From an optimization exercise on the open Yosys and OpenROAD flow, aimed at small area; shortcuts taken in it are not production practice. In this exercise RTL edits were held to simulation tests only and were not proved equivalent to the original. The series may have gaps, and a smaller design here may also do less where the tests do not look.

## flow/config.mk

```make
export PLATFORM = sky130hd
export DESIGN_NAME = Alarm_Clock_EE271
export DESIGN_NICKNAME = Alarm_Clock_EE271
export VERILOG_FILES = /design/flow/design.v
export SDC_FILE = /design/flow/constraint.sdc
export NUM_CORES = 4
export LEC_CHECK = 0
export CAP_MARGIN = 20
export CORE_MARGIN = 2
export CORE_UTILIZATION = 40
export PLACE_DENSITY = 0.6
export SLEW_MARGIN = 20
```

## flow/constraint.sdc

```tcl
create_clock -name core_clock -period 10.0 [get_ports {clk}]
set_input_delay 2.0000 -clock core_clock [delete_from_list [all_inputs] [get_ports {clk}]]
set_output_delay 2.0000 -clock core_clock [all_outputs]
set_load 0.01 [all_outputs]
```

## flow/design.v

```verilog
module Alarm_Clock_EE271 (
	clk, 
	pushBtn, 
	switches, 
	led,
	buzzer,
	ps,
	seg0, seg1, 
	seg2, seg3, 
	seg4, seg5,
	segDecimalPoint
);
input [9:0] switches;
input [1:0] pushBtn;
input clk;
output reg [9:0] led;
output reg buzzer;
output reg [3:0] ps;
output reg [7:0] seg0;
output reg [7:0] seg1;
output reg [7:0] seg2;
output reg [7:0] seg3;
output reg [6:0] seg4;
output reg [7:0] seg5;
output reg segDecimalPoint;
reg [1:0] currentState;
reg [24:0]counter_pressed, counter_not_pressed;
reg button_state;
reg alarmflag;
reg timerFlag;
reg buzzerFlag;
localparam [25:0] TICKS      = 26'd200;
localparam [25:0] HALF_TICKS = 26'd100;
localparam [24:0] DEBOUNCE   = 25'd8;
reg [25:0] count;
reg [7:0] hours;
reg [7:0] seconds;
reg [7:0] minutes;
reg [7:0] alarm_hours;
reg [7:0] alarm_minutes;  
reg [7:0] timer_hours;
reg [7:0] timer_minutes;
reg [7:0] timer_seconds;
reg [7:0] stopwatch_hours;
reg [7:0] stopwatch_minutes;
reg [7:0] stopwatch_seconds;
reg [7:0] display_hours;
reg [7:0] display_seconds;
reg [7:0] display_minutes;
reg switch_old;
always @ (posedge clk) begin
if(!pushBtn[1]) begin
	hours <= 0;
	minutes <= 0;
	seconds <= 0;
	alarm_hours <= 0;
	alarm_minutes <= 0;
	timer_hours <= 0;
	timer_minutes <= 0;
	timer_seconds <= 25'd2;
	stopwatch_hours <= 0;
	stopwatch_minutes <= 0;
	stopwatch_seconds <= 0;
	alarmflag = 0;
	timerFlag = 0;
	segDecimalPoint = 0;
	count <= 0;
	buzzer <= 0;
end
else begin
	if((switches[9] == 1'b0)) begin
		if(count == ( TICKS - 1'b1)) begin  
			count <= 0;  
			if(seconds == 6'd59) begin
				seconds <= 0;  
				if(minutes == 6'd59) begin
					minutes <= 0;  
					if(hours == 6'd23) begin  
						hours <= 0;  
					end
					else begin
						hours <= hours + 1;
					end
				end
				else begin
					minutes <= minutes + 1;
				end
			end
			else begin
				seconds <= seconds + 1;
			end
			if(timer_seconds == 6'd00 && timer_minutes != 0) begin
				timer_seconds <= 6'd59;
				if(timer_minutes == 6'd00) begin
					timer_minutes <= 0;
					if(timer_hours == 6'd00) begin 
						timer_hours <= 0;
					end
					else begin
						timer_hours <= timer_hours - 1;
					end
					end
				else begin
					timer_minutes <= timer_minutes - 1;
				end
			end
			else begin
			if (timer_seconds != 0) begin
				timer_seconds <= timer_seconds - 1;
				end
			end
			if (currentState ==3 && switches[0] == 1) begin
				if(stopwatch_seconds == 6'd00 && stopwatch_minutes != 0) begin
					stopwatch_seconds <= 6'd59;
					if(stopwatch_minutes == 6'd59) begin
						stopwatch_minutes <= 0;
						if(stopwatch_hours == 6'd23) begin 
							stopwatch_hours <= 0;
						end
						else begin
							stopwatch_hours <= stopwatch_hours + 1;
						end
					end
					else begin
						stopwatch_minutes <= stopwatch_minutes + 1;
					end
				end
				else begin
					stopwatch_seconds <= stopwatch_seconds + 1;
				end
			end
		end
		else begin
			count <= count + 1;
			if(count > HALF_TICKS) begin
				segDecimalPoint <= 1;
				if ((buzzerFlag && alarmflag) || (buzzerFlag && timerFlag)) begin
					buzzer <= 1;
				end 
				end
			else begin
				segDecimalPoint <= 0;
				buzzer <= 0;
			end
		end
	end
    if(currentState == 0 && switch_old != pushBtn[0] && !pushBtn[0]) begin
        if(switches[9] == 1'b1)
            if(switches[0] == 0 && switches[1] == 1) begin
                if(hours == 6'd23) begin
						hours <= 0;
					end
					else begin
						hours <= hours + 1;
					end
            end
            else if(switches[0] == 1 && switches[1] == 0) begin
                if(minutes == 6'd23) begin
						minutes <= 0;
					end
					else begin
						minutes <= minutes + 1;
					end
            end
    end
    else if(currentState == 1 && switch_old != pushBtn[0] && !pushBtn[0]) begin
        if(switches[9] == 1'b1)
            if(switches[0] == 0 && switches[1] == 1) begin
                if(alarm_hours == 6'd23) begin
						alarm_hours <= 0;
					end
					else begin
						alarm_hours <= alarm_hours + 1;
						alarmflag <=1;
					end
            end
            else if(switches[0] == 1 && switches[1] == 0) begin
                if(alarm_minutes == 6'd23) begin
						alarm_minutes <= 0;
					end
					else begin
						alarm_minutes <= alarm_minutes + 1;
						alarmflag <=1;
					end
            end
    end
	 else if(currentState == 2 && switch_old != pushBtn[0] && !pushBtn[0]) begin
        if(switches[9] == 1'b1)
            if(switches[0] == 0 && switches[1] == 1) begin
                if(timer_hours == 6'd23) begin
						timer_hours <= 0;
					end
					else begin
						timer_hours <= timer_hours + 1;
						timerFlag <= 1;
					end
            end
            else if(switches[0] == 1 && switches[1] == 0) begin
                if(timer_minutes == 6'd23) begin
						timer_minutes <= 0;
					end
					else begin
						timer_minutes <= timer_minutes + 1;
						timerFlag <= 1;
					end
            end
    end
end
switch_old  <= pushBtn[0];
end
always @ (posedge clk)
begin
	if(!pushBtn[1])
		begin
		currentState <= 2'b0;
		counter_pressed<= 25'b0;
		counter_not_pressed<= 25'b0;
		button_state <= 1'b1;
		end
	else
		begin
		if(!pushBtn[0] & !button_state)
			begin
			counter_pressed <= counter_pressed + 1'b1;
			end
		else
			begin
			counter_pressed <= 25'b0;
			end
		if(counter_pressed == DEBOUNCE)
			begin
			if (switches[9] == 1'b0) begin
				currentState = currentState + 1'b1;
				end
			counter_pressed <= 25'b0;
			button_state = 1'b1;
			end
		if(pushBtn[0] & button_state)
			begin
			counter_not_pressed <= counter_not_pressed + 1'b1;		
			end
		else
			begin
			counter_not_pressed <= 25'b0;
			end
		if(counter_not_pressed == DEBOUNCE)
			begin
			counter_not_pressed <= 25'b0;
			button_state = 1'b0;
			end
		end
end
always @ (posedge clk) begin
		if((hours == alarm_hours) && (minutes == alarm_minutes) && (alarmflag == 1) || (0 == timer_minutes) && (0 == timer_seconds) && (timerFlag == 1)) begin
			led = 10'b1111111111;
			buzzerFlag <= 1;
		end
		else begin
			led = 10'b0000000000;
			buzzerFlag <= 0; 
		end
end
always @ (*) begin
	case(currentState)
		0: begin 
			display_hours = hours;
			display_minutes = minutes;
			display_seconds = seconds;
			if (switches[9] == 1'b1) begin
				ps = {switches[0],switches[1], 1'b0,1'b0};
			end
			else begin
				ps = 4'b0000;
			end
			end
		1: begin 
			display_hours = alarm_hours;
			display_minutes = alarm_minutes;
			display_seconds = 0;
			if (switches[9] == 1'b1) begin
				ps = {switches[0],switches[1], 1'b0,1'b1};
			end
			else begin
				ps = 4'b0001;
			end
			end
		2: begin 
			display_hours = timer_hours;
			display_minutes = timer_minutes;
			display_seconds = timer_seconds;
			if (switches[9] == 1'b1) begin
				ps = {switches[0],switches[1], 1'b1,1'b0};
			end
			else begin
				ps = 4'b0010;
			end
			end
		3: begin 
			display_hours = stopwatch_hours;
			display_seconds = stopwatch_seconds;
			display_minutes = stopwatch_minutes;
			if (switches[0] == 1'b1) begin
				ps = {switches[0],switches[1], 1'b1,1'b1};
			end
			else begin
				ps = 4'b0011;
			end
			end
	endcase
end
always @ (*) begin
  case(display_hours)
		0: {seg5,seg4} =  {8'b11_00_00_00,7'b1_00_00_00};
		1: {seg5,seg4} =  {8'b11_00_00_00,7'b1_11_10_01};
		2: {seg5,seg4} =  {8'b11_00_00_00,7'b0_10_01_00};
		3: {seg5,seg4} =  {8'b11_00_00_00,7'b0_11_00_00};
		4: {seg5,seg4} =  {8'b11_00_00_00,7'b0_01_10_01};
		5: {seg5,seg4} =  {8'b11_00_00_00,7'b0_01_00_10};
		6: {seg5,seg4} =  {8'b11_00_00_00,7'b0_00_00_10};
		7: {seg5,seg4} =  {8'b11_00_00_00,7'b1_11_10_00};
		8: {seg5,seg4} =  {8'b11_00_00_00,7'b0_00_00_00};
		9: {seg5,seg4} =  {8'b11_00_00_00,7'b0_01_00_00};
		10: {seg5,seg4} = {8'b11_11_10_01,7'b1_00_00_00};
		11: {seg5,seg4} = {8'b11_11_10_01,7'b1_11_10_01};
		12: {seg5,seg4} = {8'b11_11_10_01,7'b0_10_01_00};
		13: {seg5,seg4} = {8'b11_11_10_01,7'b0_11_00_00};
		14: {seg5,seg4} = {8'b11_11_10_01,7'b0_01_10_01};
		15: {seg5,seg4} = {8'b11_11_10_01,7'b0_01_00_10};
		16: {seg5,seg4} = {8'b11_11_10_01,7'b0_00_00_10};
		17: {seg5,seg4} = {8'b11_11_10_01,7'b1_11_10_00};
		18: {seg5,seg4} = {8'b11_11_10_01,7'b0_00_00_00};
		19: {seg5,seg4} = {8'b11_11_10_01,7'b0_01_00_00};
		20: {seg5,seg4} = {8'b10_10_01_00,7'b1_00_00_00};
		21: {seg5,seg4} = {8'b10_10_01_00,7'b1_11_10_01};
		22: {seg5,seg4} = {8'b10_10_01_00,7'b0_10_01_00};
		23: {seg5,seg4} = {8'b10_10_01_00,7'b0_11_00_00};
		24: {seg5,seg4} = {8'b10_10_01_00,7'b0_01_10_01};
		default: {seg5,seg4} = {8'b11_11_11_11,7'b1_11_11_11};  
  endcase
  case(display_minutes)
		0: {seg3,seg2} =  {8'b11_00_00_00,8'b11_00_00_00};
		1: {seg3,seg2} =  {8'b11_00_00_00,8'b11_11_10_01};
		2: {seg3,seg2} =  {8'b11_00_00_00,8'b10_10_01_00};
		3: {seg3,seg2} =  {8'b11_00_00_00,8'b10_11_00_00};
		4: {seg3,seg2} =  {8'b11_00_00_00,8'b10_01_10_01};
		5: {seg3,seg2} =  {8'b11_00_00_00,8'b10_01_00_10};
		6: {seg3,seg2} =  {8'b11_00_00_00,8'b10_00_00_10};
		7: {seg3,seg2} =  {8'b11_00_00_00,8'b11_11_10_00};
		8: {seg3,seg2} =  {8'b11_00_00_00,8'b10_00_00_00};
		9: {seg3,seg2} =  {8'b11_00_00_00,8'b10_01_00_00};
		10: {seg3,seg2} = {8'b11_11_10_01,8'b11_00_00_00};
		11: {seg3,seg2} = {8'b11_11_10_01,8'b11_11_10_01};
		12: {seg3,seg2} = {8'b11_11_10_01,8'b10_10_01_00};
		13: {seg3,seg2} = {8'b11_11_10_01,8'b10_11_00_00};
		14: {seg3,seg2} = {8'b11_11_10_01,8'b10_01_10_01};
		15: {seg3,seg2} = {8'b11_11_10_01,8'b10_01_00_10};
		16: {seg3,seg2} = {8'b11_11_10_01,8'b10_00_00_10};
		17: {seg3,seg2} = {8'b11_11_10_01,8'b11_11_10_00};
		18: {seg3,seg2} = {8'b11_11_10_01,8'b10_00_00_00};
		19: {seg3,seg2} = {8'b11_11_10_01,8'b10_01_00_00};
		20: {seg3,seg2} = {8'b10_10_01_00,8'b11_00_00_00};
		21: {seg3,seg2} = {8'b10_10_01_00,8'b11_11_10_01};
		22: {seg3,seg2} = {8'b10_10_01_00,8'b10_10_01_00};
		23: {seg3,seg2} = {8'b10_10_01_00,8'b10_11_00_00};
		24: {seg3,seg2} = {8'b10_10_01_00,8'b10_01_10_01};
		25: {seg3,seg2} = {8'b10_10_01_00,8'b10_01_00_10};
		26: {seg3,seg2} = {8'b10_10_01_00,8'b10_00_00_10};
		27: {seg3,seg2} = {8'b10_10_01_00,8'b11_11_10_00};
		28: {seg3,seg2} = {8'b10_10_01_00,8'b10_00_00_00};
		29: {seg3,seg2} = {8'b10_10_01_00,8'b10_01_00_00};
		30: {seg3,seg2} = {8'b10_11_00_00,8'b11_00_00_00};
		31: {seg3,seg2} = {8'b10_11_00_00,8'b11_11_10_01};
		32: {seg3,seg2} = {8'b10_11_00_00,8'b10_10_01_00};
		33: {seg3,seg2} = {8'b10_11_00_00,8'b10_11_00_00};
		34: {seg3,seg2} = {8'b10_11_00_00,8'b10_01_10_01};
		35: {seg3,seg2} = {8'b10_11_00_00,8'b10_01_00_10};
		36: {seg3,seg2} = {8'b10_11_00_00,8'b10_00_00_10};
		37: {seg3,seg2} = {8'b10_11_00_00,8'b11_11_10_00};
		38: {seg3,seg2} = {8'b10_11_00_00,8'b10_00_00_00};
		39: {seg3,seg2} = {8'b10_11_00_00,8'b10_01_00_00};
		40: {seg3,seg2} = {8'b10_01_10_01,8'b11_00_00_00};
		41: {seg3,seg2} = {8'b10_01_10_01,8'b11_11_10_01};
		42: {seg3,seg2} = {8'b10_01_10_01,8'b10_10_01_00};
		43: {seg3,seg2} = {8'b10_01_10_01,8'b10_11_00_00};
		44: {seg3,seg2} = {8'b10_01_10_01,8'b10_01_10_01};
		45: {seg3,seg2} = {8'b10_01_10_01,8'b10_01_00_10};
		46: {seg3,seg2} = {8'b10_01_10_01,8'b10_00_00_10};
		47: {seg3,seg2} = {8'b10_01_10_01,8'b11_11_10_00};
		48: {seg3,seg2} = {8'b10_01_10_01,8'b10_00_00_00};
		49: {seg3,seg2} = {8'b10_01_10_01,8'b10_01_00_00};
		50: {seg3,seg2} = {8'b10_01_00_10,8'b11_00_00_00};
		51: {seg3,seg2} = {8'b10_01_00_10,8'b11_11_10_01};
		52: {seg3,seg2} = {8'b10_01_00_10,8'b10_10_01_00};
		53: {seg3,seg2} = {8'b10_01_00_10,8'b10_11_00_00};
		54: {seg3,seg2} = {8'b10_01_00_10,8'b10_01_10_01};
		55: {seg3,seg2} = {8'b10_01_00_10,8'b10_01_00_10};
		56: {seg3,seg2} = {8'b10_01_00_10,8'b10_00_00_10};
		57: {seg3,seg2} = {8'b10_01_00_10,8'b11_11_10_00};
		58: {seg3,seg2} = {8'b10_01_00_10,8'b10_00_00_00};
		59: {seg3,seg2} = {8'b10_01_00_10,8'b10_01_00_00};
		60: {seg3,seg2} = {8'b10_00_00_10,8'b11_00_00_00};
		default: {seg3,seg2} = {8'b11_11_11_11,8'b11_11_11_11};  
  endcase
  case(display_seconds)
		0: {seg1,seg0} =  {8'b11_00_00_00,8'b11_00_00_00};
		1: {seg1,seg0} =  {8'b11_00_00_00,8'b11_11_10_01};
		2: {seg1,seg0} =  {8'b11_00_00_00,8'b10_10_01_00};
		3: {seg1,seg0} =  {8'b11_00_00_00,8'b10_11_00_00};
		4: {seg1,seg0} =  {8'b11_00_00_00,8'b10_01_10_01};
		5: {seg1,seg0} =  {8'b11_00_00_00,8'b10_01_00_10};
		6: {seg1,seg0} =  {8'b11_00_00_00,8'b10_00_00_10};
		7: {seg1,seg0} =  {8'b11_00_00_00,8'b11_11_10_00};
		8: {seg1,seg0} =  {8'b11_00_00_00,8'b10_00_00_00};
		9: {seg1,seg0} =  {8'b11_00_00_00,8'b10_01_00_00};
		10: {seg1,seg0} = {8'b11_11_10_01,8'b11_00_00_00};
		11: {seg1,seg0} = {8'b11_11_10_01,8'b11_11_10_01};
		12: {seg1,seg0} = {8'b11_11_10_01,8'b10_10_01_00};
		13: {seg1,seg0} = {8'b11_11_10_01,8'b10_11_00_00};
		14: {seg1,seg0} = {8'b11_11_10_01,8'b10_01_10_01};
		15: {seg1,seg0} = {8'b11_11_10_01,8'b10_01_00_10};
		16: {seg1,seg0} = {8'b11_11_10_01,8'b10_00_00_10};
		17: {seg1,seg0} = {8'b11_11_10_01,8'b11_11_10_00};
		18: {seg1,seg0} = {8'b11_11_10_01,8'b10_00_00_00};
		19: {seg1,seg0} = {8'b11_11_10_01,8'b10_01_00_00};
		20: {seg1,seg0} = {8'b10_10_01_00,8'b11_00_00_00};
		21: {seg1,seg0} = {8'b10_10_01_00,8'b11_11_10_01};
		22: {seg1,seg0} = {8'b10_10_01_00,8'b10_10_01_00};
		23: {seg1,seg0} = {8'b10_10_01_00,8'b10_11_00_00};
		24: {seg1,seg0} = {8'b10_10_01_00,8'b10_01_10_01};
		25: {seg1,seg0} = {8'b10_10_01_00,8'b10_01_00_10};
		26: {seg1,seg0} = {8'b10_10_01_00,8'b10_00_00_10};
		27: {seg1,seg0} = {8'b10_10_01_00,8'b11_11_10_00};
		28: {seg1,seg0} = {8'b10_10_01_00,8'b10_00_00_00};
		29: {seg1,seg0} = {8'b10_10_01_00,8'b10_01_00_00};
		30: {seg1,seg0} = {8'b10_11_00_00,8'b11_00_00_00};
		31: {seg1,seg0} = {8'b10_11_00_00,8'b11_11_10_01};
		32: {seg1,seg0} = {8'b10_11_00_00,8'b10_10_01_00};
		33: {seg1,seg0} = {8'b10_11_00_00,8'b10_11_00_00};
		34: {seg1,seg0} = {8'b10_11_00_00,8'b10_01_10_01};
		35: {seg1,seg0} = {8'b10_11_00_00,8'b10_01_00_10};
		36: {seg1,seg0} = {8'b10_11_00_00,8'b10_00_00_10};
		37: {seg1,seg0} = {8'b10_11_00_00,8'b11_11_10_00};
		38: {seg1,seg0} = {8'b10_11_00_00,8'b10_00_00_00};
		39: {seg1,seg0} = {8'b10_11_00_00,8'b10_01_00_00};
		40: {seg1,seg0} = {8'b10_01_10_01,8'b11_00_00_00};
		41: {seg1,seg0} = {8'b10_01_10_01,8'b11_11_10_01};
		42: {seg1,seg0} = {8'b10_01_10_01,8'b10_10_01_00};
		43: {seg1,seg0} = {8'b10_01_10_01,8'b10_11_00_00};
		44: {seg1,seg0} = {8'b10_01_10_01,8'b10_01_10_01};
		45: {seg1,seg0} = {8'b10_01_10_01,8'b10_01_00_10};
		46: {seg1,seg0} = {8'b10_01_10_01,8'b10_00_00_10};
		47: {seg1,seg0} = {8'b10_01_10_01,8'b11_11_10_00};
		48: {seg1,seg0} = {8'b10_01_10_01,8'b10_00_00_00};
		49: {seg1,seg0} = {8'b10_01_10_01,8'b10_01_00_00};
		50: {seg1,seg0} = {8'b10_01_00_10,8'b11_00_00_00};
		51: {seg1,seg0} = {8'b10_01_00_10,8'b11_11_10_01};
		52: {seg1,seg0} = {8'b10_01_00_10,8'b10_10_01_00};
		53: {seg1,seg0} = {8'b10_01_00_10,8'b10_11_00_00};
		54: {seg1,seg0} = {8'b10_01_00_10,8'b10_01_10_01};
		55: {seg1,seg0} = {8'b10_01_00_10,8'b10_01_00_10};
		56: {seg1,seg0} = {8'b10_01_00_10,8'b10_00_00_10};
		57: {seg1,seg0} = {8'b10_01_00_10,8'b11_11_10_00};
		58: {seg1,seg0} = {8'b10_01_00_10,8'b10_00_00_00};
		59: {seg1,seg0} = {8'b10_01_00_10,8'b10_01_00_00};
		60: {seg1,seg0} = {8'b10_00_00_10,8'b11_00_00_00};
		default: {seg1,seg0} = {8'b11_11_11_11,8'b11_11_11_11};  
  endcase
end
endmodule 
```

## flow/run.sh

```bash
#!/bin/bash
# synth_recipe.tcl (not shown) runs the flow's synth.tcl, then flattens the netlist and writes it again
# the make line also repeats each setting of config.mk as NAME=value (left out here)
make -C /OpenROAD-flow-scripts/flow DESIGN_CONFIG=/design/flow/config.mk WORK_HOME=/design/flow/orfs CLKGATE_MAP_FILE= SYNTH_SCRIPT=/design/flow/synth_recipe.tcl finish
```

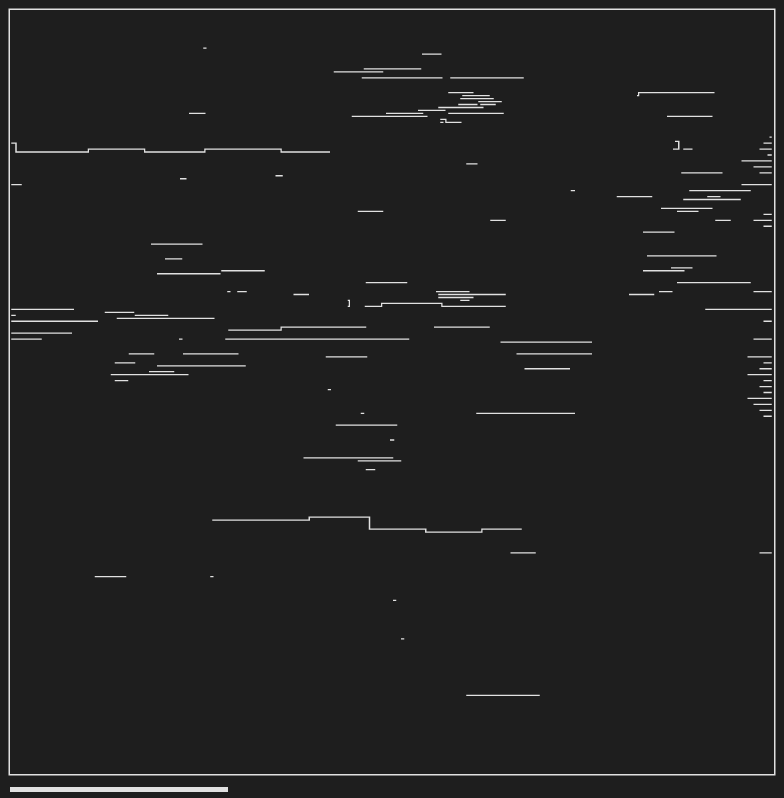
Run 1: M3 wires
Bar = 50 um.
105 nets have wire on it. The layer carries 1,100 um of wire. The wires run mostly horizontal. The longest straight run is 41.9 um.
met3 global-route usage: 0.02829
wirelength, routed: 29,540 um
via count: 10.79k

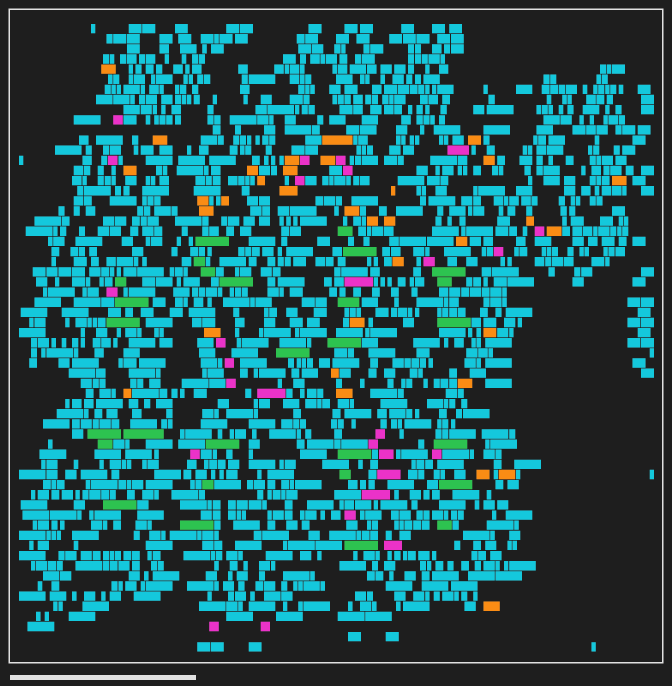
Run 1: cell sizes after repair
Bar = 50 um.
Orange marks drive 2, cells 34, share 2.2%. Cyan marks drive 1 or less, cells 1,427, share 94%. Magenta marks drive 3 to 4, cells 27, share 1.8%. Green marks drive 6 and up, cells 28, share 1.8%.
PnR worst setup slack: 3.408 ns
nonclk buf count: 79
Area Growth Syn to Fin: 11.54%

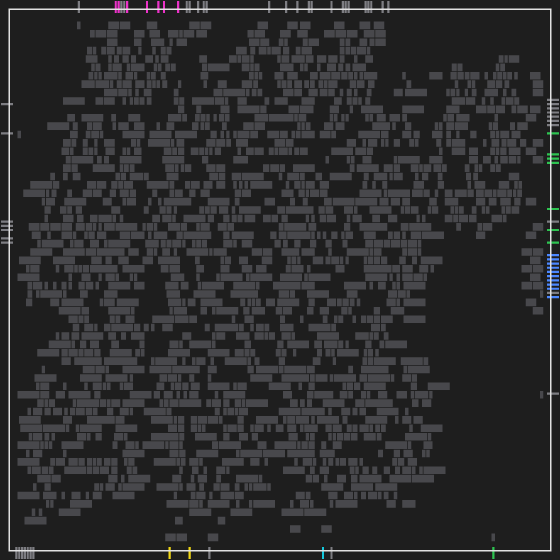
Run 1: ports around the boundary
Pins as bars across the die edge, other pins in grey.
Blue marks led, pins 10, direction output, edge right. Cyan marks buzzer, pins 1, direction output, edge bottom. Green marks seg0, pins 8, direction output, edge 7 right, 1 bottom. Magenta marks seg4, pins 7, direction output, edge top. Yellow marks pushBtn, pins 2, direction input, edge bottom.
die width: 175.0 um
port bufs: 63
Die Y: 175.0 um

==> impl_metrics.tcl, run 1 <==
set metrics [dict create \
    yosys-top-cells-count "nor2_1 (184), dfxtp_1 (173), nand2_1 (148), nand3_1 (85), o21ai_0 (77)" \
    start_util 0.4064 \
    post-route-min-period_ns 6.592 \
    crit_chain "inv_1, ha_1, buf_4, inv_2, mux2i_1, ha_1, inv_1, nor3_1, a21oi_1, o211ai_1, o21ai_0, a221o_1, clkdlybuf4s50_1" \
    overflow 0 \
    reg2reg_depth 6 \
    synth_area_leaders "dfxtp_1 (30%), nor2_1 (5.9%), ha_1 (5.7%)" \
    synth-seq-cells 173 \
    fin_util 0.4533 \
    multi_input_cells 1181 \
    routed.top_layer "met4" \
    cts.sinks 173 \
    maxCapViolCount 0 \
    finalSetupTns_ns 0 \
    grt_use_met2 0.3202 \
    cts_resized 0 \
    post-route-cell-area_mm2 0.01305 \
    synth_cell_types 88 \
    crit_family "buffers and inverters" \
    sh_seq_area 0.2655 \
    rows 62 \
    postSynthAreaPerCell_um2 7.781 \
    finalCritPeriodShare 0.6592 \
    core-area_mm2 0.02878 \
    synthAdderAreaFrac 0.05670 \
    cp-start-kind "flip-flop" \
    grt_antenna_before_repair 0 \
    post-cts-setup-buffers 0 \
    fin_worst_skew_ns 0.01419 \
    grt_usage 0.1919 \
    route.detailed.drc 0 \
    clk_latency_ns 0.44 \
    hold_depth 1 \
    final_cell_mix "nor2_1 (184), dfxtp_1 (173), nand2_1 (148), nand3_1 (85), o21ai_0 (76)" \
    largest_register_ffs 26 \
    cts_made_buffers 17 \
    multi_input_area_mm2 0.007562 \
    via_per_inst 5.676 \
    grt_first_pass_wirelength_um 49460 \
    wl_per_cell_um 15.55 \
    seq_area_frac_synth 0.2961 \
    placed_area_mm2 0.01245 \
    clockBufferDepth 2 \
    status "finished clean" \
    final_common_cell "nor2_1" \
    crit_slowest_cell "mux2i_1" \
    gp_congestion 0.8695 \
    synth-async-reset-ratio 0 \
    fin_hold_ws_ns 0.4821 \
    synth_compound_area_frac 0.1763 \
    synth_top_family_by_area "simple AND/OR/NAND/NOR gates" \
    num-fill-cells 2919 \
    crit_start "currentState[0]" \
    ys.flop_type "dfxtp_1" \
    yosysWarnings 1 \
    r2r-end "timer_minutes[1]" \
    first_iter_violations 760 \
    synth_top_cell_by_area "dfxtp_1" \
    cts-root-buf "clkbuf_16" \
    fin_cells 1900 \
    busiest_layer "met2" \
    place_hpwl_um 20780 \
    first_pass_iters 8 \
    yosysMostFrequentCell "nor2_1" \
    drv_slew 0 \
    final-setup-viol-count 0 \
    cts-htree-levels 4 \
    grt_pass1_vias 9859 \
    cts_hold_buf 0 \
    multi_input_area_share 0.5797 \
    r2r_start "timer_seconds[2]" \
    clk_share 0.04575 \
    synth_edf_count 0 \
    syn_inst 1503 \
    nets 1569 \
    die_area_mm2 0.03062 \
    max_freq_mhz 151.7 \
    synthMuxAreaShare 0.03038 \
    antenna_cells 0 \
    met2_wirelength_um 14130 \
    ff2ff_setup_slack_ns 7.20 \
    placed_cells 1868 \
    wl_met3_um 1101 \
    crit_type "reg -> out" \
    path_max_fanout 26 \
    largest_register "count" \
    io_pins 76 \
    synth_xor_area_frac 0.09436 \
    cp.depth 13 \
    hold_viol 0 \
    dp_slack_ns 3.912 \
    seq_area_mm2 0.003463 \
    cp_slowest_stage_delay_ns 0.73 \
    grt_setup_unrepaired "false" \
    synthesis.area_mm2 0.01169 \
]
--- run 2 (changed files replaced; the others as in run 1) ---
==> flow/design.v <==
module Alarm_Clock_EE271 (
	clk,
	pushBtn,
	switches,
	led,
	buzzer,
	ps,
	seg0, seg1,
	seg2, seg3,
	seg4, seg5,
	segDecimalPoint
);
input [9:0] switches;
input [1:0] pushBtn;
input clk;
output [9:0] led;
output reg buzzer;
output [3:0] ps;
output [7:0] seg0;
output [7:0] seg1;
output [7:0] seg2;
output [7:0] seg3;
output [6:0] seg4;
output [7:0] seg5;
output reg segDecimalPoint;
wire rst  = ~pushBtn[1];
wire setm = switches[9];
reg [1:0] currentState;
reg [3:0] dcnt;         
reg       button_state;
reg       switch_old;
reg [7:0] count;        
reg [1:0] hr_t;  reg [3:0] hr_u;
reg [4:0] mn_t;  reg [3:0] mn_u;
reg [2:0] sc_t;  reg [3:0] sc_u;
reg [1:0] ah_t;  reg [3:0] ah_u;
reg [1:0] am_t;  reg [3:0] am_u;
reg [1:0] th_t;  reg [3:0] th_u;
reg [1:0] tm_t;  reg [3:0] tm_u;
reg [2:0] ts_t;  reg [3:0] ts_u;
reg [4:0] sw_t;  reg [3:0] sw_u;
reg alarmflag, timerFlag, ledFlag;
wire tick  = (count == 8'd199);
wire press = switch_old & ~pushBtn[0];
wire selH  = ~switches[0] &  switches[1];
wire selM  =  switches[0] & ~switches[1];
function [5:0] inc24;
	input [1:0] t; input [3:0] u;
	if (t == 2'd2 && u == 4'd3) inc24 = 6'd0;
	else if (u == 4'd9) inc24 = {t + 2'd1, 4'd0};
	else inc24 = {t, u + 4'd1};
endfunction
function [8:0] inc256;
	input [4:0] t; input [3:0] u;
	if (t == 5'd25 && u == 4'd5) inc256 = 9'd0;
	else if (u == 4'd9) inc256 = {t + 5'd1, 4'd0};
	else inc256 = {t, u + 4'd1};
endfunction
wire [5:0] hr_inc = inc24(hr_t, hr_u);
wire [8:0] mn_inc = inc256(mn_t, mn_u);
wire sc_59 = (sc_t == 3'd5) && (sc_u == 4'd9);
wire mn_59 = (mn_t == 5'd5) && (mn_u == 4'd9);
wire mn_23 = (mn_t == 5'd2) && (mn_u == 4'd3);
wire ah_23 = (ah_t == 2'd2) && (ah_u == 4'd3);
wire am_23 = (am_t == 2'd2) && (am_u == 4'd3);
wire th_23 = (th_t == 2'd2) && (th_u == 4'd3);
wire tm_23 = (tm_t == 2'd2) && (tm_u == 4'd3);
wire ts_0  = (ts_t == 3'd0) && (ts_u == 4'd0);
wire tm_0  = (tm_t == 2'd0) && (tm_u == 4'd0);
always @(posedge clk) begin
	switch_old <= pushBtn[0];
	if (rst) begin
		{hr_t, hr_u} <= 0;
		{mn_t, mn_u} <= 0;
		{sc_t, sc_u} <= 0;
		{ah_t, ah_u} <= 0;
		{am_t, am_u} <= 0;
		{th_t, th_u} <= 0;
		{tm_t, tm_u} <= 0;
		{ts_t, ts_u} <= {3'd0, 4'd2};
		{sw_t, sw_u} <= 0;
		alarmflag <= 0;
		timerFlag <= 0;
		segDecimalPoint <= 0;
		count <= 0;
		buzzer <= 0;
	end else begin
		if (!setm) begin
			if (tick) begin
				count <= 0;
				if (sc_59) begin
					{sc_t, sc_u} <= 0;
					if (mn_59) begin
						{mn_t, mn_u} <= 0;
						{hr_t, hr_u} <= hr_inc;
					end else
						{mn_t, mn_u} <= mn_inc;
				end else if (sc_u == 4'd9) begin
					sc_t <= sc_t + 3'd1;
					sc_u <= 4'd0;
				end else
					sc_u <= sc_u + 4'd1;
				if (ts_0) begin
					if (!tm_0) begin
						{ts_t, ts_u} <= {3'd5, 4'd9};
						if (tm_u == 4'd0) begin
							tm_t <= tm_t - 2'd1;
							tm_u <= 4'd9;
						end else
							tm_u <= tm_u - 4'd1;
					end
				end else if (ts_u == 4'd0) begin
					ts_t <= ts_t - 3'd1;
					ts_u <= 4'd9;
				end else
					ts_u <= ts_u - 4'd1;
				if (currentState == 2'd3 && switches[0])
					{sw_t, sw_u} <= inc256(sw_t, sw_u);
			end else begin
				count <= count + 8'd1;
				if (count > 8'd100) begin
					segDecimalPoint <= 1;
					if (ledFlag)
						buzzer <= 1;
				end else begin
					segDecimalPoint <= 0;
					buzzer <= 0;
				end
			end
		end else if (press) begin
			case (currentState)
			2'd0: begin
				if (selH) {hr_t, hr_u} <= hr_inc;
				else if (selM) {mn_t, mn_u} <= mn_23 ? 9'd0 : mn_inc;
			end
			2'd1: begin
				if (selH) begin
					{ah_t, ah_u} <= inc24(ah_t, ah_u);
					if (!ah_23) alarmflag <= 1;
				end else if (selM) begin
					{am_t, am_u} <= inc24(am_t, am_u);
					if (!am_23) alarmflag <= 1;
				end
			end
			2'd2: begin
				if (selH) begin
					{th_t, th_u} <= inc24(th_t, th_u);
					if (!th_23) timerFlag <= 1;
				end else if (selM) begin
					{tm_t, tm_u} <= inc24(tm_t, tm_u);
					if (!tm_23) timerFlag <= 1;
				end
			end
			default: ;
			endcase
		end
	end
end
wire dcnt_hit = dcnt[3];
wire dcnt_run = button_state ? pushBtn[0] : ~pushBtn[0];
always @(posedge clk) begin
	if (rst) begin
		currentState <= 2'd0;
		dcnt <= 4'd0;
		button_state <= 1'b1;
	end else if (dcnt_hit) begin
		dcnt <= {3'd0, ~button_state & pushBtn[0]};
		button_state <= ~button_state;
		if (!button_state && !setm)
			currentState <= currentState + 2'd1;
	end else begin
		dcnt <= dcnt_run ? dcnt + 4'd1 : 4'd0;
	end
end
always @(posedge clk)
	ledFlag <= ({hr_t, hr_u} == {ah_t, ah_u}) && ({mn_t, mn_u} == {3'd0, am_t, am_u}) && alarmflag ||
	           tm_0 && ts_0 && timerFlag;
assign led = {10{ledFlag}};
assign ps[1:0] = currentState;
assign ps[3] = (currentState == 2'd3) ? switches[0] : (setm & switches[0]);
assign ps[2] = (currentState == 2'd3) ? (switches[0] & switches[1]) : (setm & switches[1]);
reg [1:0] dh_t; reg [3:0] dh_u;
reg [4:0] dm_t; reg [3:0] dm_u;
reg [4:0] ds_t; reg [3:0] ds_u;
always @(*) begin
	case (currentState)
	2'd0: begin {dh_t, dh_u} = {hr_t, hr_u}; {dm_t, dm_u} = {mn_t, mn_u};       {ds_t, ds_u} = {2'd0, sc_t, sc_u}; end
	2'd1: begin {dh_t, dh_u} = {ah_t, ah_u}; {dm_t, dm_u} = {3'd0, am_t, am_u}; {ds_t, ds_u} = 9'd0; end
	2'd2: begin {dh_t, dh_u} = {th_t, th_u}; {dm_t, dm_u} = {3'd0, tm_t, tm_u}; {ds_t, ds_u} = {2'd0, ts_t, ts_u}; end
	default: begin {dh_t, dh_u} = 6'd0;      {dm_t, dm_u} = 9'd0;               {ds_t, ds_u} = {sw_t, sw_u}; end
	endcase
end
function [6:0] digit;
	input [3:0] d;
	case (d)
	4'd0: digit = 7'b100_0000;
	4'd1: digit = 7'b111_1001;
	4'd2: digit = 7'b010_0100;
	4'd3: digit = 7'b011_0000;
	4'd4: digit = 7'b001_1001;
	4'd5: digit = 7'b001_0010;
	4'd6: digit = 7'b000_0010;
	4'd7: digit = 7'b111_1000;
	4'd8: digit = 7'b000_0000;
	4'd9: digit = 7'b001_0000;
	default: digit = 7'bxxx_xxxx;
	endcase
endfunction
wire dm_blank = (dm_t > 5'd6) || (dm_t == 5'd6 && dm_u != 4'd0);
wire ds_blank = (ds_t > 5'd6) || (ds_t == 5'd6 && ds_u != 4'd0);
assign seg5 = {1'b1, digit({2'd0, dh_t})};
assign seg4 = digit(dh_u);
assign seg3 = {1'b1, dm_blank ? 7'h7f : digit(dm_t[3:0])};
assign seg2 = {1'b1, dm_blank ? 7'h7f : digit(dm_u)};
assign seg1 = {1'b1, ds_blank ? 7'h7f : digit(ds_t[3:0])};
assign seg0 = {1'b1, ds_blank ? 7'h7f : digit(ds_u)};
endmodule
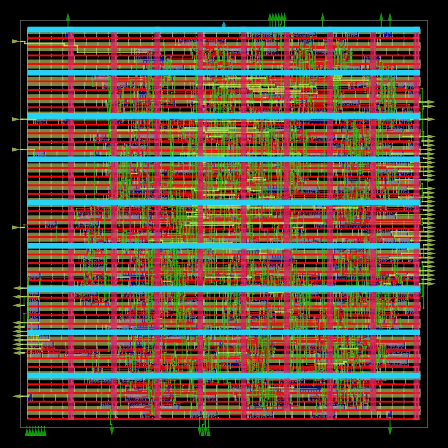
Run 2: top view of the die
Design Area, Final: 0.007041 mm2
post-layout util: 0.4666

==> impl_metrics.tcl, run 2 <==
set metrics [dict create \
    start_util 0.4075 \
    core-area_mm2 0.01509 \
    yosysMostFrequentCell "nand2_1" \
    reg2reg_depth 6 \
    clk_share 0.04283 \
    wl_per_cell_um 15.60 \
    grt_antenna_before_repair 0 \
    crit_type "reg -> out" \
    seq_area_mm2 0.001662 \
    fin_hold_ws_ns 0.4733 \
    route.detailed.drc 0 \
    num-fill-cells 1472 \
    path_max_fanout 29 \
    synth_top_cell_by_area "dfxtp_1" \
    die_area_mm2 0.01638 \
    synth_top_family_by_area "simple AND/OR/NAND/NOR gates" \
    busiest_layer "met2" \
    fin_cells 1004 \
    r2r-end "th_u[3]" \
    status "finished clean" \
    first_iter_violations 404 \
    cts_hold_buf 0 \
    crit_family "adder cells" \
    post-cts-setup-buffers 0 \
    synthAdderAreaFrac 0.1302 \
    synth_cell_types 70 \
    ff2ff_setup_slack_ns 7.33 \
    largest_register "count" \
    io_pins 76 \
    placed_cells 988 \
    cts.sinks 83 \
    largest_register_ffs 8 \
    place_hpwl_um 11320 \
    routed.top_layer "met4" \
    synthesis.area_mm2 0.006148 \
    post-route-min-period_ns 6.535 \
    synth-seq-cells 83 \
    gp_congestion 0.8622 \
    maxCapViolCount 0 \
    finalSetupTns_ns 0 \
    cp_slowest_stage_delay_ns 0.91 \
    via_per_inst 5.579 \
    hold_depth 2 \
    seq_area_frac_synth 0.2702 \
    synth_area_leaders "dfxtp_1 (27%), ha_1 (13%), nand2_1 (5.3%)" \
    hold_viol 0 \
    overflow 0 \
    first_pass_iters 5 \
    synth_xor_area_frac 0.05128 \
    synth_edf_count 0 \
    antenna_cells 0 \
]
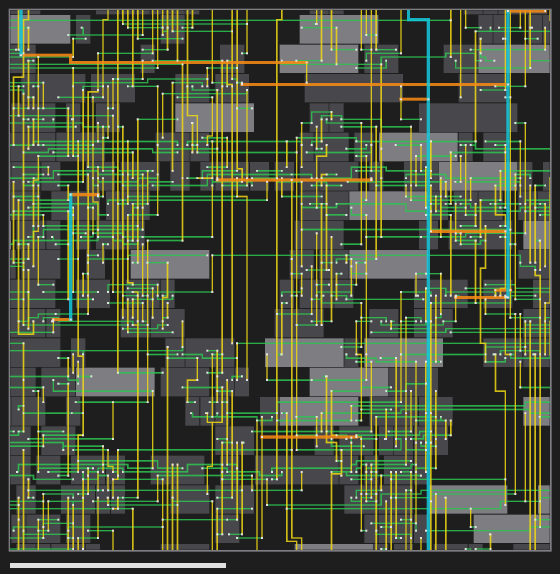
Run 2: zoomed window
Bar = 20 um. Region (39, 13) to (89, 63) um. Cells in grey, sequential cells in the stronger grey; small squares are vias.
Cyan marks met4. Orange marks met3. Green marks met1. Yellow marks met2.
Sequential cells in the window: 17. Netlist names of flops here include sc_t (3), ts_t (3), mn_u (2). Most frequent: dfxtp_1 (17), nand2_1 (15), a21oi_1 (15). 164 logic cells have their middle in the window.

--- run 3 (changed files replaced; the others as in run 2) ---
==> flow/design.v <==
module Alarm_Clock_EE271 (
	clk,
	pushBtn,
	switches,
	led,
	buzzer,
	ps,
	seg0, seg1,
	seg2, seg3,
	seg4, seg5,
	segDecimalPoint
);
input [9:0] switches;
input [1:0] pushBtn;
input clk;
output [9:0] led;
output reg buzzer;
output [3:0] ps;
output [7:0] seg0;
output [7:0] seg1;
output [7:0] seg2;
output [7:0] seg3;
output [6:0] seg4;
output [7:0] seg5;
output reg segDecimalPoint;
wire rst  = ~pushBtn[1];
wire setm = switches[9];
reg [1:0] currentState;
reg [3:0] dcnt;         
reg       button_state;
reg       switch_old;
reg [7:0] count;        
reg [1:0] hr_t;  reg [3:0] hr_u;
reg [4:0] mn_t;  reg [3:0] mn_u;
reg [2:0] sc_t;  reg [3:0] sc_u;
reg [1:0] ah_t;  reg [3:0] ah_u;
reg [1:0] am_t;  reg [3:0] am_u;
reg [1:0] th_t;  reg [3:0] th_u;
reg [1:0] tm_t;  reg [3:0] tm_u;
reg [2:0] ts_t;  reg [3:0] ts_u;
reg [4:0] sw_t;  reg [3:0] sw_u;
reg alarmflag, timerFlag, ledFlag;
reg [1:0] dh_t; reg [3:0] dh_u;
reg [2:0] dm_t; reg [3:0] dm_u;
reg [2:0] ds_t; reg [3:0] ds_u;
always @(*) begin
	case (currentState)
	2'd0: begin {dh_t, dh_u} = {hr_t, hr_u}; {dm_t, dm_u} = {mn_t[2:0], mn_u}; {ds_t, ds_u} = {sc_t, sc_u}; end
	2'd1: begin {dh_t, dh_u} = {ah_t, ah_u}; {dm_t, dm_u} = {1'b0, am_t, am_u}; {ds_t, ds_u} = 7'd0; end
	2'd2: begin {dh_t, dh_u} = {th_t, th_u}; {dm_t, dm_u} = {1'b0, tm_t, tm_u}; {ds_t, ds_u} = {ts_t, ts_u}; end
	default: begin {dh_t, dh_u} = 6'd0;      {dm_t, dm_u} = 7'd0;               {ds_t, ds_u} = {sw_t[2:0], sw_u}; end
	endcase
end
wire mn_over = (mn_t[4:3] != 2'd0) || (mn_t[2:0] == 3'd7) || (mn_t[2:0] == 3'd6 && mn_u != 4'd0);
wire sw_over = (sw_t[4:3] != 2'd0) || (sw_t[2:0] == 3'd7) || (sw_t[2:0] == 3'd6 && sw_u != 4'd0);
wire dm_blank = (currentState == 2'd0) & mn_over;
wire ds_blank = (currentState == 2'd3) & sw_over;
wire tick  = count[7] & count[6] & count[2] & count[1] & count[0];    
wire press = switch_old & ~pushBtn[0];
wire selH  = ~switches[0] &  switches[1];
wire selM  =  switches[0] & ~switches[1];
function [3:0] u_inc;
	input [3:0] u;
	u_inc = {u[3] | (u[2] & u[1] & u[0]), u[2] ^ (u[1] & u[0]), u[1] ^ u[0], ~u[0]};
endfunction
function [3:0] u_dec;
	input [3:0] u;
	u_dec = {u[3] & u[0], (u[2] & (u[1] | u[0])) | (u[3] & ~u[0]),
	         (u[1] & u[0]) | (~u[1] & ~u[0] & (u[2] | u[3])), ~u[0]};
endfunction
function [5:0] inc24;
	input [1:0] t; input [3:0] u;
	if (t[1] & u[1] & u[0]) inc24 = 6'd0;
	else if (u[3] & u[0]) inc24 = {t[0], ~t[0], 4'd0};
	else inc24 = {t, u_inc(u)};
endfunction
function [8:0] inc256;
	input [4:0] t; input [3:0] u;
	if (t[4] & t[3] & t[0] & u[2] & ~u[1] & u[0]) inc256 = 9'd0;
	else if (u[3] & u[0]) inc256 = {t + 5'd1, 4'd0};
	else inc256 = {t, u_inc(u)};
endfunction
wire [5:0] hr_inc = inc24(hr_t, hr_u);
wire [8:0] mn_inc = inc256(mn_t, mn_u);
wire [8:0] sw_inc = inc256(sw_t, sw_u);
wire [3:0] sc_u_inc = u_inc(sc_u);
wire [3:0] tm_u_dec = u_dec(tm_u);
wire [3:0] ts_u_dec = u_dec(ts_u);
wire sc_u9 = sc_u[3] & sc_u[0];
wire sc_59 = sc_t[2] & sc_t[0] & sc_u9;
wire mn_59 = (mn_t == 5'd5) && mn_u[3] && mn_u[0];
wire mn_23 = (mn_t == 5'd2) && (mn_u[2:0] == 3'd3);
wire [5:0] dh_inc = inc24(dh_t, dh_u);
wire [5:0] dm_inc = inc24(dm_t[1:0], dm_u);
wire dh_23 = dh_t[1] & dh_u[1] & dh_u[0];
wire dm_23 = dm_t[1] & dm_u[1] & dm_u[0];
wire ts_0  = (ts_t == 3'd0) && (ts_u == 4'd0);
wire tm_0  = (tm_t == 2'd0) && (tm_u == 4'd0);
always @(posedge clk) begin
	switch_old <= pushBtn[0];
	if (rst) begin
		{hr_t, hr_u} <= 0;
		{mn_t, mn_u} <= 0;
		{sc_t, sc_u} <= 0;
		{ah_t, ah_u} <= 0;
		{am_t, am_u} <= 0;
		{th_t, th_u} <= 0;
		{tm_t, tm_u} <= 0;
		{ts_t, ts_u} <= {3'd0, 4'd2};
		{sw_t, sw_u} <= 0;
		alarmflag <= 0;
		timerFlag <= 0;
		segDecimalPoint <= 0;
		count <= 0;
		buzzer <= 0;
	end else begin
		if (!setm) begin
			if (tick) begin
				count <= 0;
				if (sc_59) begin
					{sc_t, sc_u} <= 0;
					if (mn_59) begin
						{mn_t, mn_u} <= 0;
						{hr_t, hr_u} <= hr_inc;
					end else
						{mn_t, mn_u} <= mn_inc;
				end else if (sc_u9) begin
					sc_t <= sc_t + 3'd1;
					sc_u <= 4'd0;
				end else
					sc_u <= sc_u_inc;
				if (ts_0) begin
					if (!tm_0) begin
						{ts_t, ts_u} <= {3'd5, 4'd9};
						if (tm_u == 4'd0) begin
							tm_t <= {1'b0, tm_t[1]};
							tm_u <= 4'd9;
						end else
							tm_u <= tm_u_dec;
					end
				end else if (ts_u == 4'd0) begin
					ts_t <= ts_t - 3'd1;
					ts_u <= 4'd9;
				end else
					ts_u <= ts_u_dec;
				if (currentState == 2'd3 && switches[0])
					{sw_t, sw_u} <= sw_inc;
			end else begin
				count <= count + 8'd1;
				if (count > 8'd100) begin
					segDecimalPoint <= 1;
					if (ledFlag)
						buzzer <= 1;
				end else begin
					segDecimalPoint <= 0;
					buzzer <= 0;
				end
			end
		end else if (press) begin
			case (currentState)
			2'd0: begin
				if (selH) {hr_t, hr_u} <= hr_inc;
				else if (selM) {mn_t, mn_u} <= mn_23 ? 9'd0 : mn_inc;
			end
			2'd1: begin
				if (selH) begin
					{ah_t, ah_u} <= dh_inc;
					if (!dh_23) alarmflag <= 1;
				end else if (selM) begin
					{am_t, am_u} <= dm_inc;
					if (!dm_23) alarmflag <= 1;
				end
			end
			2'd2: begin
				if (selH) begin
					{th_t, th_u} <= dh_inc;
					if (!dh_23) timerFlag <= 1;
				end else if (selM) begin
					{tm_t, tm_u} <= dm_inc;
					if (!dm_23) timerFlag <= 1;
				end
			end
			default: ;
			endcase
		end
	end
end
wire dcnt_hit = dcnt[3];
wire dcnt_run = button_state ? pushBtn[0] : ~pushBtn[0];
always @(posedge clk) begin
	if (rst) begin
		currentState <= 2'd0;
		dcnt <= 4'd0;
		button_state <= 1'b1;
	end else if (dcnt_hit) begin
		dcnt <= {3'd0, ~button_state & pushBtn[0]};
		button_state <= ~button_state;
		if (!button_state && !setm)
			currentState <= currentState + 2'd1;
	end else begin
		dcnt <= dcnt_run ? dcnt + 4'd1 : 4'd0;
	end
end
always @(posedge clk)
	ledFlag <= ({hr_t, hr_u} == {ah_t, ah_u}) && ({mn_t, mn_u} == {3'd0, am_t, am_u}) && alarmflag ||
	           tm_0 && ts_0 && timerFlag;
assign led = {10{ledFlag}};
assign ps[1:0] = currentState;
assign ps[3] = (currentState == 2'd3) ? switches[0] : (setm & switches[0]);
assign ps[2] = (currentState == 2'd3) ? (switches[0] & switches[1]) : (setm & switches[1]);
function [6:0] digit;
	input [3:0] d;
	case (d)
	4'd0: digit = 7'b100_0000;
	4'd1: digit = 7'b111_1001;
	4'd2: digit = 7'b010_0100;
	4'd3: digit = 7'b011_0000;
	4'd4: digit = 7'b001_1001;
	4'd5: digit = 7'b001_0010;
	4'd6: digit = 7'b000_0010;
	4'd7: digit = 7'b111_1000;
	4'd8: digit = 7'b000_0000;
	4'd9: digit = 7'b001_0000;
	default: digit = 7'b111_1111;
	endcase
endfunction
function [6:0] tens;
	input [2:0] d;
	case (d)
	3'd0: tens = 7'b100_0000;
	3'd1: tens = 7'b111_1001;
	3'd2: tens = 7'b010_0100;
	3'd3: tens = 7'b011_0000;
	3'd4: tens = 7'b001_1001;
	3'd5: tens = 7'b001_0010;
	3'd6: tens = 7'b000_0010;
	default: tens = 7'b111_1111;
	endcase
endfunction
assign seg5 = {1'b1, tens({1'b0, dh_t})};
assign seg4 = digit(dh_u);
assign seg3 = {1'b1, tens(dm_t | {3{dm_blank}})};
assign seg2 = {1'b1, digit(dm_u | {4{dm_blank}})};
assign seg1 = {1'b1, tens(ds_t | {3{ds_blank}})};
assign seg0 = {1'b1, digit(ds_u | {4{ds_blank}})};
endmodule
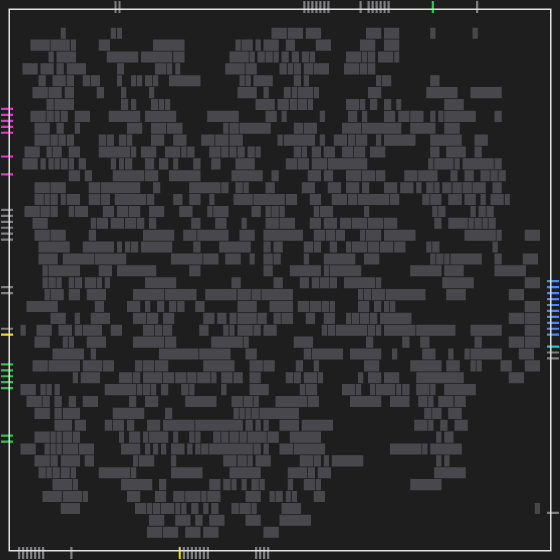
Run 3: ports around the boundary
Pins as bars across the die edge, other pins in grey.
Blue marks led, pins 10, direction output, edge right. Cyan marks buzzer, pins 1, direction output, edge right. Yellow marks pushBtn, pins 2, direction input, edge 1 left, 1 bottom. Green marks seg0, pins 8, direction output, edge 7 left, 1 top. Magenta marks seg4, pins 7, direction output, edge left.
All pins by edge: 24 left, 20 bottom, 18 top, 14 right.
port bufs: 62
Die Y: 123.6 um
die width: 123.6 um

==> impl_metrics.tcl, run 3 <==
set metrics [dict create \
    status "finished clean" \
    crit_slowest_cell "a222oi_1" \
    final_cell_mix "dfxtp_1 (83), nor2_1 (78), nand2_1 (72), clkdlybuf4s50_1 (62), a21oi_1 (58)" \
    grt_use_met2 0.3338 \
    finalCritPeriodShare 0.5852 \
    yosysMostFrequentCell "dfxtp_1" \
    r2r-end "th_u[2]" \
    die_area_mm2 0.01529 \
    grt_setup_unrepaired "false" \
    yosys-top-cells-count "dfxtp_1 (83), nor2_1 (78), nand2_1 (72), a21oi_1 (58), o21ai_0 (48)" \
    grt_usage 0.2066 \
    fin_cells 958 \
    largest_register "count" \
    fin_hold_ws_ns 0.4504 \
    cp.depth 9 \
    overflow 0 \
    syn_inst 741 \
    max_freq_mhz 170.9 \
    clockBufferDepth 2 \
    ff2ff_setup_slack_ns 6.62 \
    synth_edf_count 0 \
    sh_seq_area 0.2470 \
    gp_congestion 0.8384 \
    fin_util 0.4827 \
    synthesis.area_mm2 0.005725 \
    r2r_start "currentState[0]" \
    grt_antenna_before_repair 0 \
    postSynthAreaPerCell_um2 7.727 \
    synth-seq-cells 83 \
    dp_slack_ns 4.430 \
    met2_wirelength_um 7106 \
    clk_share 0.04725 \
    cts_hold_buf 0 \
    yosysWarnings 1 \
    synth_top_cell_by_area "dfxtp_1" \
    cts_made_buffers 9 \
    synth_top_family_by_area "simple AND/OR/NAND/NOR gates" \
    synth-async-reset-ratio 0 \
    seq_area_mm2 0.001662 \
    via_per_inst 5.717 \
    route.detailed.drc 0 \
    post-cts-setup-buffers 0 \
    crit_family "compound AO/OA/AOI/OAI gates" \
    placed_area_mm2 0.006397 \
    cts.sinks 83 \
    synthMuxAreaShare 0.02841 \
    multi_input_area_share 0.5482 \
    busiest_layer "met2" \
    placed_cells 942 \
    final-setup-viol-count 0 \
    synth_compound_area_frac 0.2273 \
    num-fill-cells 1375 \
    place_hpwl_um 10960 \
    core-area_mm2 0.01393 \
    first_iter_violations 415 \
]
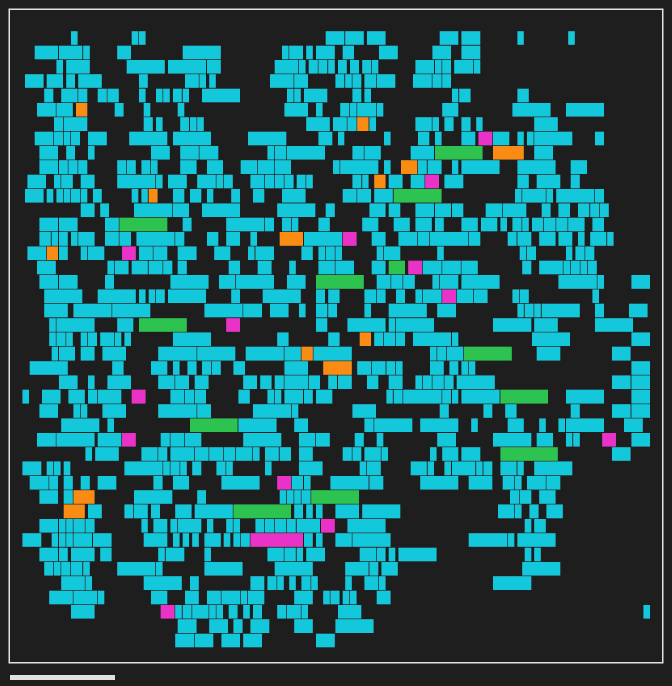
Run 3: cell sizes after repair
Bar = 20 um.
Orange marks drive 2, cells 13, share 1.7%. Cyan marks drive 1 or less, cells 739, share 95%. Magenta marks drive 3 to 4, cells 14, share 1.8%. Green marks drive 6 and up, cells 12, share 1.5%.
nonclk buf count: 73
PnR worst setup slack: 4.148 ns
Area Growth Syn to Fin: 17.48%
Design Area, Final: 0.006726 mm2

==> run 4, diff against run 3 <==
==> flow/flow/run.sh (new file) <==
#!/bin/bash
# Own layout flow: the standard layout (standard.sh, all steps), with these
# changes that only affect how the combinational logic and buffers are built:
#  - synthesis maps logic with an area-oriented ABC script (flow/synth_area.tcl
#    wraps synth_recipe.tcl and only swaps the ABC script) and without the
#    half/full-adder extraction (ADDER_MAP_FILE empty);
#  - port buffers are buf_1 cells (BUFFER_PORTS_ARGS);
#  - clock tree of clkbuf_8 cells without dummy loads (CTS_ARGS).
# Registers, their names and cell types are those of the standard synthesis.
set -euo pipefail
work=$(pwd)
export MY_ABC_SCRIPT="$work/flow/abc_area.script"
export MY_WORK="$work"
bash standard.sh \
  SYNTH_SCRIPT="$work/flow/synth_area.tcl" \
  ADDER_MAP_FILE= \
  "BUFFER_PORTS_ARGS=-buffer_cell sky130_fd_sc_hd__buf_1" \
  "CTS_ARGS=-sink_clustering_enable -repair_clock_nets -buf_list sky130_fd_sc_hd__clkbuf_8 -dont_use_dummy_load" \
  finish > "$work/flow_standard.log" 2>&1
==> flow/flow/abc_area.script (new file) <==
strash
&get -n
&fraig -x
&put
scorr
dc2
dretime
strash
&get -n
&dch -f
&nf -R 1000 -p -F 8 -A 4 -C 32
&put
topo
==> flow/flow/synth_area.tcl (new file) <==
# synth_recipe.tcl with the ABC mapping script replaced by an area-oriented one
proc abc {args} {
  set i [lsearch -exact $args -script]
  if {$i >= 0} { lset args [expr {$i + 1}] $::env(MY_ABC_SCRIPT) }
  yosys abc {*}$args
}
source [file join $::env(MY_WORK) synth_recipe.tcl]
==> flow/standard.sh (new file) <==
#!/bin/bash
# synth_recipe.tcl (not shown) runs the flow's synth.tcl, then flattens the netlist and writes it again
# the make line also repeats each setting of config.mk as NAME=value (left out here)
make -C /OpenROAD-flow-scripts/flow DESIGN_CONFIG=/design/flow/config.mk WORK_HOME=/design/flow/orfs CLKGATE_MAP_FILE= SYNTH_SCRIPT=/design/flow/synth_recipe.tcl "${@:-finish}"
removed: flow/run.sh
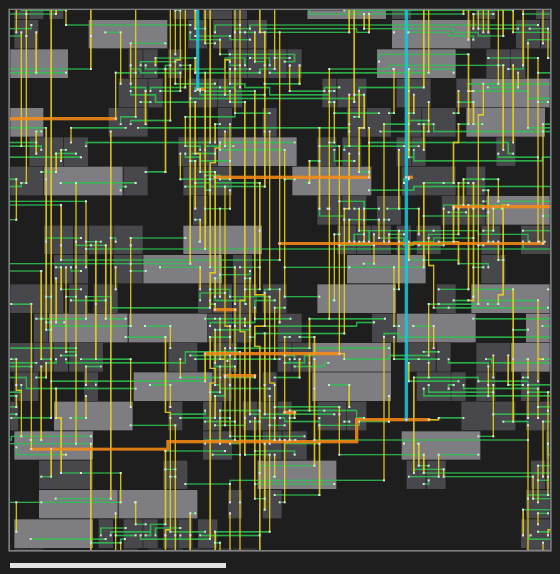
Run 4: zoomed window
Bar = 20 um. Region (30, 8) to (80, 58) um. Cells in grey, sequential cells in the stronger grey; small squares are vias.
Cyan marks met4. Orange marks met3. Green marks met1. Yellow marks met2.
Sequential cells in the window: 28. Most frequent: dfxtp_1 (28), nor2_1 (24), a21oi_1 (17). 155 logic cells have their middle in the window. Netlist names of flops here include count (8), ts_u (4), ts_t (3).

==> impl_metrics.tcl, run 4 <==
set metrics [dict create \
    status "finished clean" \
    dp_slack_ns 4.808 \
    cts_hold_buf 0 \
    largest_register_ffs 8 \
    final-setup-viol-count 0 \
    cp_slowest_stage_delay_ns 0.73 \
    synth_cell_types 48 \
    seq_area_frac_synth 0.3736 \
    r2r_start "currentState[0]" \
    crit_slowest_cell "buf_1" \
    placed_cells 787 \
    ff2ff_setup_slack_ns 6.85 \
    reg2reg_depth 8 \
    cp.depth 4 \
    routed.top_layer "met4" \
    route.detailed.drc 0 \
    synth_area_leaders "dfxtp_1 (37%), a21oi_1 (7.7%), o21ai_0 (6.9%)" \
    grt_first_pass_wirelength_um 19090 \
    finalSetupTns_ns 0 \
    hold_depth 2 \
    wl_per_cell_um 14.67 \
    antenna_cells 0 \
    critPathRequiredTime_ns 8.00 \
    max_freq_mhz 193.1 \
    final_common_cell "dfxtp_1" \
    sh_seq_area 0.3387 \
    hold_viol 0 \
    postSynthAreaPerCell_um2 7.501 \
    nets 671 \
    r2r-end "tm_u[2]" \
    grt_setup_unrepaired "false" \
    grt_use_met3 0.03557 \
    final_cell_mix "dfxtp_1 (83), nor2_1 (77), a21oi_1 (68), nand2_1 (66)" \
    cts-root-buf "clkbuf_8" \
    synth_compound_area_frac 0.2591 \
    core-area_mm2 0.01084 \
    overflow 0 \
    num-fill-cells 1122 \
    first_iter_violations 308 \
    gp_congestion 0.8375 \
    post-cts-setup-buffers 0 \
    grt_usage 0.1996 \
    synth_xor_area_frac 0.03938 \
    yosys-top-cells-count "dfxtp_1 (83), nor2_1 (77), a21oi_1 (68), nand2_1 (66), o21ai_0 (61)" \
    first_pass_iters 5 \
    post-route-min-period_ns 5.179 \
    io_pins 76 \
    finalCritPeriodShare 0.5179 \
    rows 38 \
    wl_met3_um 533 \
    synth-async-reset-ratio 0 \
    multi_input_area_share 0.5259 \
    setup_slack_ns 4.821 \
    start_util 0.4103 \
    synthesis.area_mm2 0.004448 \
    yosysMostFrequentCell "dfxtp_1" \
    met2_wirelength_um 5566 \
    largest_register "count" \
    seq_area_mm2 0.001662 \
    fin_cells 796 \
    grt_use_met2 0.3298 \
    synth-seq-cells 83 \
    fin_hold_ws_ns 0.4755 \
    synthAdderAreaFrac 0 \
    synth_edf_count 0 \
    synthSimpleGateAreaFrac 0.2714 \
    crit_start "switches[9]" \
    grt_antenna_before_repair 0 \
    crit_type "in -> out" \
    grt_pass1_vias 4021 \
    drv_slew 0 \
    hold_path_class "reg -> reg" \
    yosysWarnings 1 \
    placed_area_mm2 0.004782 \
    busiest_layer "met2" \
    clockBufferDepth 2 \
    synth_top_cell_by_area "dfxtp_1" \
    synth_top_family_by_area "simple AND/OR/NAND/NOR gates" \
    ys.flop_type "dfxtp_1" \
    maxCapViolCount 0 \
    synthMuxAreaShare 0.005063 \
    fin_worst_skew_ns 0.01253 \
    post-route-cell-area_mm2 0.004906 \
    io_buffers 62 \
    cts.sinks 83 \
    place_hpwl_um 8272 \
    multi_input_cells 474 \
    path_max_fanout 20 \
    die_h_um 109.5 \
    cts_resized 0 \
    signal_buffers 69 \
    syn_inst 593 \
]
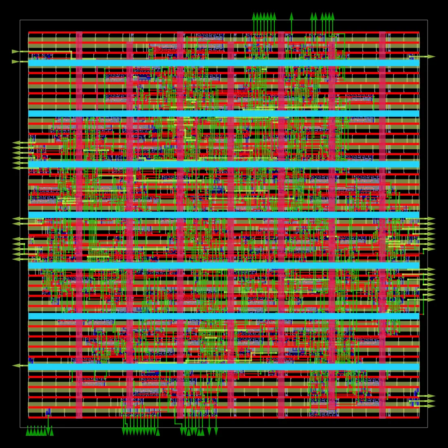
Run 4: top view of the die
wirelength, routed: 11,680 um
die area: 0.01198 mm2
post-layout util: 0.4526

==> run 5, diff against run 4 <==
--- a/flow/flow/run.sh
+++ b/flow/flow/run.sh
@@ -11,3 +11,3 @@
 work=$(pwd)
-export MY_ABC_SCRIPT="$work/flow/abc_area.script"
+
 export MY_WORK="$work"
==> flow/flow/abc_area1.script (new file) <==
strash
&get -n
&fraig -x
&put
scorr
dc2
dretime
strash
&get -n
&dch -f
&nf -R 1000 -p -F 8 -A 4 -C 32
&put
topo
==> flow/flow/abc_area2.script (new file) <==
strash
&get -n
&fraig -x
&put
scorr
dc2
dretime
strash
&get -n
&deepsyn -T 25 -S 2
&put
strash
&get -n
&dch -f
&nf -R 1000 -p -F 8 -A 4 -C 32
&put
topo
==> flow/flow/abc_area3.script (new file) <==
strash
&get -n
&fraig -x
&put
scorr
dc2
dretime
strash
&get -n
&deepsyn -T 25 -S 3
&put
strash
&get -n
&dch -f
&nf -R 1000 -p -F 8 -A 4 -C 32
&put
topo
==> flow/flow/abc_area4.script (new file) <==
strash
&get -n
&fraig -x
&put
scorr
dc2
dretime
strash
&get -n
&deepsyn -T 25 -S 4
&put
strash
&get -n
&dch -f
&nf -R 1000 -p -F 8 -A 4 -C 32
&put
topo
==> flow/flow/synth_area.tcl (replaced) <==
# synth_recipe.tcl with the ABC mapping step replaced: the logic is mapped
# several times with area-oriented ABC scripts (flow/abc_area*.script) and
# the smallest result is kept. Only combinational logic goes through ABC, so
# the registers stay exactly those of the standard synthesis.
proc abc_area_of_design {} {
  set lib_args {}
  foreach lib $::env(LIB_FILES) { lappend lib_args -liberty $lib }
  set s [tee -q -s result.string stat {*}$lib_args]
  if {[regexp {Chip area for [^:]*: +([0-9.eE+-]+)} $s -> a]} { return $a }
  return 1e99
}
proc abc {args} {
  set i [lsearch -exact $args -script]
  set scripts [lsort [glob -nocomplain [file join $::env(MY_WORK) flow abc_area*.script]]]
  if {$i < 0 || [llength $scripts] == 0} { yosys abc {*}$args; return }
  yosys design -save my_pre_abc
  set best 1e99
  set n 0
  foreach sc $scripts {
    yosys design -load my_pre_abc
    lset args [expr {$i + 1}] $sc
    yosys abc {*}$args
    set a [abc_area_of_design]
    puts "ABC script $sc: area $a"
    if {$a < $best} { set best $a; yosys design -save my_best_abc }
    incr n
  }
  yosys design -load my_best_abc
  puts "ABC best area $best of $n scripts"
}
source [file join $::env(MY_WORK) synth_recipe.tcl]
removed: flow/flow/abc_area.script
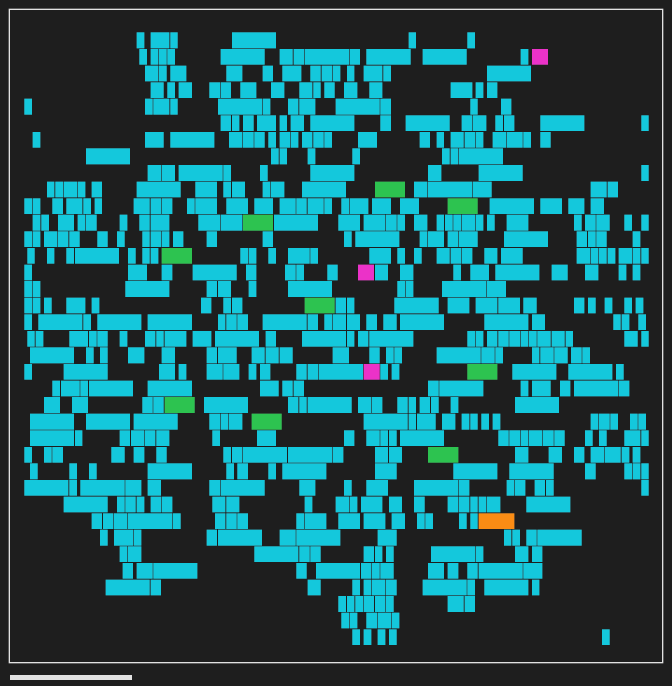
Run 5: cell sizes after repair
Bar = 20 um.
Orange marks drive 2, cells 1, share 0.16%. Cyan marks drive 1 or less, cells 596, share 98%. Green marks drive 6 and up, cells 9, share 1.5%. Magenta marks drive 3 to 4, cells 3, share 0.49%.
nonclk buf count: 65
Design Area, Final: 0.004671 mm2
Area Growth Syn to Fin: 10.12%

==> impl_metrics.tcl, run 5 <==
set metrics [dict create \
    largest_register "count" \
    r2r_start "count[0]" \
    crit_start "currentState[0]" \
    grt_antenna_before_repair 0 \
    io_buffers 62 \
    fin_hold_ws_ns 0.4762 \
    grt_setup_unrepaired "false" \
    cp-start-kind "flip-flop" \
    start_util 0.4109 \
    synth_top_cell_by_area "dfxtp_1" \
    synth_cell_types 49 \
    seq_area_frac_synth 0.3917 \
    crit_family "compound AO/OA/AOI/OAI gates" \
    post-route-min-period_ns 5.425 \
    syn_inst 550 \
    clockBufferDepth 2 \
    crit_chain "nor2_1, buf_4, a222oi_1, nor2b_1, nor2_1, a21o_1, o21ai_0, o21ai_0, buf_1" \
    path_max_fanout 14 \
    die_area_mm2 0.01144 \
    finalSetupTns_ns 0 \
    clk_latency_ns 0.36 \
    reg2reg_depth 14 \
    first_pass_iters 5 \
    synth_edf_count 0 \
    placed_area_mm2 0.004539 \
    clk_share 0.02652 \
    drv_slew 0 \
    hold_viol 0 \
    postSynthAreaPerCell_um2 7.712 \
    maxCapViolCount 0 \
    grt_first_pass_wirelength_um 17950 \
    cp.depth 9 \
    cts-htree-levels 3 \
    num-fill-cells 1061 \
    synth-async-reset-ratio 0 \
    finalCritPeriodShare 0.5425 \
    gp_congestion 0.8939 \
    placed_cells 736 \
    cts-root-buf "clkbuf_8" \
    cts_hold_buf 0 \
    wl_met3_um 613 \
    fin_cells 745 \
    critPathRequiredTime_ns 8.00 \
    crit_slowest_cell "a222oi_1" \
    ff2ff_setup_slack_ns 6.54 \
    fin_util 0.4524 \
    synth_top_family_by_area "simple AND/OR/NAND/NOR gates" \
    synth-seq-cells 83 \
    grt_use_met2 0.3167 \
    cts_made_buffers 9 \
    routed_wl_um 10810 \
    synth_area_leaders "dfxtp_1 (39%), nand2_1 (5.8%), nor2_1 (5.4%)" \
    yosysMostFrequentCell "dfxtp_1" \
    status "finished clean" \
    r2r-end "hr_u[2]" \
    final_common_cell "dfxtp_1" \
    crit_type "reg -> out" \
    first_iter_violations 334 \
    yosys-top-cells-count "dfxtp_1 (83), nand2_1 (66), nor2_1 (61), a21oi_1 (45), o21ai_0 (43)" \
    fin_worst_skew_ns 0.02544 \
    hold_path_class "reg -> reg" \
    overflow 0 \
    antenna_cells 0 \
    synth_xor_area_frac 0.02891 \
    post-cts-setup-buffers 0 \
    via_per_inst 5.631 \
    nets 624 \
]
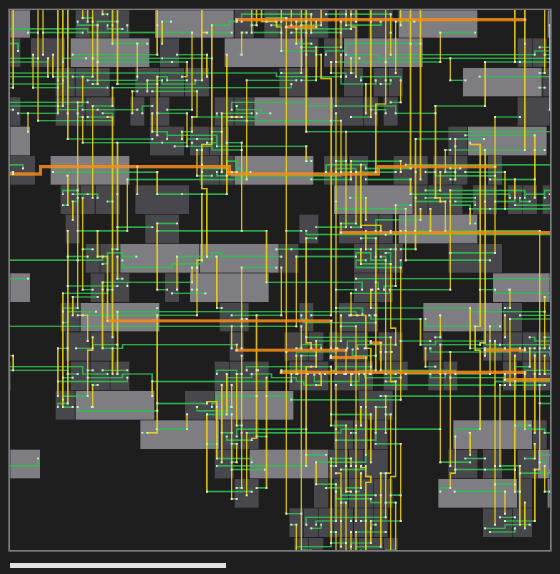
Run 5: zoomed window
Bar = 20 um. Region (28, 7) to (78, 57) um. Cells in grey, sequential cells in the stronger grey; small squares are vias.
Green marks met1. Orange marks met3. Yellow marks met2.
Sequential cells in the window: 24. 157 logic cells have their middle in the window. Most frequent: nand2_1 (26), dfxtp_1 (24), o21ai_0 (17). Netlist names of flops here include sc_u (4), ts_u (4), sc_t (3).

==> run 6, diff against run 5 <==
--- a/flow/design.v
+++ b/flow/design.v
@@ -24,3 +24,3 @@
 output [7:0] seg5;
-output reg segDecimalPoint;
+output segDecimalPoint;
 wire rst  = ~pushBtn[1];
@@ -58,2 +58,4 @@
 wire tick  = count[7] & count[6] & count[2] & count[1] & count[0];    
+wire c200  = count[7] & count[6] & count[3];
+assign segDecimalPoint = (count > 8'd101);
 wire press = switch_old & ~pushBtn[0];
@@ -112,3 +114,2 @@
 		timerFlag <= 0;
-		segDecimalPoint <= 0;
 		count <= 0;
@@ -117,4 +118,4 @@
 		if (!setm) begin
+			count <= c200 ? 8'd1 : count + 8'd1;
 			if (tick) begin
-				count <= 0;
 				if (sc_59) begin
@@ -147,12 +148,9 @@
 					{sw_t, sw_u} <= sw_inc;
-			end else begin
-				count <= count + 8'd1;
-				if (count > 8'd100) begin
-					segDecimalPoint <= 1;
+			end
+			if (!tick) begin
+				if (count > 8'd100 && !c200) begin
 					if (ledFlag)
 						buzzer <= 1;
-				end else begin
-					segDecimalPoint <= 0;
+				end else
 					buzzer <= 0;
-				end
 			end
==> flow/flow/abc_area5.script (new file) <==
strash
&get -n
&fraig -x
&put
scorr
dc2
dretime
strash
&get -n
&deepsyn -T 25 -S 5
&put
strash
&get -n
&dch -f
&nf -R 1000 -p -F 8 -A 4 -C 32
&put
topo
==> flow/flow/abc_area6.script (new file) <==
strash
&get -n
&fraig -x
&put
scorr
dc2
dretime
strash
&get -n
&deepsyn -T 25 -S 6
&put
strash
&get -n
&dch -f
&nf -R 1000 -p -F 8 -A 4 -C 32
&put
topo
==> flow/flow/abc_area7.script (new file) <==
strash
&get -n
&fraig -x
&put
scorr
dc2
dretime
strash
&get -n
&deepsyn -T 25 -S 7
&put
strash
&get -n
&dch -f
&nf -R 1000 -p -F 8 -A 4 -C 32
&put
topo
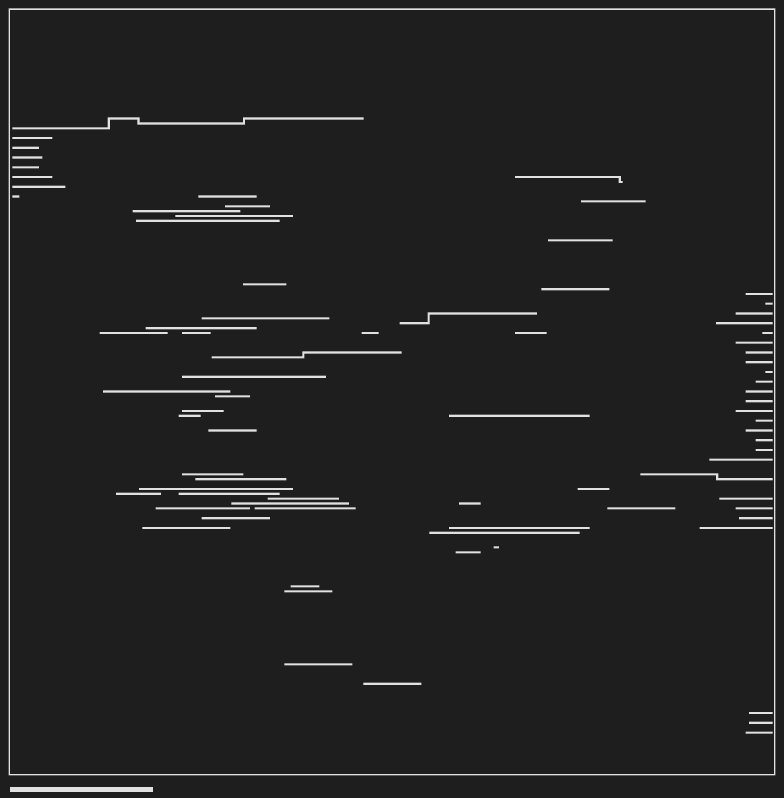
Run 6: M3 wires
Bar = 20 um.
The layer holds 6.5% of the routed length. The longest straight run is 21.2 um.
met3 global-route usage: 0.03465
via count: 4,212

==> impl_metrics.tcl, run 6 <==
set metrics [dict create \
    post-cts-setup-buffers 0 \
    grt_first_pass_wirelength_um 18240 \
    ff2ff_setup_slack_ns 6.26 \
    busiest_layer "met2" \
    via_per_inst 5.623 \
    place_hpwl_um 8032 \
    dp_slack_ns 4.296 \
    clk_share 0.02669 \
    yosysWarnings 1 \
    setup_slack_ns 4.627 \
    grt_antenna_before_repair 0 \
    route.detailed.drc 0 \
    overflow 0 \
    nets 628 \
    synth_compound_area_frac 0.2386 \
    synthAdderAreaFrac 0 \
    max_freq_mhz 186.1 \
    sh_seq_area 0.3537 \
    clk_latency_ns 0.35 \
    grt_usage 0.1960 \
    crit_start "switches[9]" \
    cts_resized 0 \
    status "finished clean" \
    crit_chain "buf_1, nor2b_1, and3_1, and3_1, nand2_1, nor3b_1, nand2_1, or3_1, a21boi_0, nor2_1, o21ai_0, nor4_1, nor2_1, a21oi_1" \
    io_pins 76 \
    signal_buffers 66 \
    synthesis.area_mm2 0.004212 \
    largest_register "count" \
    crit_slowest_cell "nor3b_1" \
    synthMuxAreaShare 0.007130 \
    synth_area_leaders "dfxtp_1 (39%), nand2_1 (6.6%), a21oi_1 (6.5%)" \
    placed_area_mm2 0.004517 \
    synth_xor_area_frac 0.02704 \
    gp_congestion 0.9027 \
    multi_input_area_mm2 0.002337 \
    fin_cells 749 \
    multi_input_area_share 0.5036 \
    maxCapViolCount 0 \
    final_cell_mix "dfxtp_1 (82), nand2_1 (74), buf_1 (62), nor2_1 (61), a21oi_1 (55)" \
    drv_slew 0 \
    hold_path_class "reg -> reg" \
    crit_type "in -> reg" \
    start_util 0.4098 \
    core-area_mm2 0.01028 \
    io_buffers 62 \
    yosys-top-cells-count "dfxtp_1 (82), nand2_1 (74), nor2_1 (61), a21oi_1 (55), o21ai_0 (34)" \
    cts.sinks 82 \
    cp-start-kind "primary input" \
    postSynthAreaPerCell_um2 7.616 \
    rows 37 \
    synth_edf_count 0 \
    largest_register_ffs 8 \
    placed_cells 740 \
    ys.flop_type "dfxtp_1" \
    first_iter_violations 262 \
    cts_hold_buf 0 \
]
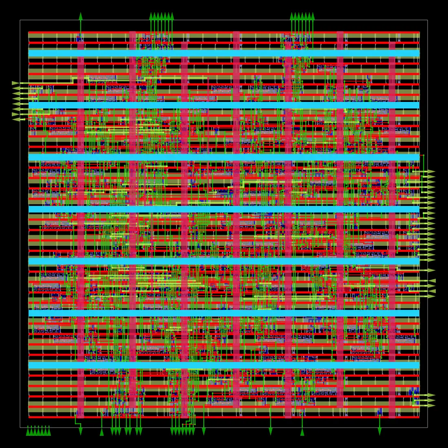
Run 6: top view of the die
die area: 0.01137 mm2
die width: 106.6 um

==> run 7, diff against run 6 <==
--- a/flow/design.v
+++ b/flow/design.v
@@ -198,3 +198,3 @@
 	end else begin
-		dcnt <= dcnt_run ? dcnt + 4'd1 : 4'd0;
+		dcnt <= dcnt_run ? {dcnt[2] & dcnt[1] & dcnt[0], dcnt[2] ^ (dcnt[1] & dcnt[0]), dcnt[1] ^ dcnt[0], ~dcnt[0]} : 4'd0;
 	end
@@ -221,2 +221,7 @@
 	4'd9: digit = 7'b001_0000;
+	4'd10: digit = 7'b000_0100;
+	4'd11: digit = 7'b011_1100;
+	4'd12: digit = 7'b001_1001;
+	4'd13: digit = 7'b001_0011;
+	4'd14: digit = 7'b000_0111;
 	default: digit = 7'b111_1111;
@@ -237,3 +242,12 @@
 endfunction
-assign seg5 = {1'b1, tens({1'b0, dh_t})};
+function [6:0] htens;
+	input [1:0] d;
+	case (d)
+	2'd0: htens = 7'b100_0000;
+	2'd1: htens = 7'b111_1001;
+	2'd2: htens = 7'b010_0100;
+	default: htens = 7'b011_1101;
+	endcase
+endfunction
+assign seg5 = {1'b1, htens(dh_t)};
 assign seg4 = digit(dh_u);
==> flow/flow/abc_area10.script (new file) <==
strash
&get -n
&fraig -x
&put
scorr
dc2
dretime
strash
&get -n
&deepsyn -T 25 -S 10
&put
strash
&get -n
&dch -f
&nf -R 1000 -p -F 8 -A 4 -C 32
&put
topo
==> flow/flow/abc_area8.script (new file) <==
strash
&get -n
&fraig -x
&put
scorr
dc2
dretime
strash
&get -n
&deepsyn -T 25 -S 8
&put
strash
&get -n
&dch -f
&nf -R 1000 -p -F 8 -A 4 -C 32
&put
topo
==> flow/flow/abc_area9.script (new file) <==
strash
&get -n
&fraig -x
&put
scorr
dc2
dretime
strash
&get -n
&deepsyn -T 25 -S 9
&put
strash
&get -n
&dch -f
&nf -R 1000 -p -F 8 -A 4 -C 32
&put
topo
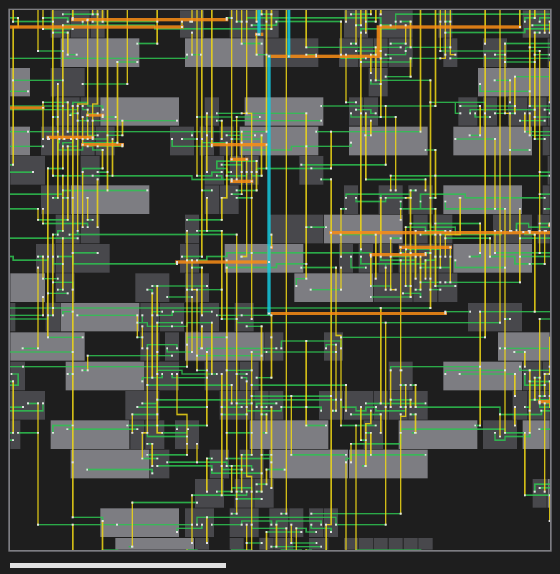
Run 7: zoomed window
Bar = 20 um. Region (28, 7) to (78, 57) um. Cells in grey, sequential cells in the stronger grey; small squares are vias.
Green marks met1. Orange marks met3. Cyan marks met4. Yellow marks met2.
142 logic cells have their middle in the window. Most frequent: dfxtp_1 (27), nor2_1 (18), a21oi_1 (18). Sequential cells in the window: 27. Netlist names of flops here include count (7), sc_u (4), sw_u (3).

==> impl_metrics.tcl, run 7 <==
set metrics [dict create \
    status "finished clean" \
    grt_use_met2 0.3430 \
    yosysWarnings 1 \
    synth-async-reset-ratio 0 \
    crit_family "simple AND/OR/NAND/NOR gates" \
    clk_share 0.02661 \
    grt_antenna_before_repair 0 \
    finalSetupTns_ns 0 \
    clk_latency_ns 0.36 \
    die_w_um 106.8 \
    hold_viol 0 \
    synthSimpleGateAreaFrac 0.2558 \
    sh_seq_area 0.3526 \
    route.detailed.drc 0 \
    synthAdderAreaFrac 0 \
    cp-start-kind "flip-flop" \
    fin_util 0.4530 \
    max_freq_mhz 197.2 \
    placed_cells 731 \
    io_buffers 62 \
    gp_congestion 0.8229 \
    critPathRequiredTime_ns 8.00 \
    busiest_layer "met2" \
    multi_input_cells 419 \
    maxCapViolCount 0 \
    cts_resized 0 \
    multi_input_area_mm2 0.002349 \
    postSynthAreaPerCell_um2 7.769 \
    crit_start "currentState[0]" \
    grt_pass1_vias 3848 \
    io_pins 76 \
    rows 37 \
    synthesis.area_mm2 0.004227 \
    cts_hold_buf 0 \
    r2r_start "count[0]" \
    post-cts-setup-buffers 0 \
    first_pass_iters 5 \
    cp.depth 7 \
    fin_worst_skew_ns 0.01839 \
    ff2ff_setup_slack_ns 6.80 \
    largest_register "count" \
    ys.flop_type "dfxtp_1" \
    r2r-end "mn_t[1]" \
    synth_top_family_by_area "compound AO/OA/AOI/OAI gates" \
    grt_first_pass_wirelength_um 18400 \
    synth_edf_count 0 \
    seq_area_mm2 0.001642 \
    synthMuxAreaShare 0 \
    final_common_cell "dfxtp_1" \
    cts_made_buffers 9 \
    antenna_cells 0 \
    wl_met3_um 658 \
    reg2reg_depth 11 \
    placed_area_mm2 0.004532 \
    final_cell_mix "dfxtp_1 (82), nand2_1 (69), buf_1 (62), a21oi_1 (51), nor2_1 (49)" \
    nets 619 \
    via_per_inst 5.646 \
    fin_cells 740 \
    overflow 0 \
    clockBufferDepth 2 \
    hold_path_class "reg -> reg" \
    wl_per_cell_um 14.90 \
    setup_slack_ns 4.929 \
    grt_setup_unrepaired "false" \
    place_hpwl_um 8123 \
    finalCritPeriodShare 0.5071 \
    synth_xor_area_frac 0.03108 \
    met2_wirelength_um 5261 \
    grt_use_met3 0.04195 \
    multi_input_area_share 0.5044 \
    first_iter_violations 338 \
    synth_area_leaders "dfxtp_1 (39%), nand2_1 (6.1%), a21oi_1 (6.0%)" \
    crit_type "reg -> out" \
    num-fill-cells 1061 \
]
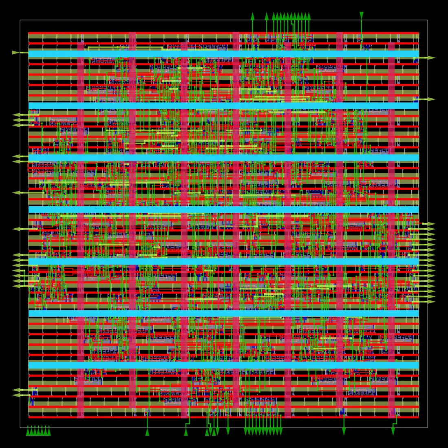
Run 7: top view of the die
die area: 0.01140 mm2
Design Area, Final: 0.004656 mm2

==> run 8, diff against run 7 <==
--- a/flow/design.v
+++ b/flow/design.v
@@ -32,9 +32,9 @@
 reg [7:0] count;        
-reg [1:0] hr_t;  reg [3:0] hr_u;
+reg [4:0] hr;
 reg [4:0] mn_t;  reg [3:0] mn_u;
 reg [2:0] sc_t;  reg [3:0] sc_u;
-reg [1:0] ah_t;  reg [3:0] ah_u;
-reg [1:0] am_t;  reg [3:0] am_u;
-reg [1:0] th_t;  reg [3:0] th_u;
-reg [1:0] tm_t;  reg [3:0] tm_u;
+reg [4:0] ah;
+reg [4:0] am;
+reg [4:0] th;
+reg [4:0] tm;
 reg [2:0] ts_t;  reg [3:0] ts_u;
@@ -42,4 +42,12 @@
 reg alarmflag, timerFlag, ledFlag;
-reg [1:0] dh_t; reg [3:0] dh_u;
-reg [2:0] dm_t; reg [3:0] dm_u;
+function [5:0] c24_digits;
+	input [4:0] c;
+	reg hi;
+	begin
+		hi = c[3] & (c[2] | c[1]);
+		c24_digits = {hi, c[4], hi ? {2'b00, c[2], c[0]} : c[3:0]};
+	end
+endfunction
+reg [4:0] dh;               
+reg [4:0] dmc;              
 reg [2:0] ds_t; reg [3:0] ds_u;
@@ -47,8 +55,14 @@
 	case (currentState)
-	2'd0: begin {dh_t, dh_u} = {hr_t, hr_u}; {dm_t, dm_u} = {mn_t[2:0], mn_u}; {ds_t, ds_u} = {sc_t, sc_u}; end
-	2'd1: begin {dh_t, dh_u} = {ah_t, ah_u}; {dm_t, dm_u} = {1'b0, am_t, am_u}; {ds_t, ds_u} = 7'd0; end
-	2'd2: begin {dh_t, dh_u} = {th_t, th_u}; {dm_t, dm_u} = {1'b0, tm_t, tm_u}; {ds_t, ds_u} = {ts_t, ts_u}; end
-	default: begin {dh_t, dh_u} = 6'd0;      {dm_t, dm_u} = 7'd0;               {ds_t, ds_u} = {sw_t[2:0], sw_u}; end
+	2'd0: begin dh = hr; dmc = am; {ds_t, ds_u} = {sc_t, sc_u}; end
+	2'd1: begin dh = ah; dmc = am; {ds_t, ds_u} = 7'd0; end
+	2'd2: begin dh = th; dmc = tm; {ds_t, ds_u} = {ts_t, ts_u}; end
+	default: begin dh = 5'd0; dmc = tm; {ds_t, ds_u} = {sw_t[2:0], sw_u}; end
 	endcase
 end
+wire [5:0] dh_d  = c24_digits(dh);
+wire [5:0] dmc_d = c24_digits(dmc);
+wire [1:0] dh_t = dh_d[5:4];
+wire [3:0] dh_u = dh_d[3:0];
+wire [2:0] dm_t = (currentState == 2'd0) ? mn_t[2:0] : (currentState == 2'd3) ? 3'd0 : {1'b0, dmc_d[5:4]};
+wire [3:0] dm_u = (currentState == 2'd0) ? mn_u : (currentState == 2'd3) ? 4'd0 : dmc_d[3:0];
 wire mn_over = (mn_t[4:3] != 2'd0) || (mn_t[2:0] == 3'd7) || (mn_t[2:0] == 3'd6 && mn_u != 4'd0);
@@ -72,7 +86,13 @@
 endfunction
-function [5:0] inc24;
-	input [1:0] t; input [3:0] u;
-	if (t[1] & u[1] & u[0]) inc24 = 6'd0;
-	else if (u[3] & u[0]) inc24 = {t[0], ~t[0], 4'd0};
-	else inc24 = {t, u_inc(u)};
+function [4:0] c24_inc;
+	input [4:0] c;
+	if (c[3] & c[2] & c[0]) c24_inc = 5'd0;                                  
+	else if (c[3] & ~c[1] & c[0]) c24_inc = c[4] ? 5'b0_1010 : 5'b1_0000;    
+	else c24_inc = {c[4], u_inc(c[3:0])};
+endfunction
+function [4:0] c24_dec;
+	input [4:0] c;
+	if (~c[4] & c[3] & c[1] & ~c[0]) c24_dec = 5'b1_1001;                   
+	else if (c[4] & (c[3:0] == 4'd0)) c24_dec = 5'b0_1001;                  
+	else c24_dec = {c[4], c[3:0] - 4'd1};
 endfunction
@@ -84,3 +104,3 @@
 endfunction
-wire [5:0] hr_inc = inc24(hr_t, hr_u);
+wire [4:0] hr_inc = c24_inc(hr);
 wire [8:0] mn_inc = inc256(mn_t, mn_u);
@@ -88,3 +108,2 @@
 wire [3:0] sc_u_inc = u_inc(sc_u);
-wire [3:0] tm_u_dec = u_dec(tm_u);
 wire [3:0] ts_u_dec = u_dec(ts_u);
@@ -94,8 +113,8 @@
 wire mn_23 = (mn_t == 5'd2) && (mn_u[2:0] == 3'd3);
-wire [5:0] dh_inc = inc24(dh_t, dh_u);
-wire [5:0] dm_inc = inc24(dm_t[1:0], dm_u);
-wire dh_23 = dh_t[1] & dh_u[1] & dh_u[0];
-wire dm_23 = dm_t[1] & dm_u[1] & dm_u[0];
+wire [4:0] dh_inc = c24_inc(dh);
+wire [4:0] dm_inc = c24_inc(dmc);
+wire dh_23 = dh[3] & dh[2] & dh[0];
+wire dm_23 = dmc[3] & dmc[2] & dmc[0];
 wire ts_0  = (ts_t == 3'd0) && (ts_u == 4'd0);
-wire tm_0  = (tm_t == 2'd0) && (tm_u == 4'd0);
+wire tm_0  = (tm == 5'd0);
 always @(posedge clk) begin
@@ -103,9 +122,9 @@
 	if (rst) begin
-		{hr_t, hr_u} <= 0;
+		hr <= 0;
 		{mn_t, mn_u} <= 0;
 		{sc_t, sc_u} <= 0;
-		{ah_t, ah_u} <= 0;
-		{am_t, am_u} <= 0;
-		{th_t, th_u} <= 0;
-		{tm_t, tm_u} <= 0;
+		ah <= 0;
+		am <= 0;
+		th <= 0;
+		tm <= 0;
 		{ts_t, ts_u} <= {3'd0, 4'd2};
@@ -124,3 +143,3 @@
 						{mn_t, mn_u} <= 0;
-						{hr_t, hr_u} <= hr_inc;
+						hr <= hr_inc;
 					end else
@@ -135,7 +154,3 @@
 						{ts_t, ts_u} <= {3'd5, 4'd9};
-						if (tm_u == 4'd0) begin
-							tm_t <= {1'b0, tm_t[1]};
-							tm_u <= 4'd9;
-						end else
-							tm_u <= tm_u_dec;
+						tm <= c24_dec(tm);
 					end
@@ -159,3 +174,3 @@
 			2'd0: begin
-				if (selH) {hr_t, hr_u} <= hr_inc;
+				if (selH) hr <= hr_inc;
 				else if (selM) {mn_t, mn_u} <= mn_23 ? 9'd0 : mn_inc;
@@ -164,6 +179,6 @@
 				if (selH) begin
-					{ah_t, ah_u} <= dh_inc;
+					ah <= dh_inc;
 					if (!dh_23) alarmflag <= 1;
 				end else if (selM) begin
-					{am_t, am_u} <= dm_inc;
+					am <= dm_inc;
 					if (!dm_23) alarmflag <= 1;
@@ -173,6 +188,6 @@
 				if (selH) begin
-					{th_t, th_u} <= dh_inc;
+					th <= dh_inc;
 					if (!dh_23) timerFlag <= 1;
 				end else if (selM) begin
-					{tm_t, tm_u} <= dm_inc;
+					tm <= dm_inc;
 					if (!dm_23) timerFlag <= 1;
@@ -198,7 +213,8 @@
 	end else begin
-		dcnt <= dcnt_run ? {dcnt[2] & dcnt[1] & dcnt[0], dcnt[2] ^ (dcnt[1] & dcnt[0]), dcnt[1] ^ dcnt[0], ~dcnt[0]} : 4'd0;
+		dcnt <= dcnt_run ? dcnt + 4'd1 : 4'd0;
 	end
 end
+wire [5:0] am_d = c24_digits(am);
 always @(posedge clk)
-	ledFlag <= ({hr_t, hr_u} == {ah_t, ah_u}) && ({mn_t, mn_u} == {3'd0, am_t, am_u}) && alarmflag ||
+	ledFlag <= (hr == ah) && ({mn_t, mn_u} == {3'd0, am_d}) && alarmflag ||
 	           tm_0 && ts_0 && timerFlag;
@@ -221,7 +237,2 @@
 	4'd9: digit = 7'b001_0000;
-	4'd10: digit = 7'b000_0100;
-	4'd11: digit = 7'b011_1100;
-	4'd12: digit = 7'b001_1001;
-	4'd13: digit = 7'b001_0011;
-	4'd14: digit = 7'b000_0111;
 	default: digit = 7'b111_1111;
@@ -242,12 +253,3 @@
 endfunction
-function [6:0] htens;
-	input [1:0] d;
-	case (d)
-	2'd0: htens = 7'b100_0000;
-	2'd1: htens = 7'b111_1001;
-	2'd2: htens = 7'b010_0100;
-	default: htens = 7'b011_1101;
-	endcase
-endfunction
-assign seg5 = {1'b1, htens(dh_t)};
+assign seg5 = {1'b1, tens({1'b0, dh_t})};
 assign seg4 = digit(dh_u);
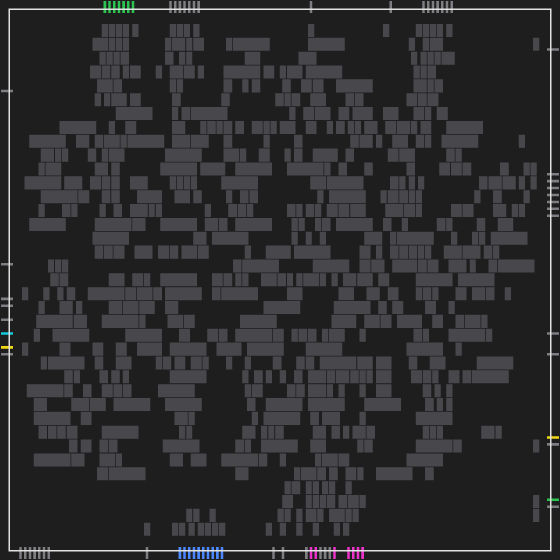
Run 8: ports around the boundary
Pins as bars across the die edge, other pins in grey.
Green marks seg0, pins 8, direction output, edge 7 top, 1 right. Cyan marks buzzer, pins 1, direction output, edge left. Blue marks led, pins 10, direction output, edge bottom. Magenta marks seg4, pins 7, direction output, edge bottom. Yellow marks pushBtn, pins 2, direction input, edge 1 left, 1 right.
Die Y: 106.0 um
die width: 106.0 um

==> impl_metrics.tcl, run 8 <==
set metrics [dict create \
    status "finished clean" \
    first_pass_iters 5 \
    yosys-top-cells-count "dfxtp_1 (77), nor2_1 (72), nand2_1 (64), o21ai_0 (50), a21oi_1 (38)" \
    final_common_cell "dfxtp_1" \
    antenna_cells 0 \
    crit_type "reg -> out" \
    cts-htree-levels 3 \
    start_util 0.4069 \
    maxCapViolCount 0 \
    crit_family "compound AO/OA/AOI/OAI gates" \
    ys.flop_type "dfxtp_1" \
    placed_area_mm2 0.004468 \
    multi_input_area_mm2 0.002415 \
    clk_share 0.02695 \
    gp_congestion 0.8437 \
    hold_path_class "reg -> reg" \
    yosysMostFrequentCell "dfxtp_1" \
    wl_per_cell_um 14.14 \
    grt_use_met2 0.3456 \
    clk_latency_ns 0.37 \
    first_iter_violations 215 \
    overflow 0 \
    final_cell_mix "dfxtp_1 (77), nor2_1 (72), nand2_1 (64), buf_1 (62), o21ai_0 (50)" \
    cts_resized 0 \
    route.detailed.drc 0 \
    fin_worst_skew_ns 0.04028 \
    cts-root-buf "clkbuf_8" \
    busiest_layer "met2" \
    reg2reg_depth 12 \
    wl_met3_um 475 \
    grt_usage 0.1954 \
    ff2ff_setup_slack_ns 6.33 \
    syn_inst 546 \
    core-area_mm2 0.01023 \
    cp_slowest_stage_delay_ns 0.67 \
    synthAdderAreaFrac 0 \
    largest_register "count" \
    num_vias 4089 \
    postSynthAreaPerCell_um2 7.624 \
    cp.depth 10 \
    sh_seq_area 0.3353 \
    grt_antenna_before_repair 0 \
    fin_hold_ws_ns 0.4615 \
    synth_xor_area_frac 0.05260 \
    grt_use_met3 0.04169 \
    rows 37 \
    multi_input_cells 433 \
    r2r-end "hr[4]" \
    io_pins 76 \
    hold_viol 0 \
    synth_area_leaders "dfxtp_1 (37%), nor2_1 (6.5%), o21ai_0 (6.0%)" \
    die_area_mm2 0.01124 \
    routed.top_layer "met4" \
    fin_util 0.4493 \
    multi_input_area_share 0.5253 \
]
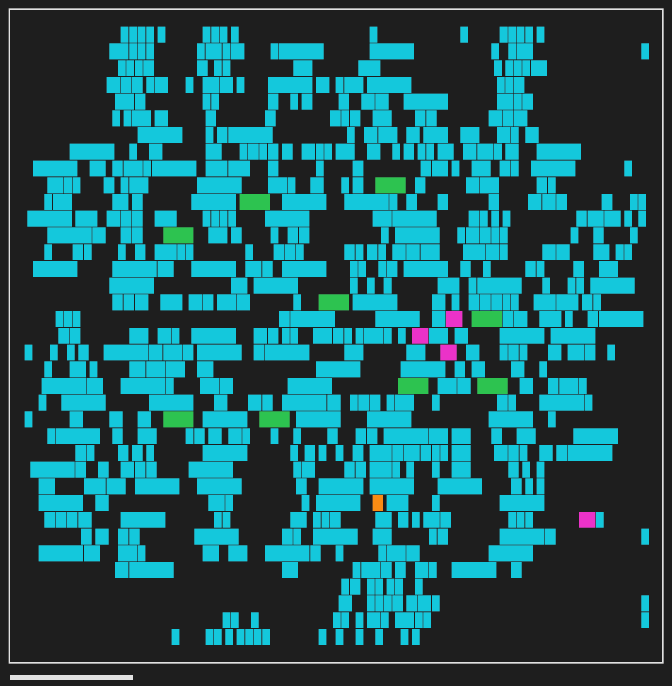
Run 8: cell sizes after repair
Bar = 20 um.
Orange marks drive 2, cells 1, share 0.16%. Magenta marks drive 3 to 4, cells 4, share 0.66%. Cyan marks drive 1 or less, cells 593, share 98%. Green marks drive 6 and up, cells 9, share 1.5%.
nonclk buf count: 67
Area Growth Syn to Fin: 10.43%
PnR worst setup slack: 4.470 ns
Design Area, Final: 0.004597 mm2

==> run 9, diff against run 8 <==
--- a/flow/design.v
+++ b/flow/design.v
@@ -41,3 +41,6 @@
 reg [4:0] sw_t;  reg [3:0] sw_u;
-reg alarmflag, timerFlag, ledFlag;
+reg ledFlag;
+localparam [4:0] OFF = 5'b1_1010;
+wire ah_off = ah[4] & ah[3] & ah[1];
+wire th_off = th[4] & th[3] & th[1];
 function [5:0] c24_digits;
@@ -113,6 +116,4 @@
 wire mn_23 = (mn_t == 5'd2) && (mn_u[2:0] == 3'd3);
-wire [4:0] dh_inc = c24_inc(dh);
+wire [4:0] dh_inc = (dh[4] & dh[3] & dh[1]) ? 5'd1 : c24_inc(dh);    
 wire [4:0] dm_inc = c24_inc(dmc);
-wire dh_23 = dh[3] & dh[2] & dh[0];
-wire dm_23 = dmc[3] & dmc[2] & dmc[0];
 wire ts_0  = (ts_t == 3'd0) && (ts_u == 4'd0);
@@ -125,5 +126,5 @@
 		{sc_t, sc_u} <= 0;
-		ah <= 0;
+		ah <= OFF;
 		am <= 0;
-		th <= 0;
+		th <= OFF;
 		tm <= 0;
@@ -131,4 +132,2 @@
 		{sw_t, sw_u} <= 0;
-		alarmflag <= 0;
-		timerFlag <= 0;
 		count <= 0;
@@ -178,8 +177,7 @@
 			2'd1: begin
-				if (selH) begin
+				if (selH)
 					ah <= dh_inc;
-					if (!dh_23) alarmflag <= 1;
-				end else if (selM) begin
+				else if (selM) begin
 					am <= dm_inc;
-					if (!dm_23) alarmflag <= 1;
+					if (ah_off) ah <= 5'd0;
 				end
@@ -187,8 +185,7 @@
 			2'd2: begin
-				if (selH) begin
+				if (selH)
 					th <= dh_inc;
-					if (!dh_23) timerFlag <= 1;
-				end else if (selM) begin
+				else if (selM) begin
 					tm <= dm_inc;
-					if (!dm_23) timerFlag <= 1;
+					if (th_off) th <= 5'd0;
 				end
@@ -218,4 +215,4 @@
 always @(posedge clk)
-	ledFlag <= (hr == ah) && ({mn_t, mn_u} == {3'd0, am_d}) && alarmflag ||
-	           tm_0 && ts_0 && timerFlag;
+	ledFlag <= (hr == ah) && ({mn_t, mn_u} == {3'd0, am_d}) ||
+	           tm_0 && ts_0 && !th_off;
 assign led = {10{ledFlag}};
@@ -253,3 +250,11 @@
 endfunction
-assign seg5 = {1'b1, tens({1'b0, dh_t})};
+function [6:0] htens;
+	input [1:0] d;
+	case (d)
+	2'd1: htens = 7'b111_1001;
+	2'd2: htens = 7'b010_0100;
+	default: htens = 7'b100_0000;
+	endcase
+endfunction
+assign seg5 = {1'b1, htens(dh_t)};
 assign seg4 = digit(dh_u);
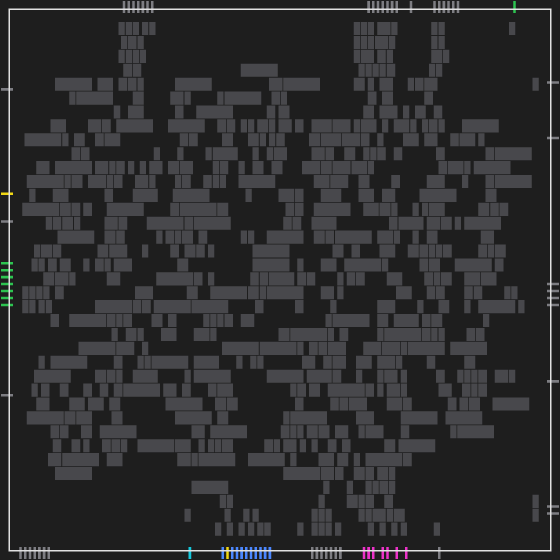
Run 9: ports around the boundary
Pins as bars across the die edge, other pins in grey.
Cyan marks buzzer, pins 1, direction output, edge bottom. Magenta marks seg4, pins 7, direction output, edge bottom. Yellow marks pushBtn, pins 2, direction input, edge 1 bottom, 1 left. Green marks seg0, pins 8, direction output, edge 7 left, 1 top. Blue marks led, pins 10, direction output, edge bottom.
die width: 105.6 um
Die Y: 105.6 um

==> impl_metrics.tcl, run 9 <==
set metrics [dict create \
    start_util 0.4057 \
    io_buffers 62 \
    io_pins 76 \
    synth_area_leaders "dfxtp_1 (36%), a21oi_1 (7.3%), nor2_1 (6.1%)" \
    fin_util 0.4480 \
    signal_buffers 67 \
    first_pass_iters 5 \
    crit_slowest_cell "dfxtp_1" \
    antenna_cells 0 \
    postSynthAreaPerCell_um2 7.595 \
    synth_edf_count 0 \
    fin_cells 740 \
    cts-root-buf "clkbuf_8" \
    cp_slowest_stage_delay_ns 0.72 \
    sh_seq_area 0.3290 \
    status "finished clean" \
    post-route-cell-area_mm2 0.004563 \
    cts_hold_buf 0 \
    largest_register_ffs 8 \
    rows 37 \
    synthesis.area_mm2 0.004131 \
    clockBufferDepth 2 \
    synth_cell_types 53 \
    finalCritPeriodShare 0.5401 \
    cp.depth 11 \
    ff2ff_setup_slack_ns 6.31 \
    reg2reg_depth 10 \
    multi_input_area_share 0.5308 \
    multi_input_area_mm2 0.002422 \
    hold_path_class "reg -> reg" \
    grt_pass1_vias 3765 \
    max_freq_mhz 185.2 \
    post-route-min-period_ns 5.401 \
    seq_area_frac_synth 0.3634 \
    final_cell_mix "dfxtp_1 (75), nor2_1 (67), buf_1 (62), a21oi_1 (60), nand2_1 (59)" \
    drv_slew 0 \
    dp_slack_ns 4.515 \
    multi_input_cells 433 \
    cp-start-kind "flip-flop" \
]
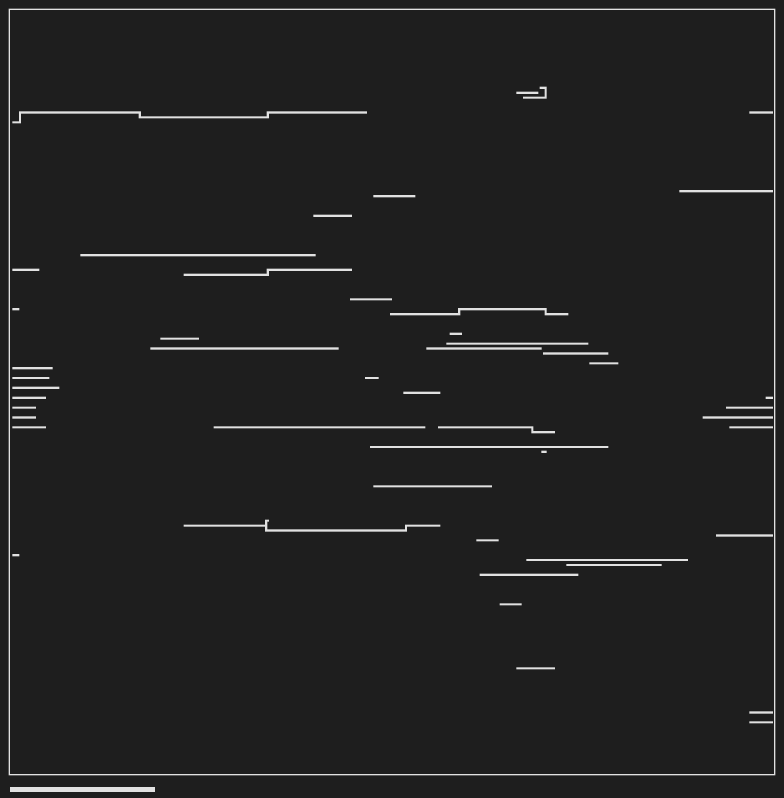
Run 9: M3 wires
Bar = 20 um.
39 nets have wire on it. The longest straight run is 32.7 um.
via count: 4,101
wirelength, routed: 10,420 um

==> run 10, diff against run 9 <==
==> flow/flow/abc_area11.script (new file) <==
strash
&get -n
&fraig -x
&put
scorr
dc2
dretime
strash
&get -n
&deepsyn -T 25 -S 11
&put
strash
&get -n
&dch -f
&nf -R 1000 -p -F 8 -A 4 -C 32
&put
topo
==> flow/flow/abc_area12.script (new file) <==
strash
&get -n
&fraig -x
&put
scorr
dc2
dretime
strash
&get -n
&deepsyn -T 25 -S 12
&put
strash
&get -n
&dch -f
&nf -R 1000 -p -F 8 -A 4 -C 32
&put
topo
==> flow/flow/abc_area13.script (new file) <==
strash
&get -n
&fraig -x
&put
scorr
dc2
dretime
strash
&get -n
&deepsyn -T 25 -S 13
&put
strash
&get -n
&dch -f
&nf -R 1000 -p -F 8 -A 4 -C 32
&put
topo
==> flow/flow/abc_area14.script (new file) <==
strash
&get -n
&fraig -x
&put
scorr
dc2
dretime
strash
&get -n
&deepsyn -T 25 -S 14
&put
strash
&get -n
&dch -f
&nf -R 1000 -p -F 8 -A 4 -C 32
&put
topo
==> flow/flow/abc_area15.script (new file) <==
strash
&get -n
&fraig -x
&put
scorr
dc2
dretime
strash
&get -n
&deepsyn -T 25 -S 20
&put
strash
&get -n
&dch -f
&nf -R 1000 -p -F 8 -A 4 -C 32 -E 50
&put
topo
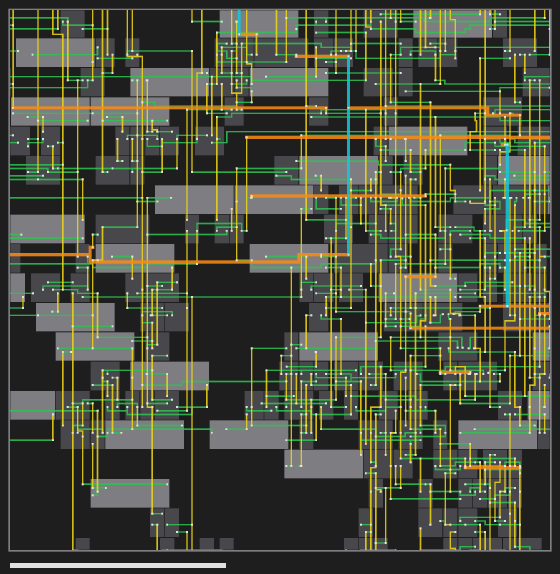
Run 10: zoomed window
Bar = 20 um. Region (28, 7) to (78, 57) um. Cells in grey, sequential cells in the stronger grey; small squares are vias.
Yellow marks met2. Cyan marks met4. Green marks met1. Orange marks met3.
Most frequent: dfxtp_1 (26), nor2_1 (20), nand2_1 (18). 163 logic cells have their middle in the window. Netlist names of flops here include th (5), dcnt (4), ah (3). Sequential cells in the window: 26.

==> impl_metrics.tcl, run 10 <==
set metrics [dict create \
    clk_latency_ns 0.35 \
    max_freq_mhz 185.2 \
    maxCapViolCount 0 \
    finalSetupTns_ns 0 \
    gp_congestion 0.8633 \
    postSynthAreaPerCell_um2 7.595 \
    io_buffers 62 \
    reg2reg_depth 10 \
    synth_edf_count 0 \
    synthAdderAreaFrac 0 \
    multi_input_area_share 0.5308 \
    cts-root-buf "clkbuf_8" \
    syn_inst 544 \
    io_pins 76 \
    yosysWarnings 1 \
    routed_wl_um 10420 \
    clockBufferDepth 2 \
    r2r_start "currentState[1]" \
    grt_use_met2 0.3124 \
    largest_register "count" \
    synthSimpleGateAreaFrac 0.2686 \
    synth_area_leaders "dfxtp_1 (36%), a21oi_1 (7.3%), nor2_1 (6.1%)" \
    crit_slowest_cell "dfxtp_1" \
    final_cell_mix "dfxtp_1 (75), nor2_1 (67), buf_1 (62), a21oi_1 (60), nand2_1 (59)" \
    placed_area_mm2 0.004437 \
    seq_area_frac_synth 0.3634 \
    ys.flop_type "dfxtp_1" \
    wl_met3_um 521 \
    cts_made_buffers 9 \
    seq_area_mm2 0.001501 \
    setup_slack_ns 4.599 \
    num-fill-cells 1060 \
    crit_type "reg -> out" \
    synth_top_cell_by_area "dfxtp_1" \
    synth-async-reset-ratio 0 \
    syn2layout_area_growth_pct 10.45 \
    path_max_fanout 15 \
    met2_wirelength_um 5007 \
    busiest_layer "met2" \
    cts_hold_buf 0 \
    signal_buffers 67 \
    hold_viol 0 \
    crit_start "currentState[1]" \
    r2r-end "ah[4]" \
    routed.top_layer "met4" \
    fin_cells 740 \
    num_vias 4101 \
    crit_chain "nor2_1, buf_4, nand2_1, a21oi_1, a21oi_1, nor2b_1, a21boi_0, a21oi_1, nand2b_1, a22oi_1, buf_1" \
    dp_slack_ns 4.515 \
    multi_input_area_mm2 0.002422 \
    cts.sinks 75 \
    first_iter_violations 176 \
    place_hpwl_um 7604 \
    fin_worst_skew_ns 0.02380 \
    synth_compound_area_frac 0.2623 \
    status "finished clean" \
    post-route-min-period_ns 5.401 \
    first_pass_iters 5 \
    grt_antenna_before_repair 0 \
    synth_cell_types 53 \
    antenna_cells 0 \
    final_common_cell "dfxtp_1" \
    ff2ff_setup_slack_ns 6.31 \
    fin_util 0.4480 \
    die_w_um 105.6 \
    nets 619 \
    grt_first_pass_wirelength_um 17420 \
    critPathRequiredTime_ns 8.00 \
    clk_share 0.02715 \
    sh_seq_area 0.3290 \
    start_util 0.4057 \
    cp.depth 11 \
    via_per_inst 5.542 \
    post-cts-setup-buffers 0 \
    synthMuxAreaShare 0.01757 \
]
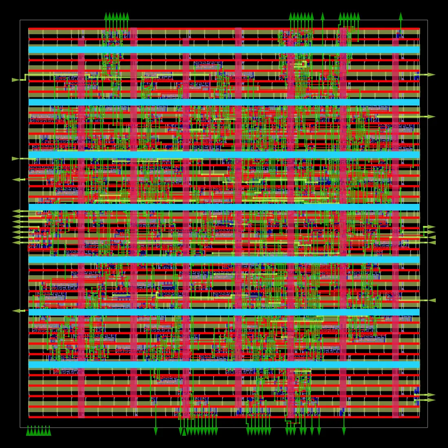
Run 10: top view of the die
die area: 0.01116 mm2
Core Rows: 37
Design Area, Final: 0.004563 mm2

==> run 11, diff against run 10 <==
==> flow/run.sh (new file) <==
#!/bin/bash
# synth_recipe.tcl (not shown) runs the flow's synth.tcl, then flattens the netlist and writes it again
# the make line also repeats each setting of config.mk as NAME=value (left out here)
make -C /OpenROAD-flow-scripts/flow DESIGN_CONFIG=/design/flow/config.mk WORK_HOME=/design/flow/orfs CLKGATE_MAP_FILE= SYNTH_SCRIPT=/design/flow/synth_recipe.tcl finish
removed: flow/flow/run.sh
removed: flow/flow/abc_area1.script
removed: flow/flow/abc_area10.script
removed: flow/flow/abc_area11.script
removed: flow/flow/abc_area12.script
removed: flow/flow/abc_area13.script
removed: flow/flow/abc_area14.script
removed: flow/flow/abc_area15.script
removed: flow/flow/abc_area2.script
removed: flow/flow/abc_area3.script
removed: flow/flow/abc_area4.script
removed: flow/flow/abc_area5.script
removed: flow/flow/abc_area6.script
removed: flow/flow/abc_area7.script
removed: flow/flow/abc_area8.script
removed: flow/flow/abc_area9.script
removed: flow/flow/synth_area.tcl
removed: flow/standard.sh
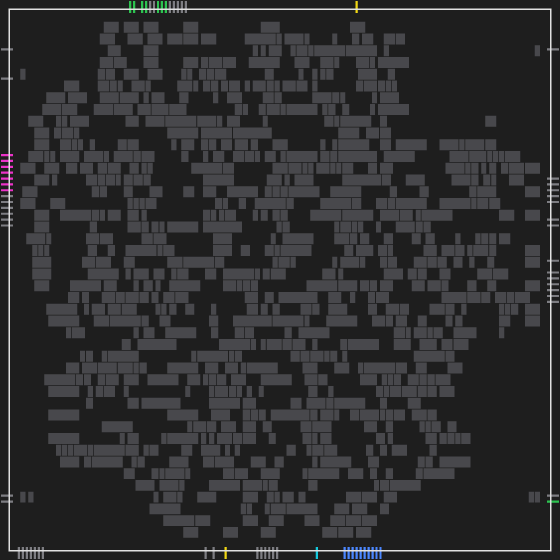
Run 11: ports around the boundary
Pins as bars across the die edge, other pins in grey.
Cyan marks buzzer, pins 1, direction output, edge bottom. Green marks seg0, pins 8, direction output, edge 7 top, 1 right. Yellow marks pushBtn, pins 2, direction input, edge 1 bottom, 1 top. Magenta marks seg4, pins 7, direction output, edge left. Blue marks led, pins 10, direction output, edge bottom.
die width: 125.0 um
Die Y: 125.0 um

==> impl_metrics.tcl, run 11 <==
set metrics [dict create \
    synthesis.area_mm2 0.005861 \
    cts_hold_buf 0 \
    first_iter_violations 465 \
    synth_top_cell_by_area "dfxtp_1" \
    first_pass_iters 5 \
    grt_setup_unrepaired "false" \
    nets 837 \
    r2r-end "th[2]" \
    maxCapViolCount 0 \
    wl_per_cell_um 15.91 \
    grt_first_pass_wirelength_um 25230 \
    grt_antenna_before_repair 0 \
    signal_buffers 69 \
    clk_latency_ns 0.34 \
    final_common_cell "dfxtp_1" \
    cp.depth 4 \
    largest_register_ffs 8 \
    synthMuxAreaShare 0.03373 \
    fin_cells 963 \
    max_freq_mhz 170.7 \
    synthSimpleGateAreaFrac 0.2139 \
    status "finished clean" \
    hold_path_class "reg -> reg" \
    yosysMostFrequentCell "dfxtp_1" \
    rows 44 \
    fin_util 0.4667 \
    yosysWarnings 1 \
    postSynthAreaPerCell_um2 7.814 \
    fin_hold_ws_ns 0.4572 \
    wl_met3_um 698 \
    final-setup-viol-count 0 \
    core-area_mm2 0.01442 \
    gp_congestion 0.8446 \
    grt_pass1_vias 5190 \
    yosys-top-cells-count "dfxtp_1 (75), nand2_1 (64), nor2_1 (63), ha_1 (50), inv_1 (47)" \
    grt_use_met3 0.03038 \
    synthAdderAreaFrac 0.1102 \
    hold_viol 0 \
    overflow 0 \
    cp-start-kind "primary input" \
    io_buffers 62 \
    synth_edf_count 0 \
    dp_slack_ns 4.135 \
    setup_slack_ns 4.142 \
    cts-htree-levels 3 \
    synth-async-reset-ratio 0 \
    placed_area_mm2 0.006451 \
    synth_top_family_by_area "compound AO/OA/AOI/OAI gates" \
    post-cts-setup-buffers 0 \
    synth_xor_area_frac 0.04334 \
    cts_resized 0 \
    cts_made_buffers 9 \
    busiest_layer "met2" \
    post-route-min-period_ns 5.858 \
    largest_register "count" \
    final_cell_mix "dfxtp_1 (75), nand2_1 (64), nor2_1 (63), clkdlybuf4s50_1 (62), ha_1 (50)" \
    cts.sinks 75 \
    num-fill-cells 1412 \
    synth_area_leaders "dfxtp_1 (26%), ha_1 (11%), nand2_1 (4.1%)" \
    grt_usage 0.1921 \
    reg2reg_depth 10 \
    multi_input_area_share 0.5738 \
    multi_input_area_mm2 0.003862 \
    synth_compound_area_frac 0.2541 \
    crit_type "in -> out" \
    route.detailed.drc 0 \
    finalSetupTns_ns 0 \
    crit_slowest_cell "clkdlybuf4s50_1" \
    drv_slew 0 \
    grt_use_met2 0.3293 \
    r2r_start "currentState[0]" \
]
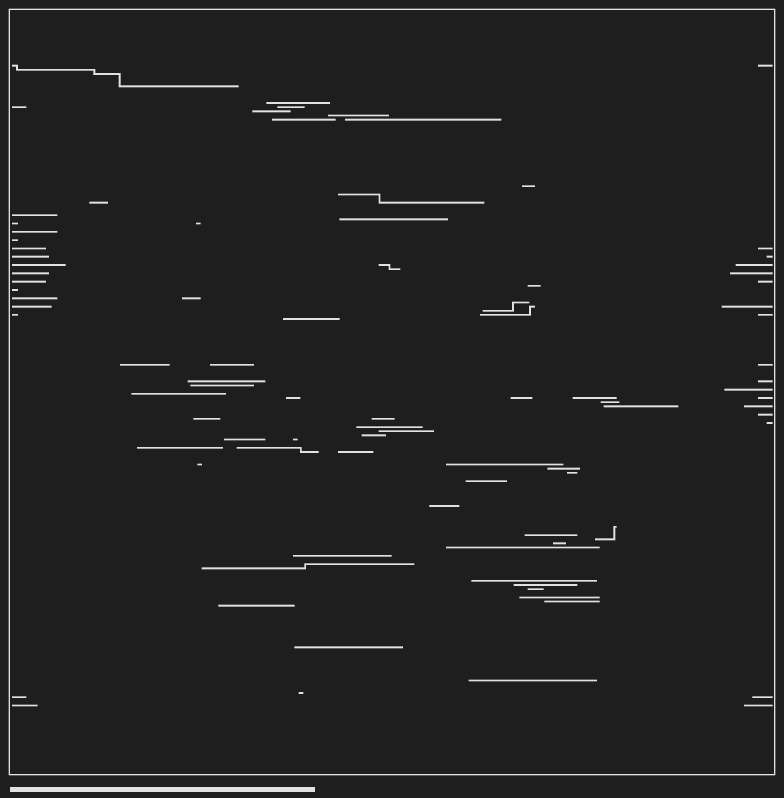
Run 11: M3 wires
Bar = 50 um.
77 nets have wire on it. The layer carries 698 um of wire. The layer holds 4.6% of the routed length. The longest straight run is 25.3 um.
via count: 5,527
wirelength, routed: 15,320 um


==> screenshots <==
Cell sizes after repair.
panel A
Bar = 20 um.
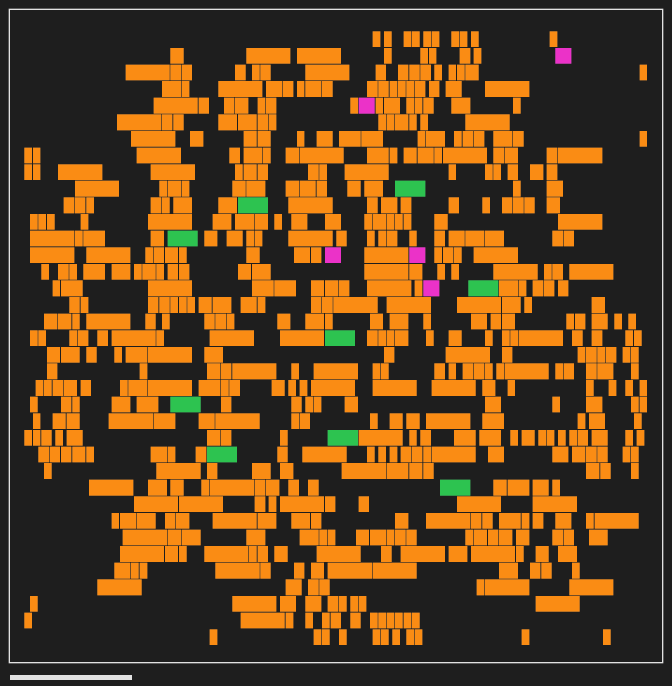
panel B
Bar = 20 um.
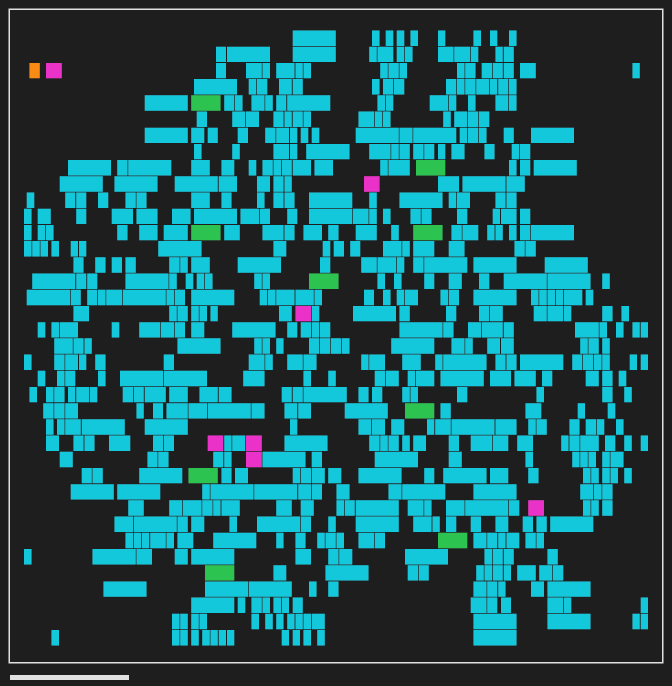
panel C
Bar = 20 um.
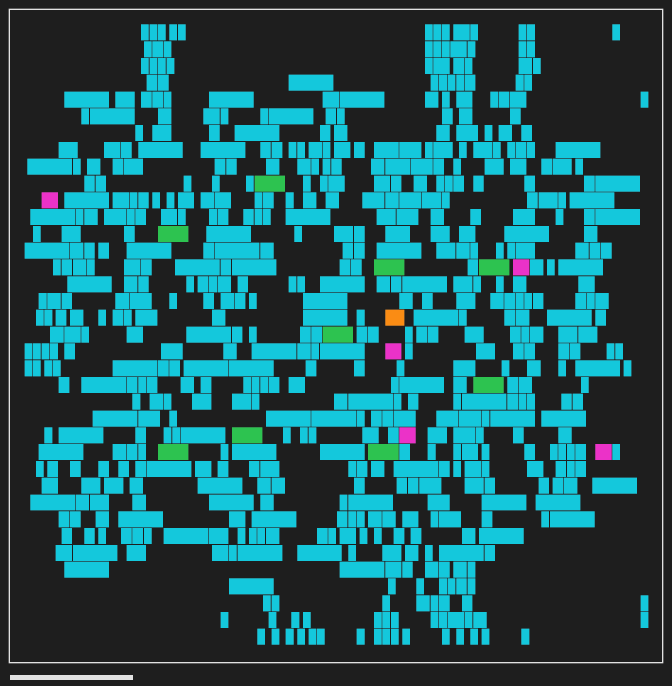
panel D
Bar = 50 um.
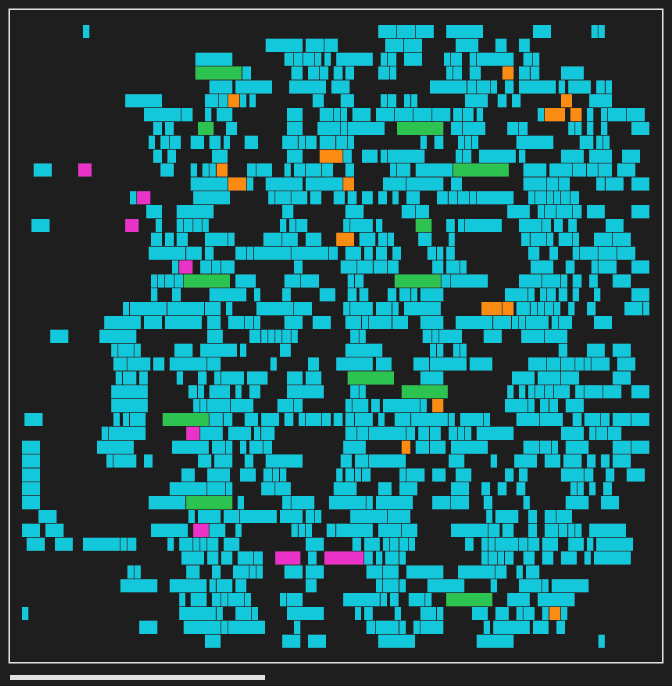
panel E
Bar = 50 um.
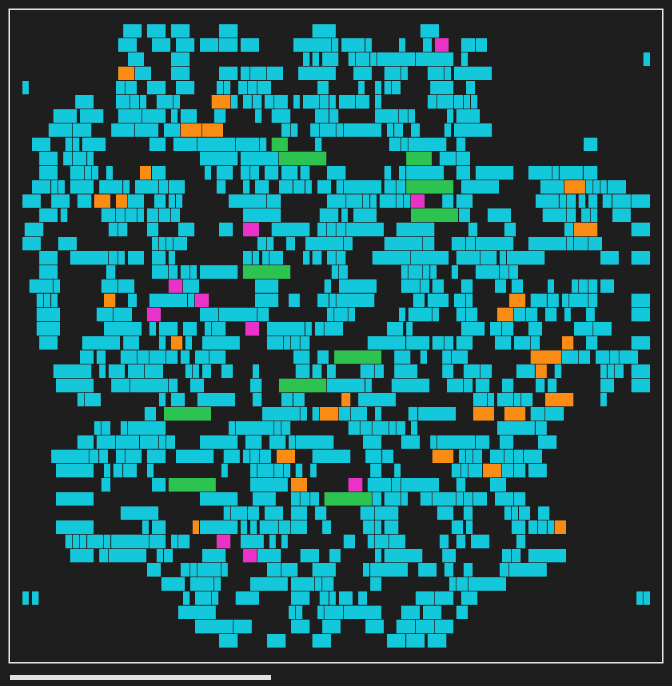
panel F
Bar = 20 um.
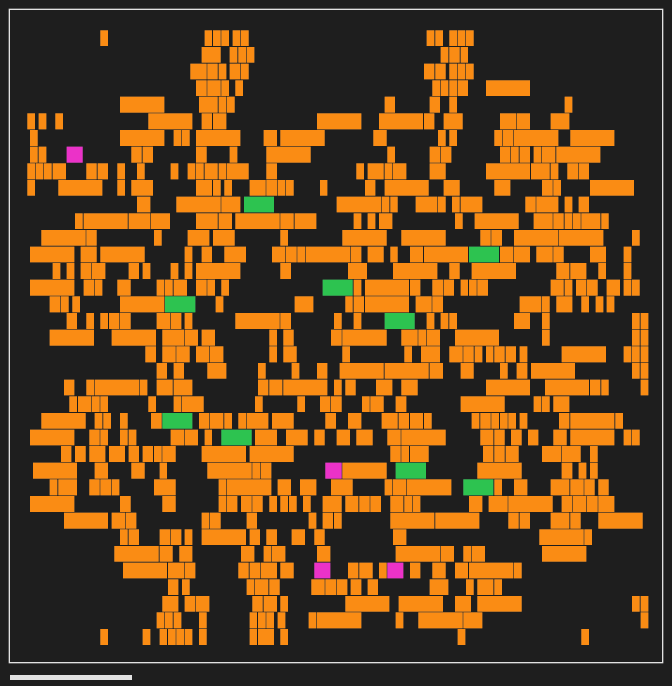
Panel F is run 6.
Panel B is run 4.
Panel A is run 7.
Panel D is run 2.
Panel C is run 9.
Panel E is run 11.

Key to panel D:
Magenta marks drive 3 to 4, cells 8, share 0.98%. Green marks drive 6 and up, cells 12, share 1.5%. Orange marks drive 2, cells 15, share 1.8%. Cyan marks drive 1 or less, cells 781, share 96%.

==> static timing again, ports no longer ideal <==
The flow's constraints put no driver on any port. The routed layouts listed below were extracted and timed again, unchanged, in two steps. Step 1 assumes that a clkbuf_16 drives the clock port and a buf_2 every other input. Step 2 times the ports against the registers' clock, not the clock port: input delays grow and output delays shrink by t, the midpoint of the rising clock arrivals with the driver on. Three values: ideal, step 1, step 2; two values: the first two.
run	t (ns)	slack for setup (ns)	hold WS [ns]
run 1	0.477	3.408 / 3.361 / 3.838	0.482 / 0.482 / 0.482
run 2	0.392	3.465 / 3.422 / 3.814	0.473 / 0.473 / 0.473
run 3	0.389	4.148 / 4.105 / 4.400	0.450 / 0.450 / 0.450
run 4	0.382	4.821 / 4.794 / 4.732	0.476 / 0.476 / 0.476
run 5	0.381	4.575 / 4.542 / 4.501	0.476 / 0.476 / 0.476
run 6	0.364	4.627 / 4.636 / 4.272	0.476 / 0.476 / 0.476
run 7	0.387	4.929 / 4.895 / 4.825	0.478 / 0.478 / 0.478
run 8	0.379	4.470 / 4.442 / 4.412	0.461 / 0.461 / 0.461
run 9	0.370	4.599 / 4.567 / 4.481	0.491 / 0.491 / 0.491
run 10	0.370	4.599 / 4.567 / 4.481	0.491 / 0.491 / 0.491
run 11	0.372	4.142 / 4.116 / 4.116	0.457 / 0.457 / 0.457
After both steps setup and hold are still met in every run listed. The setup slack of run 6, which loses most, moves by +0.009 ns with the drivers and by -0.355 ns with both steps.
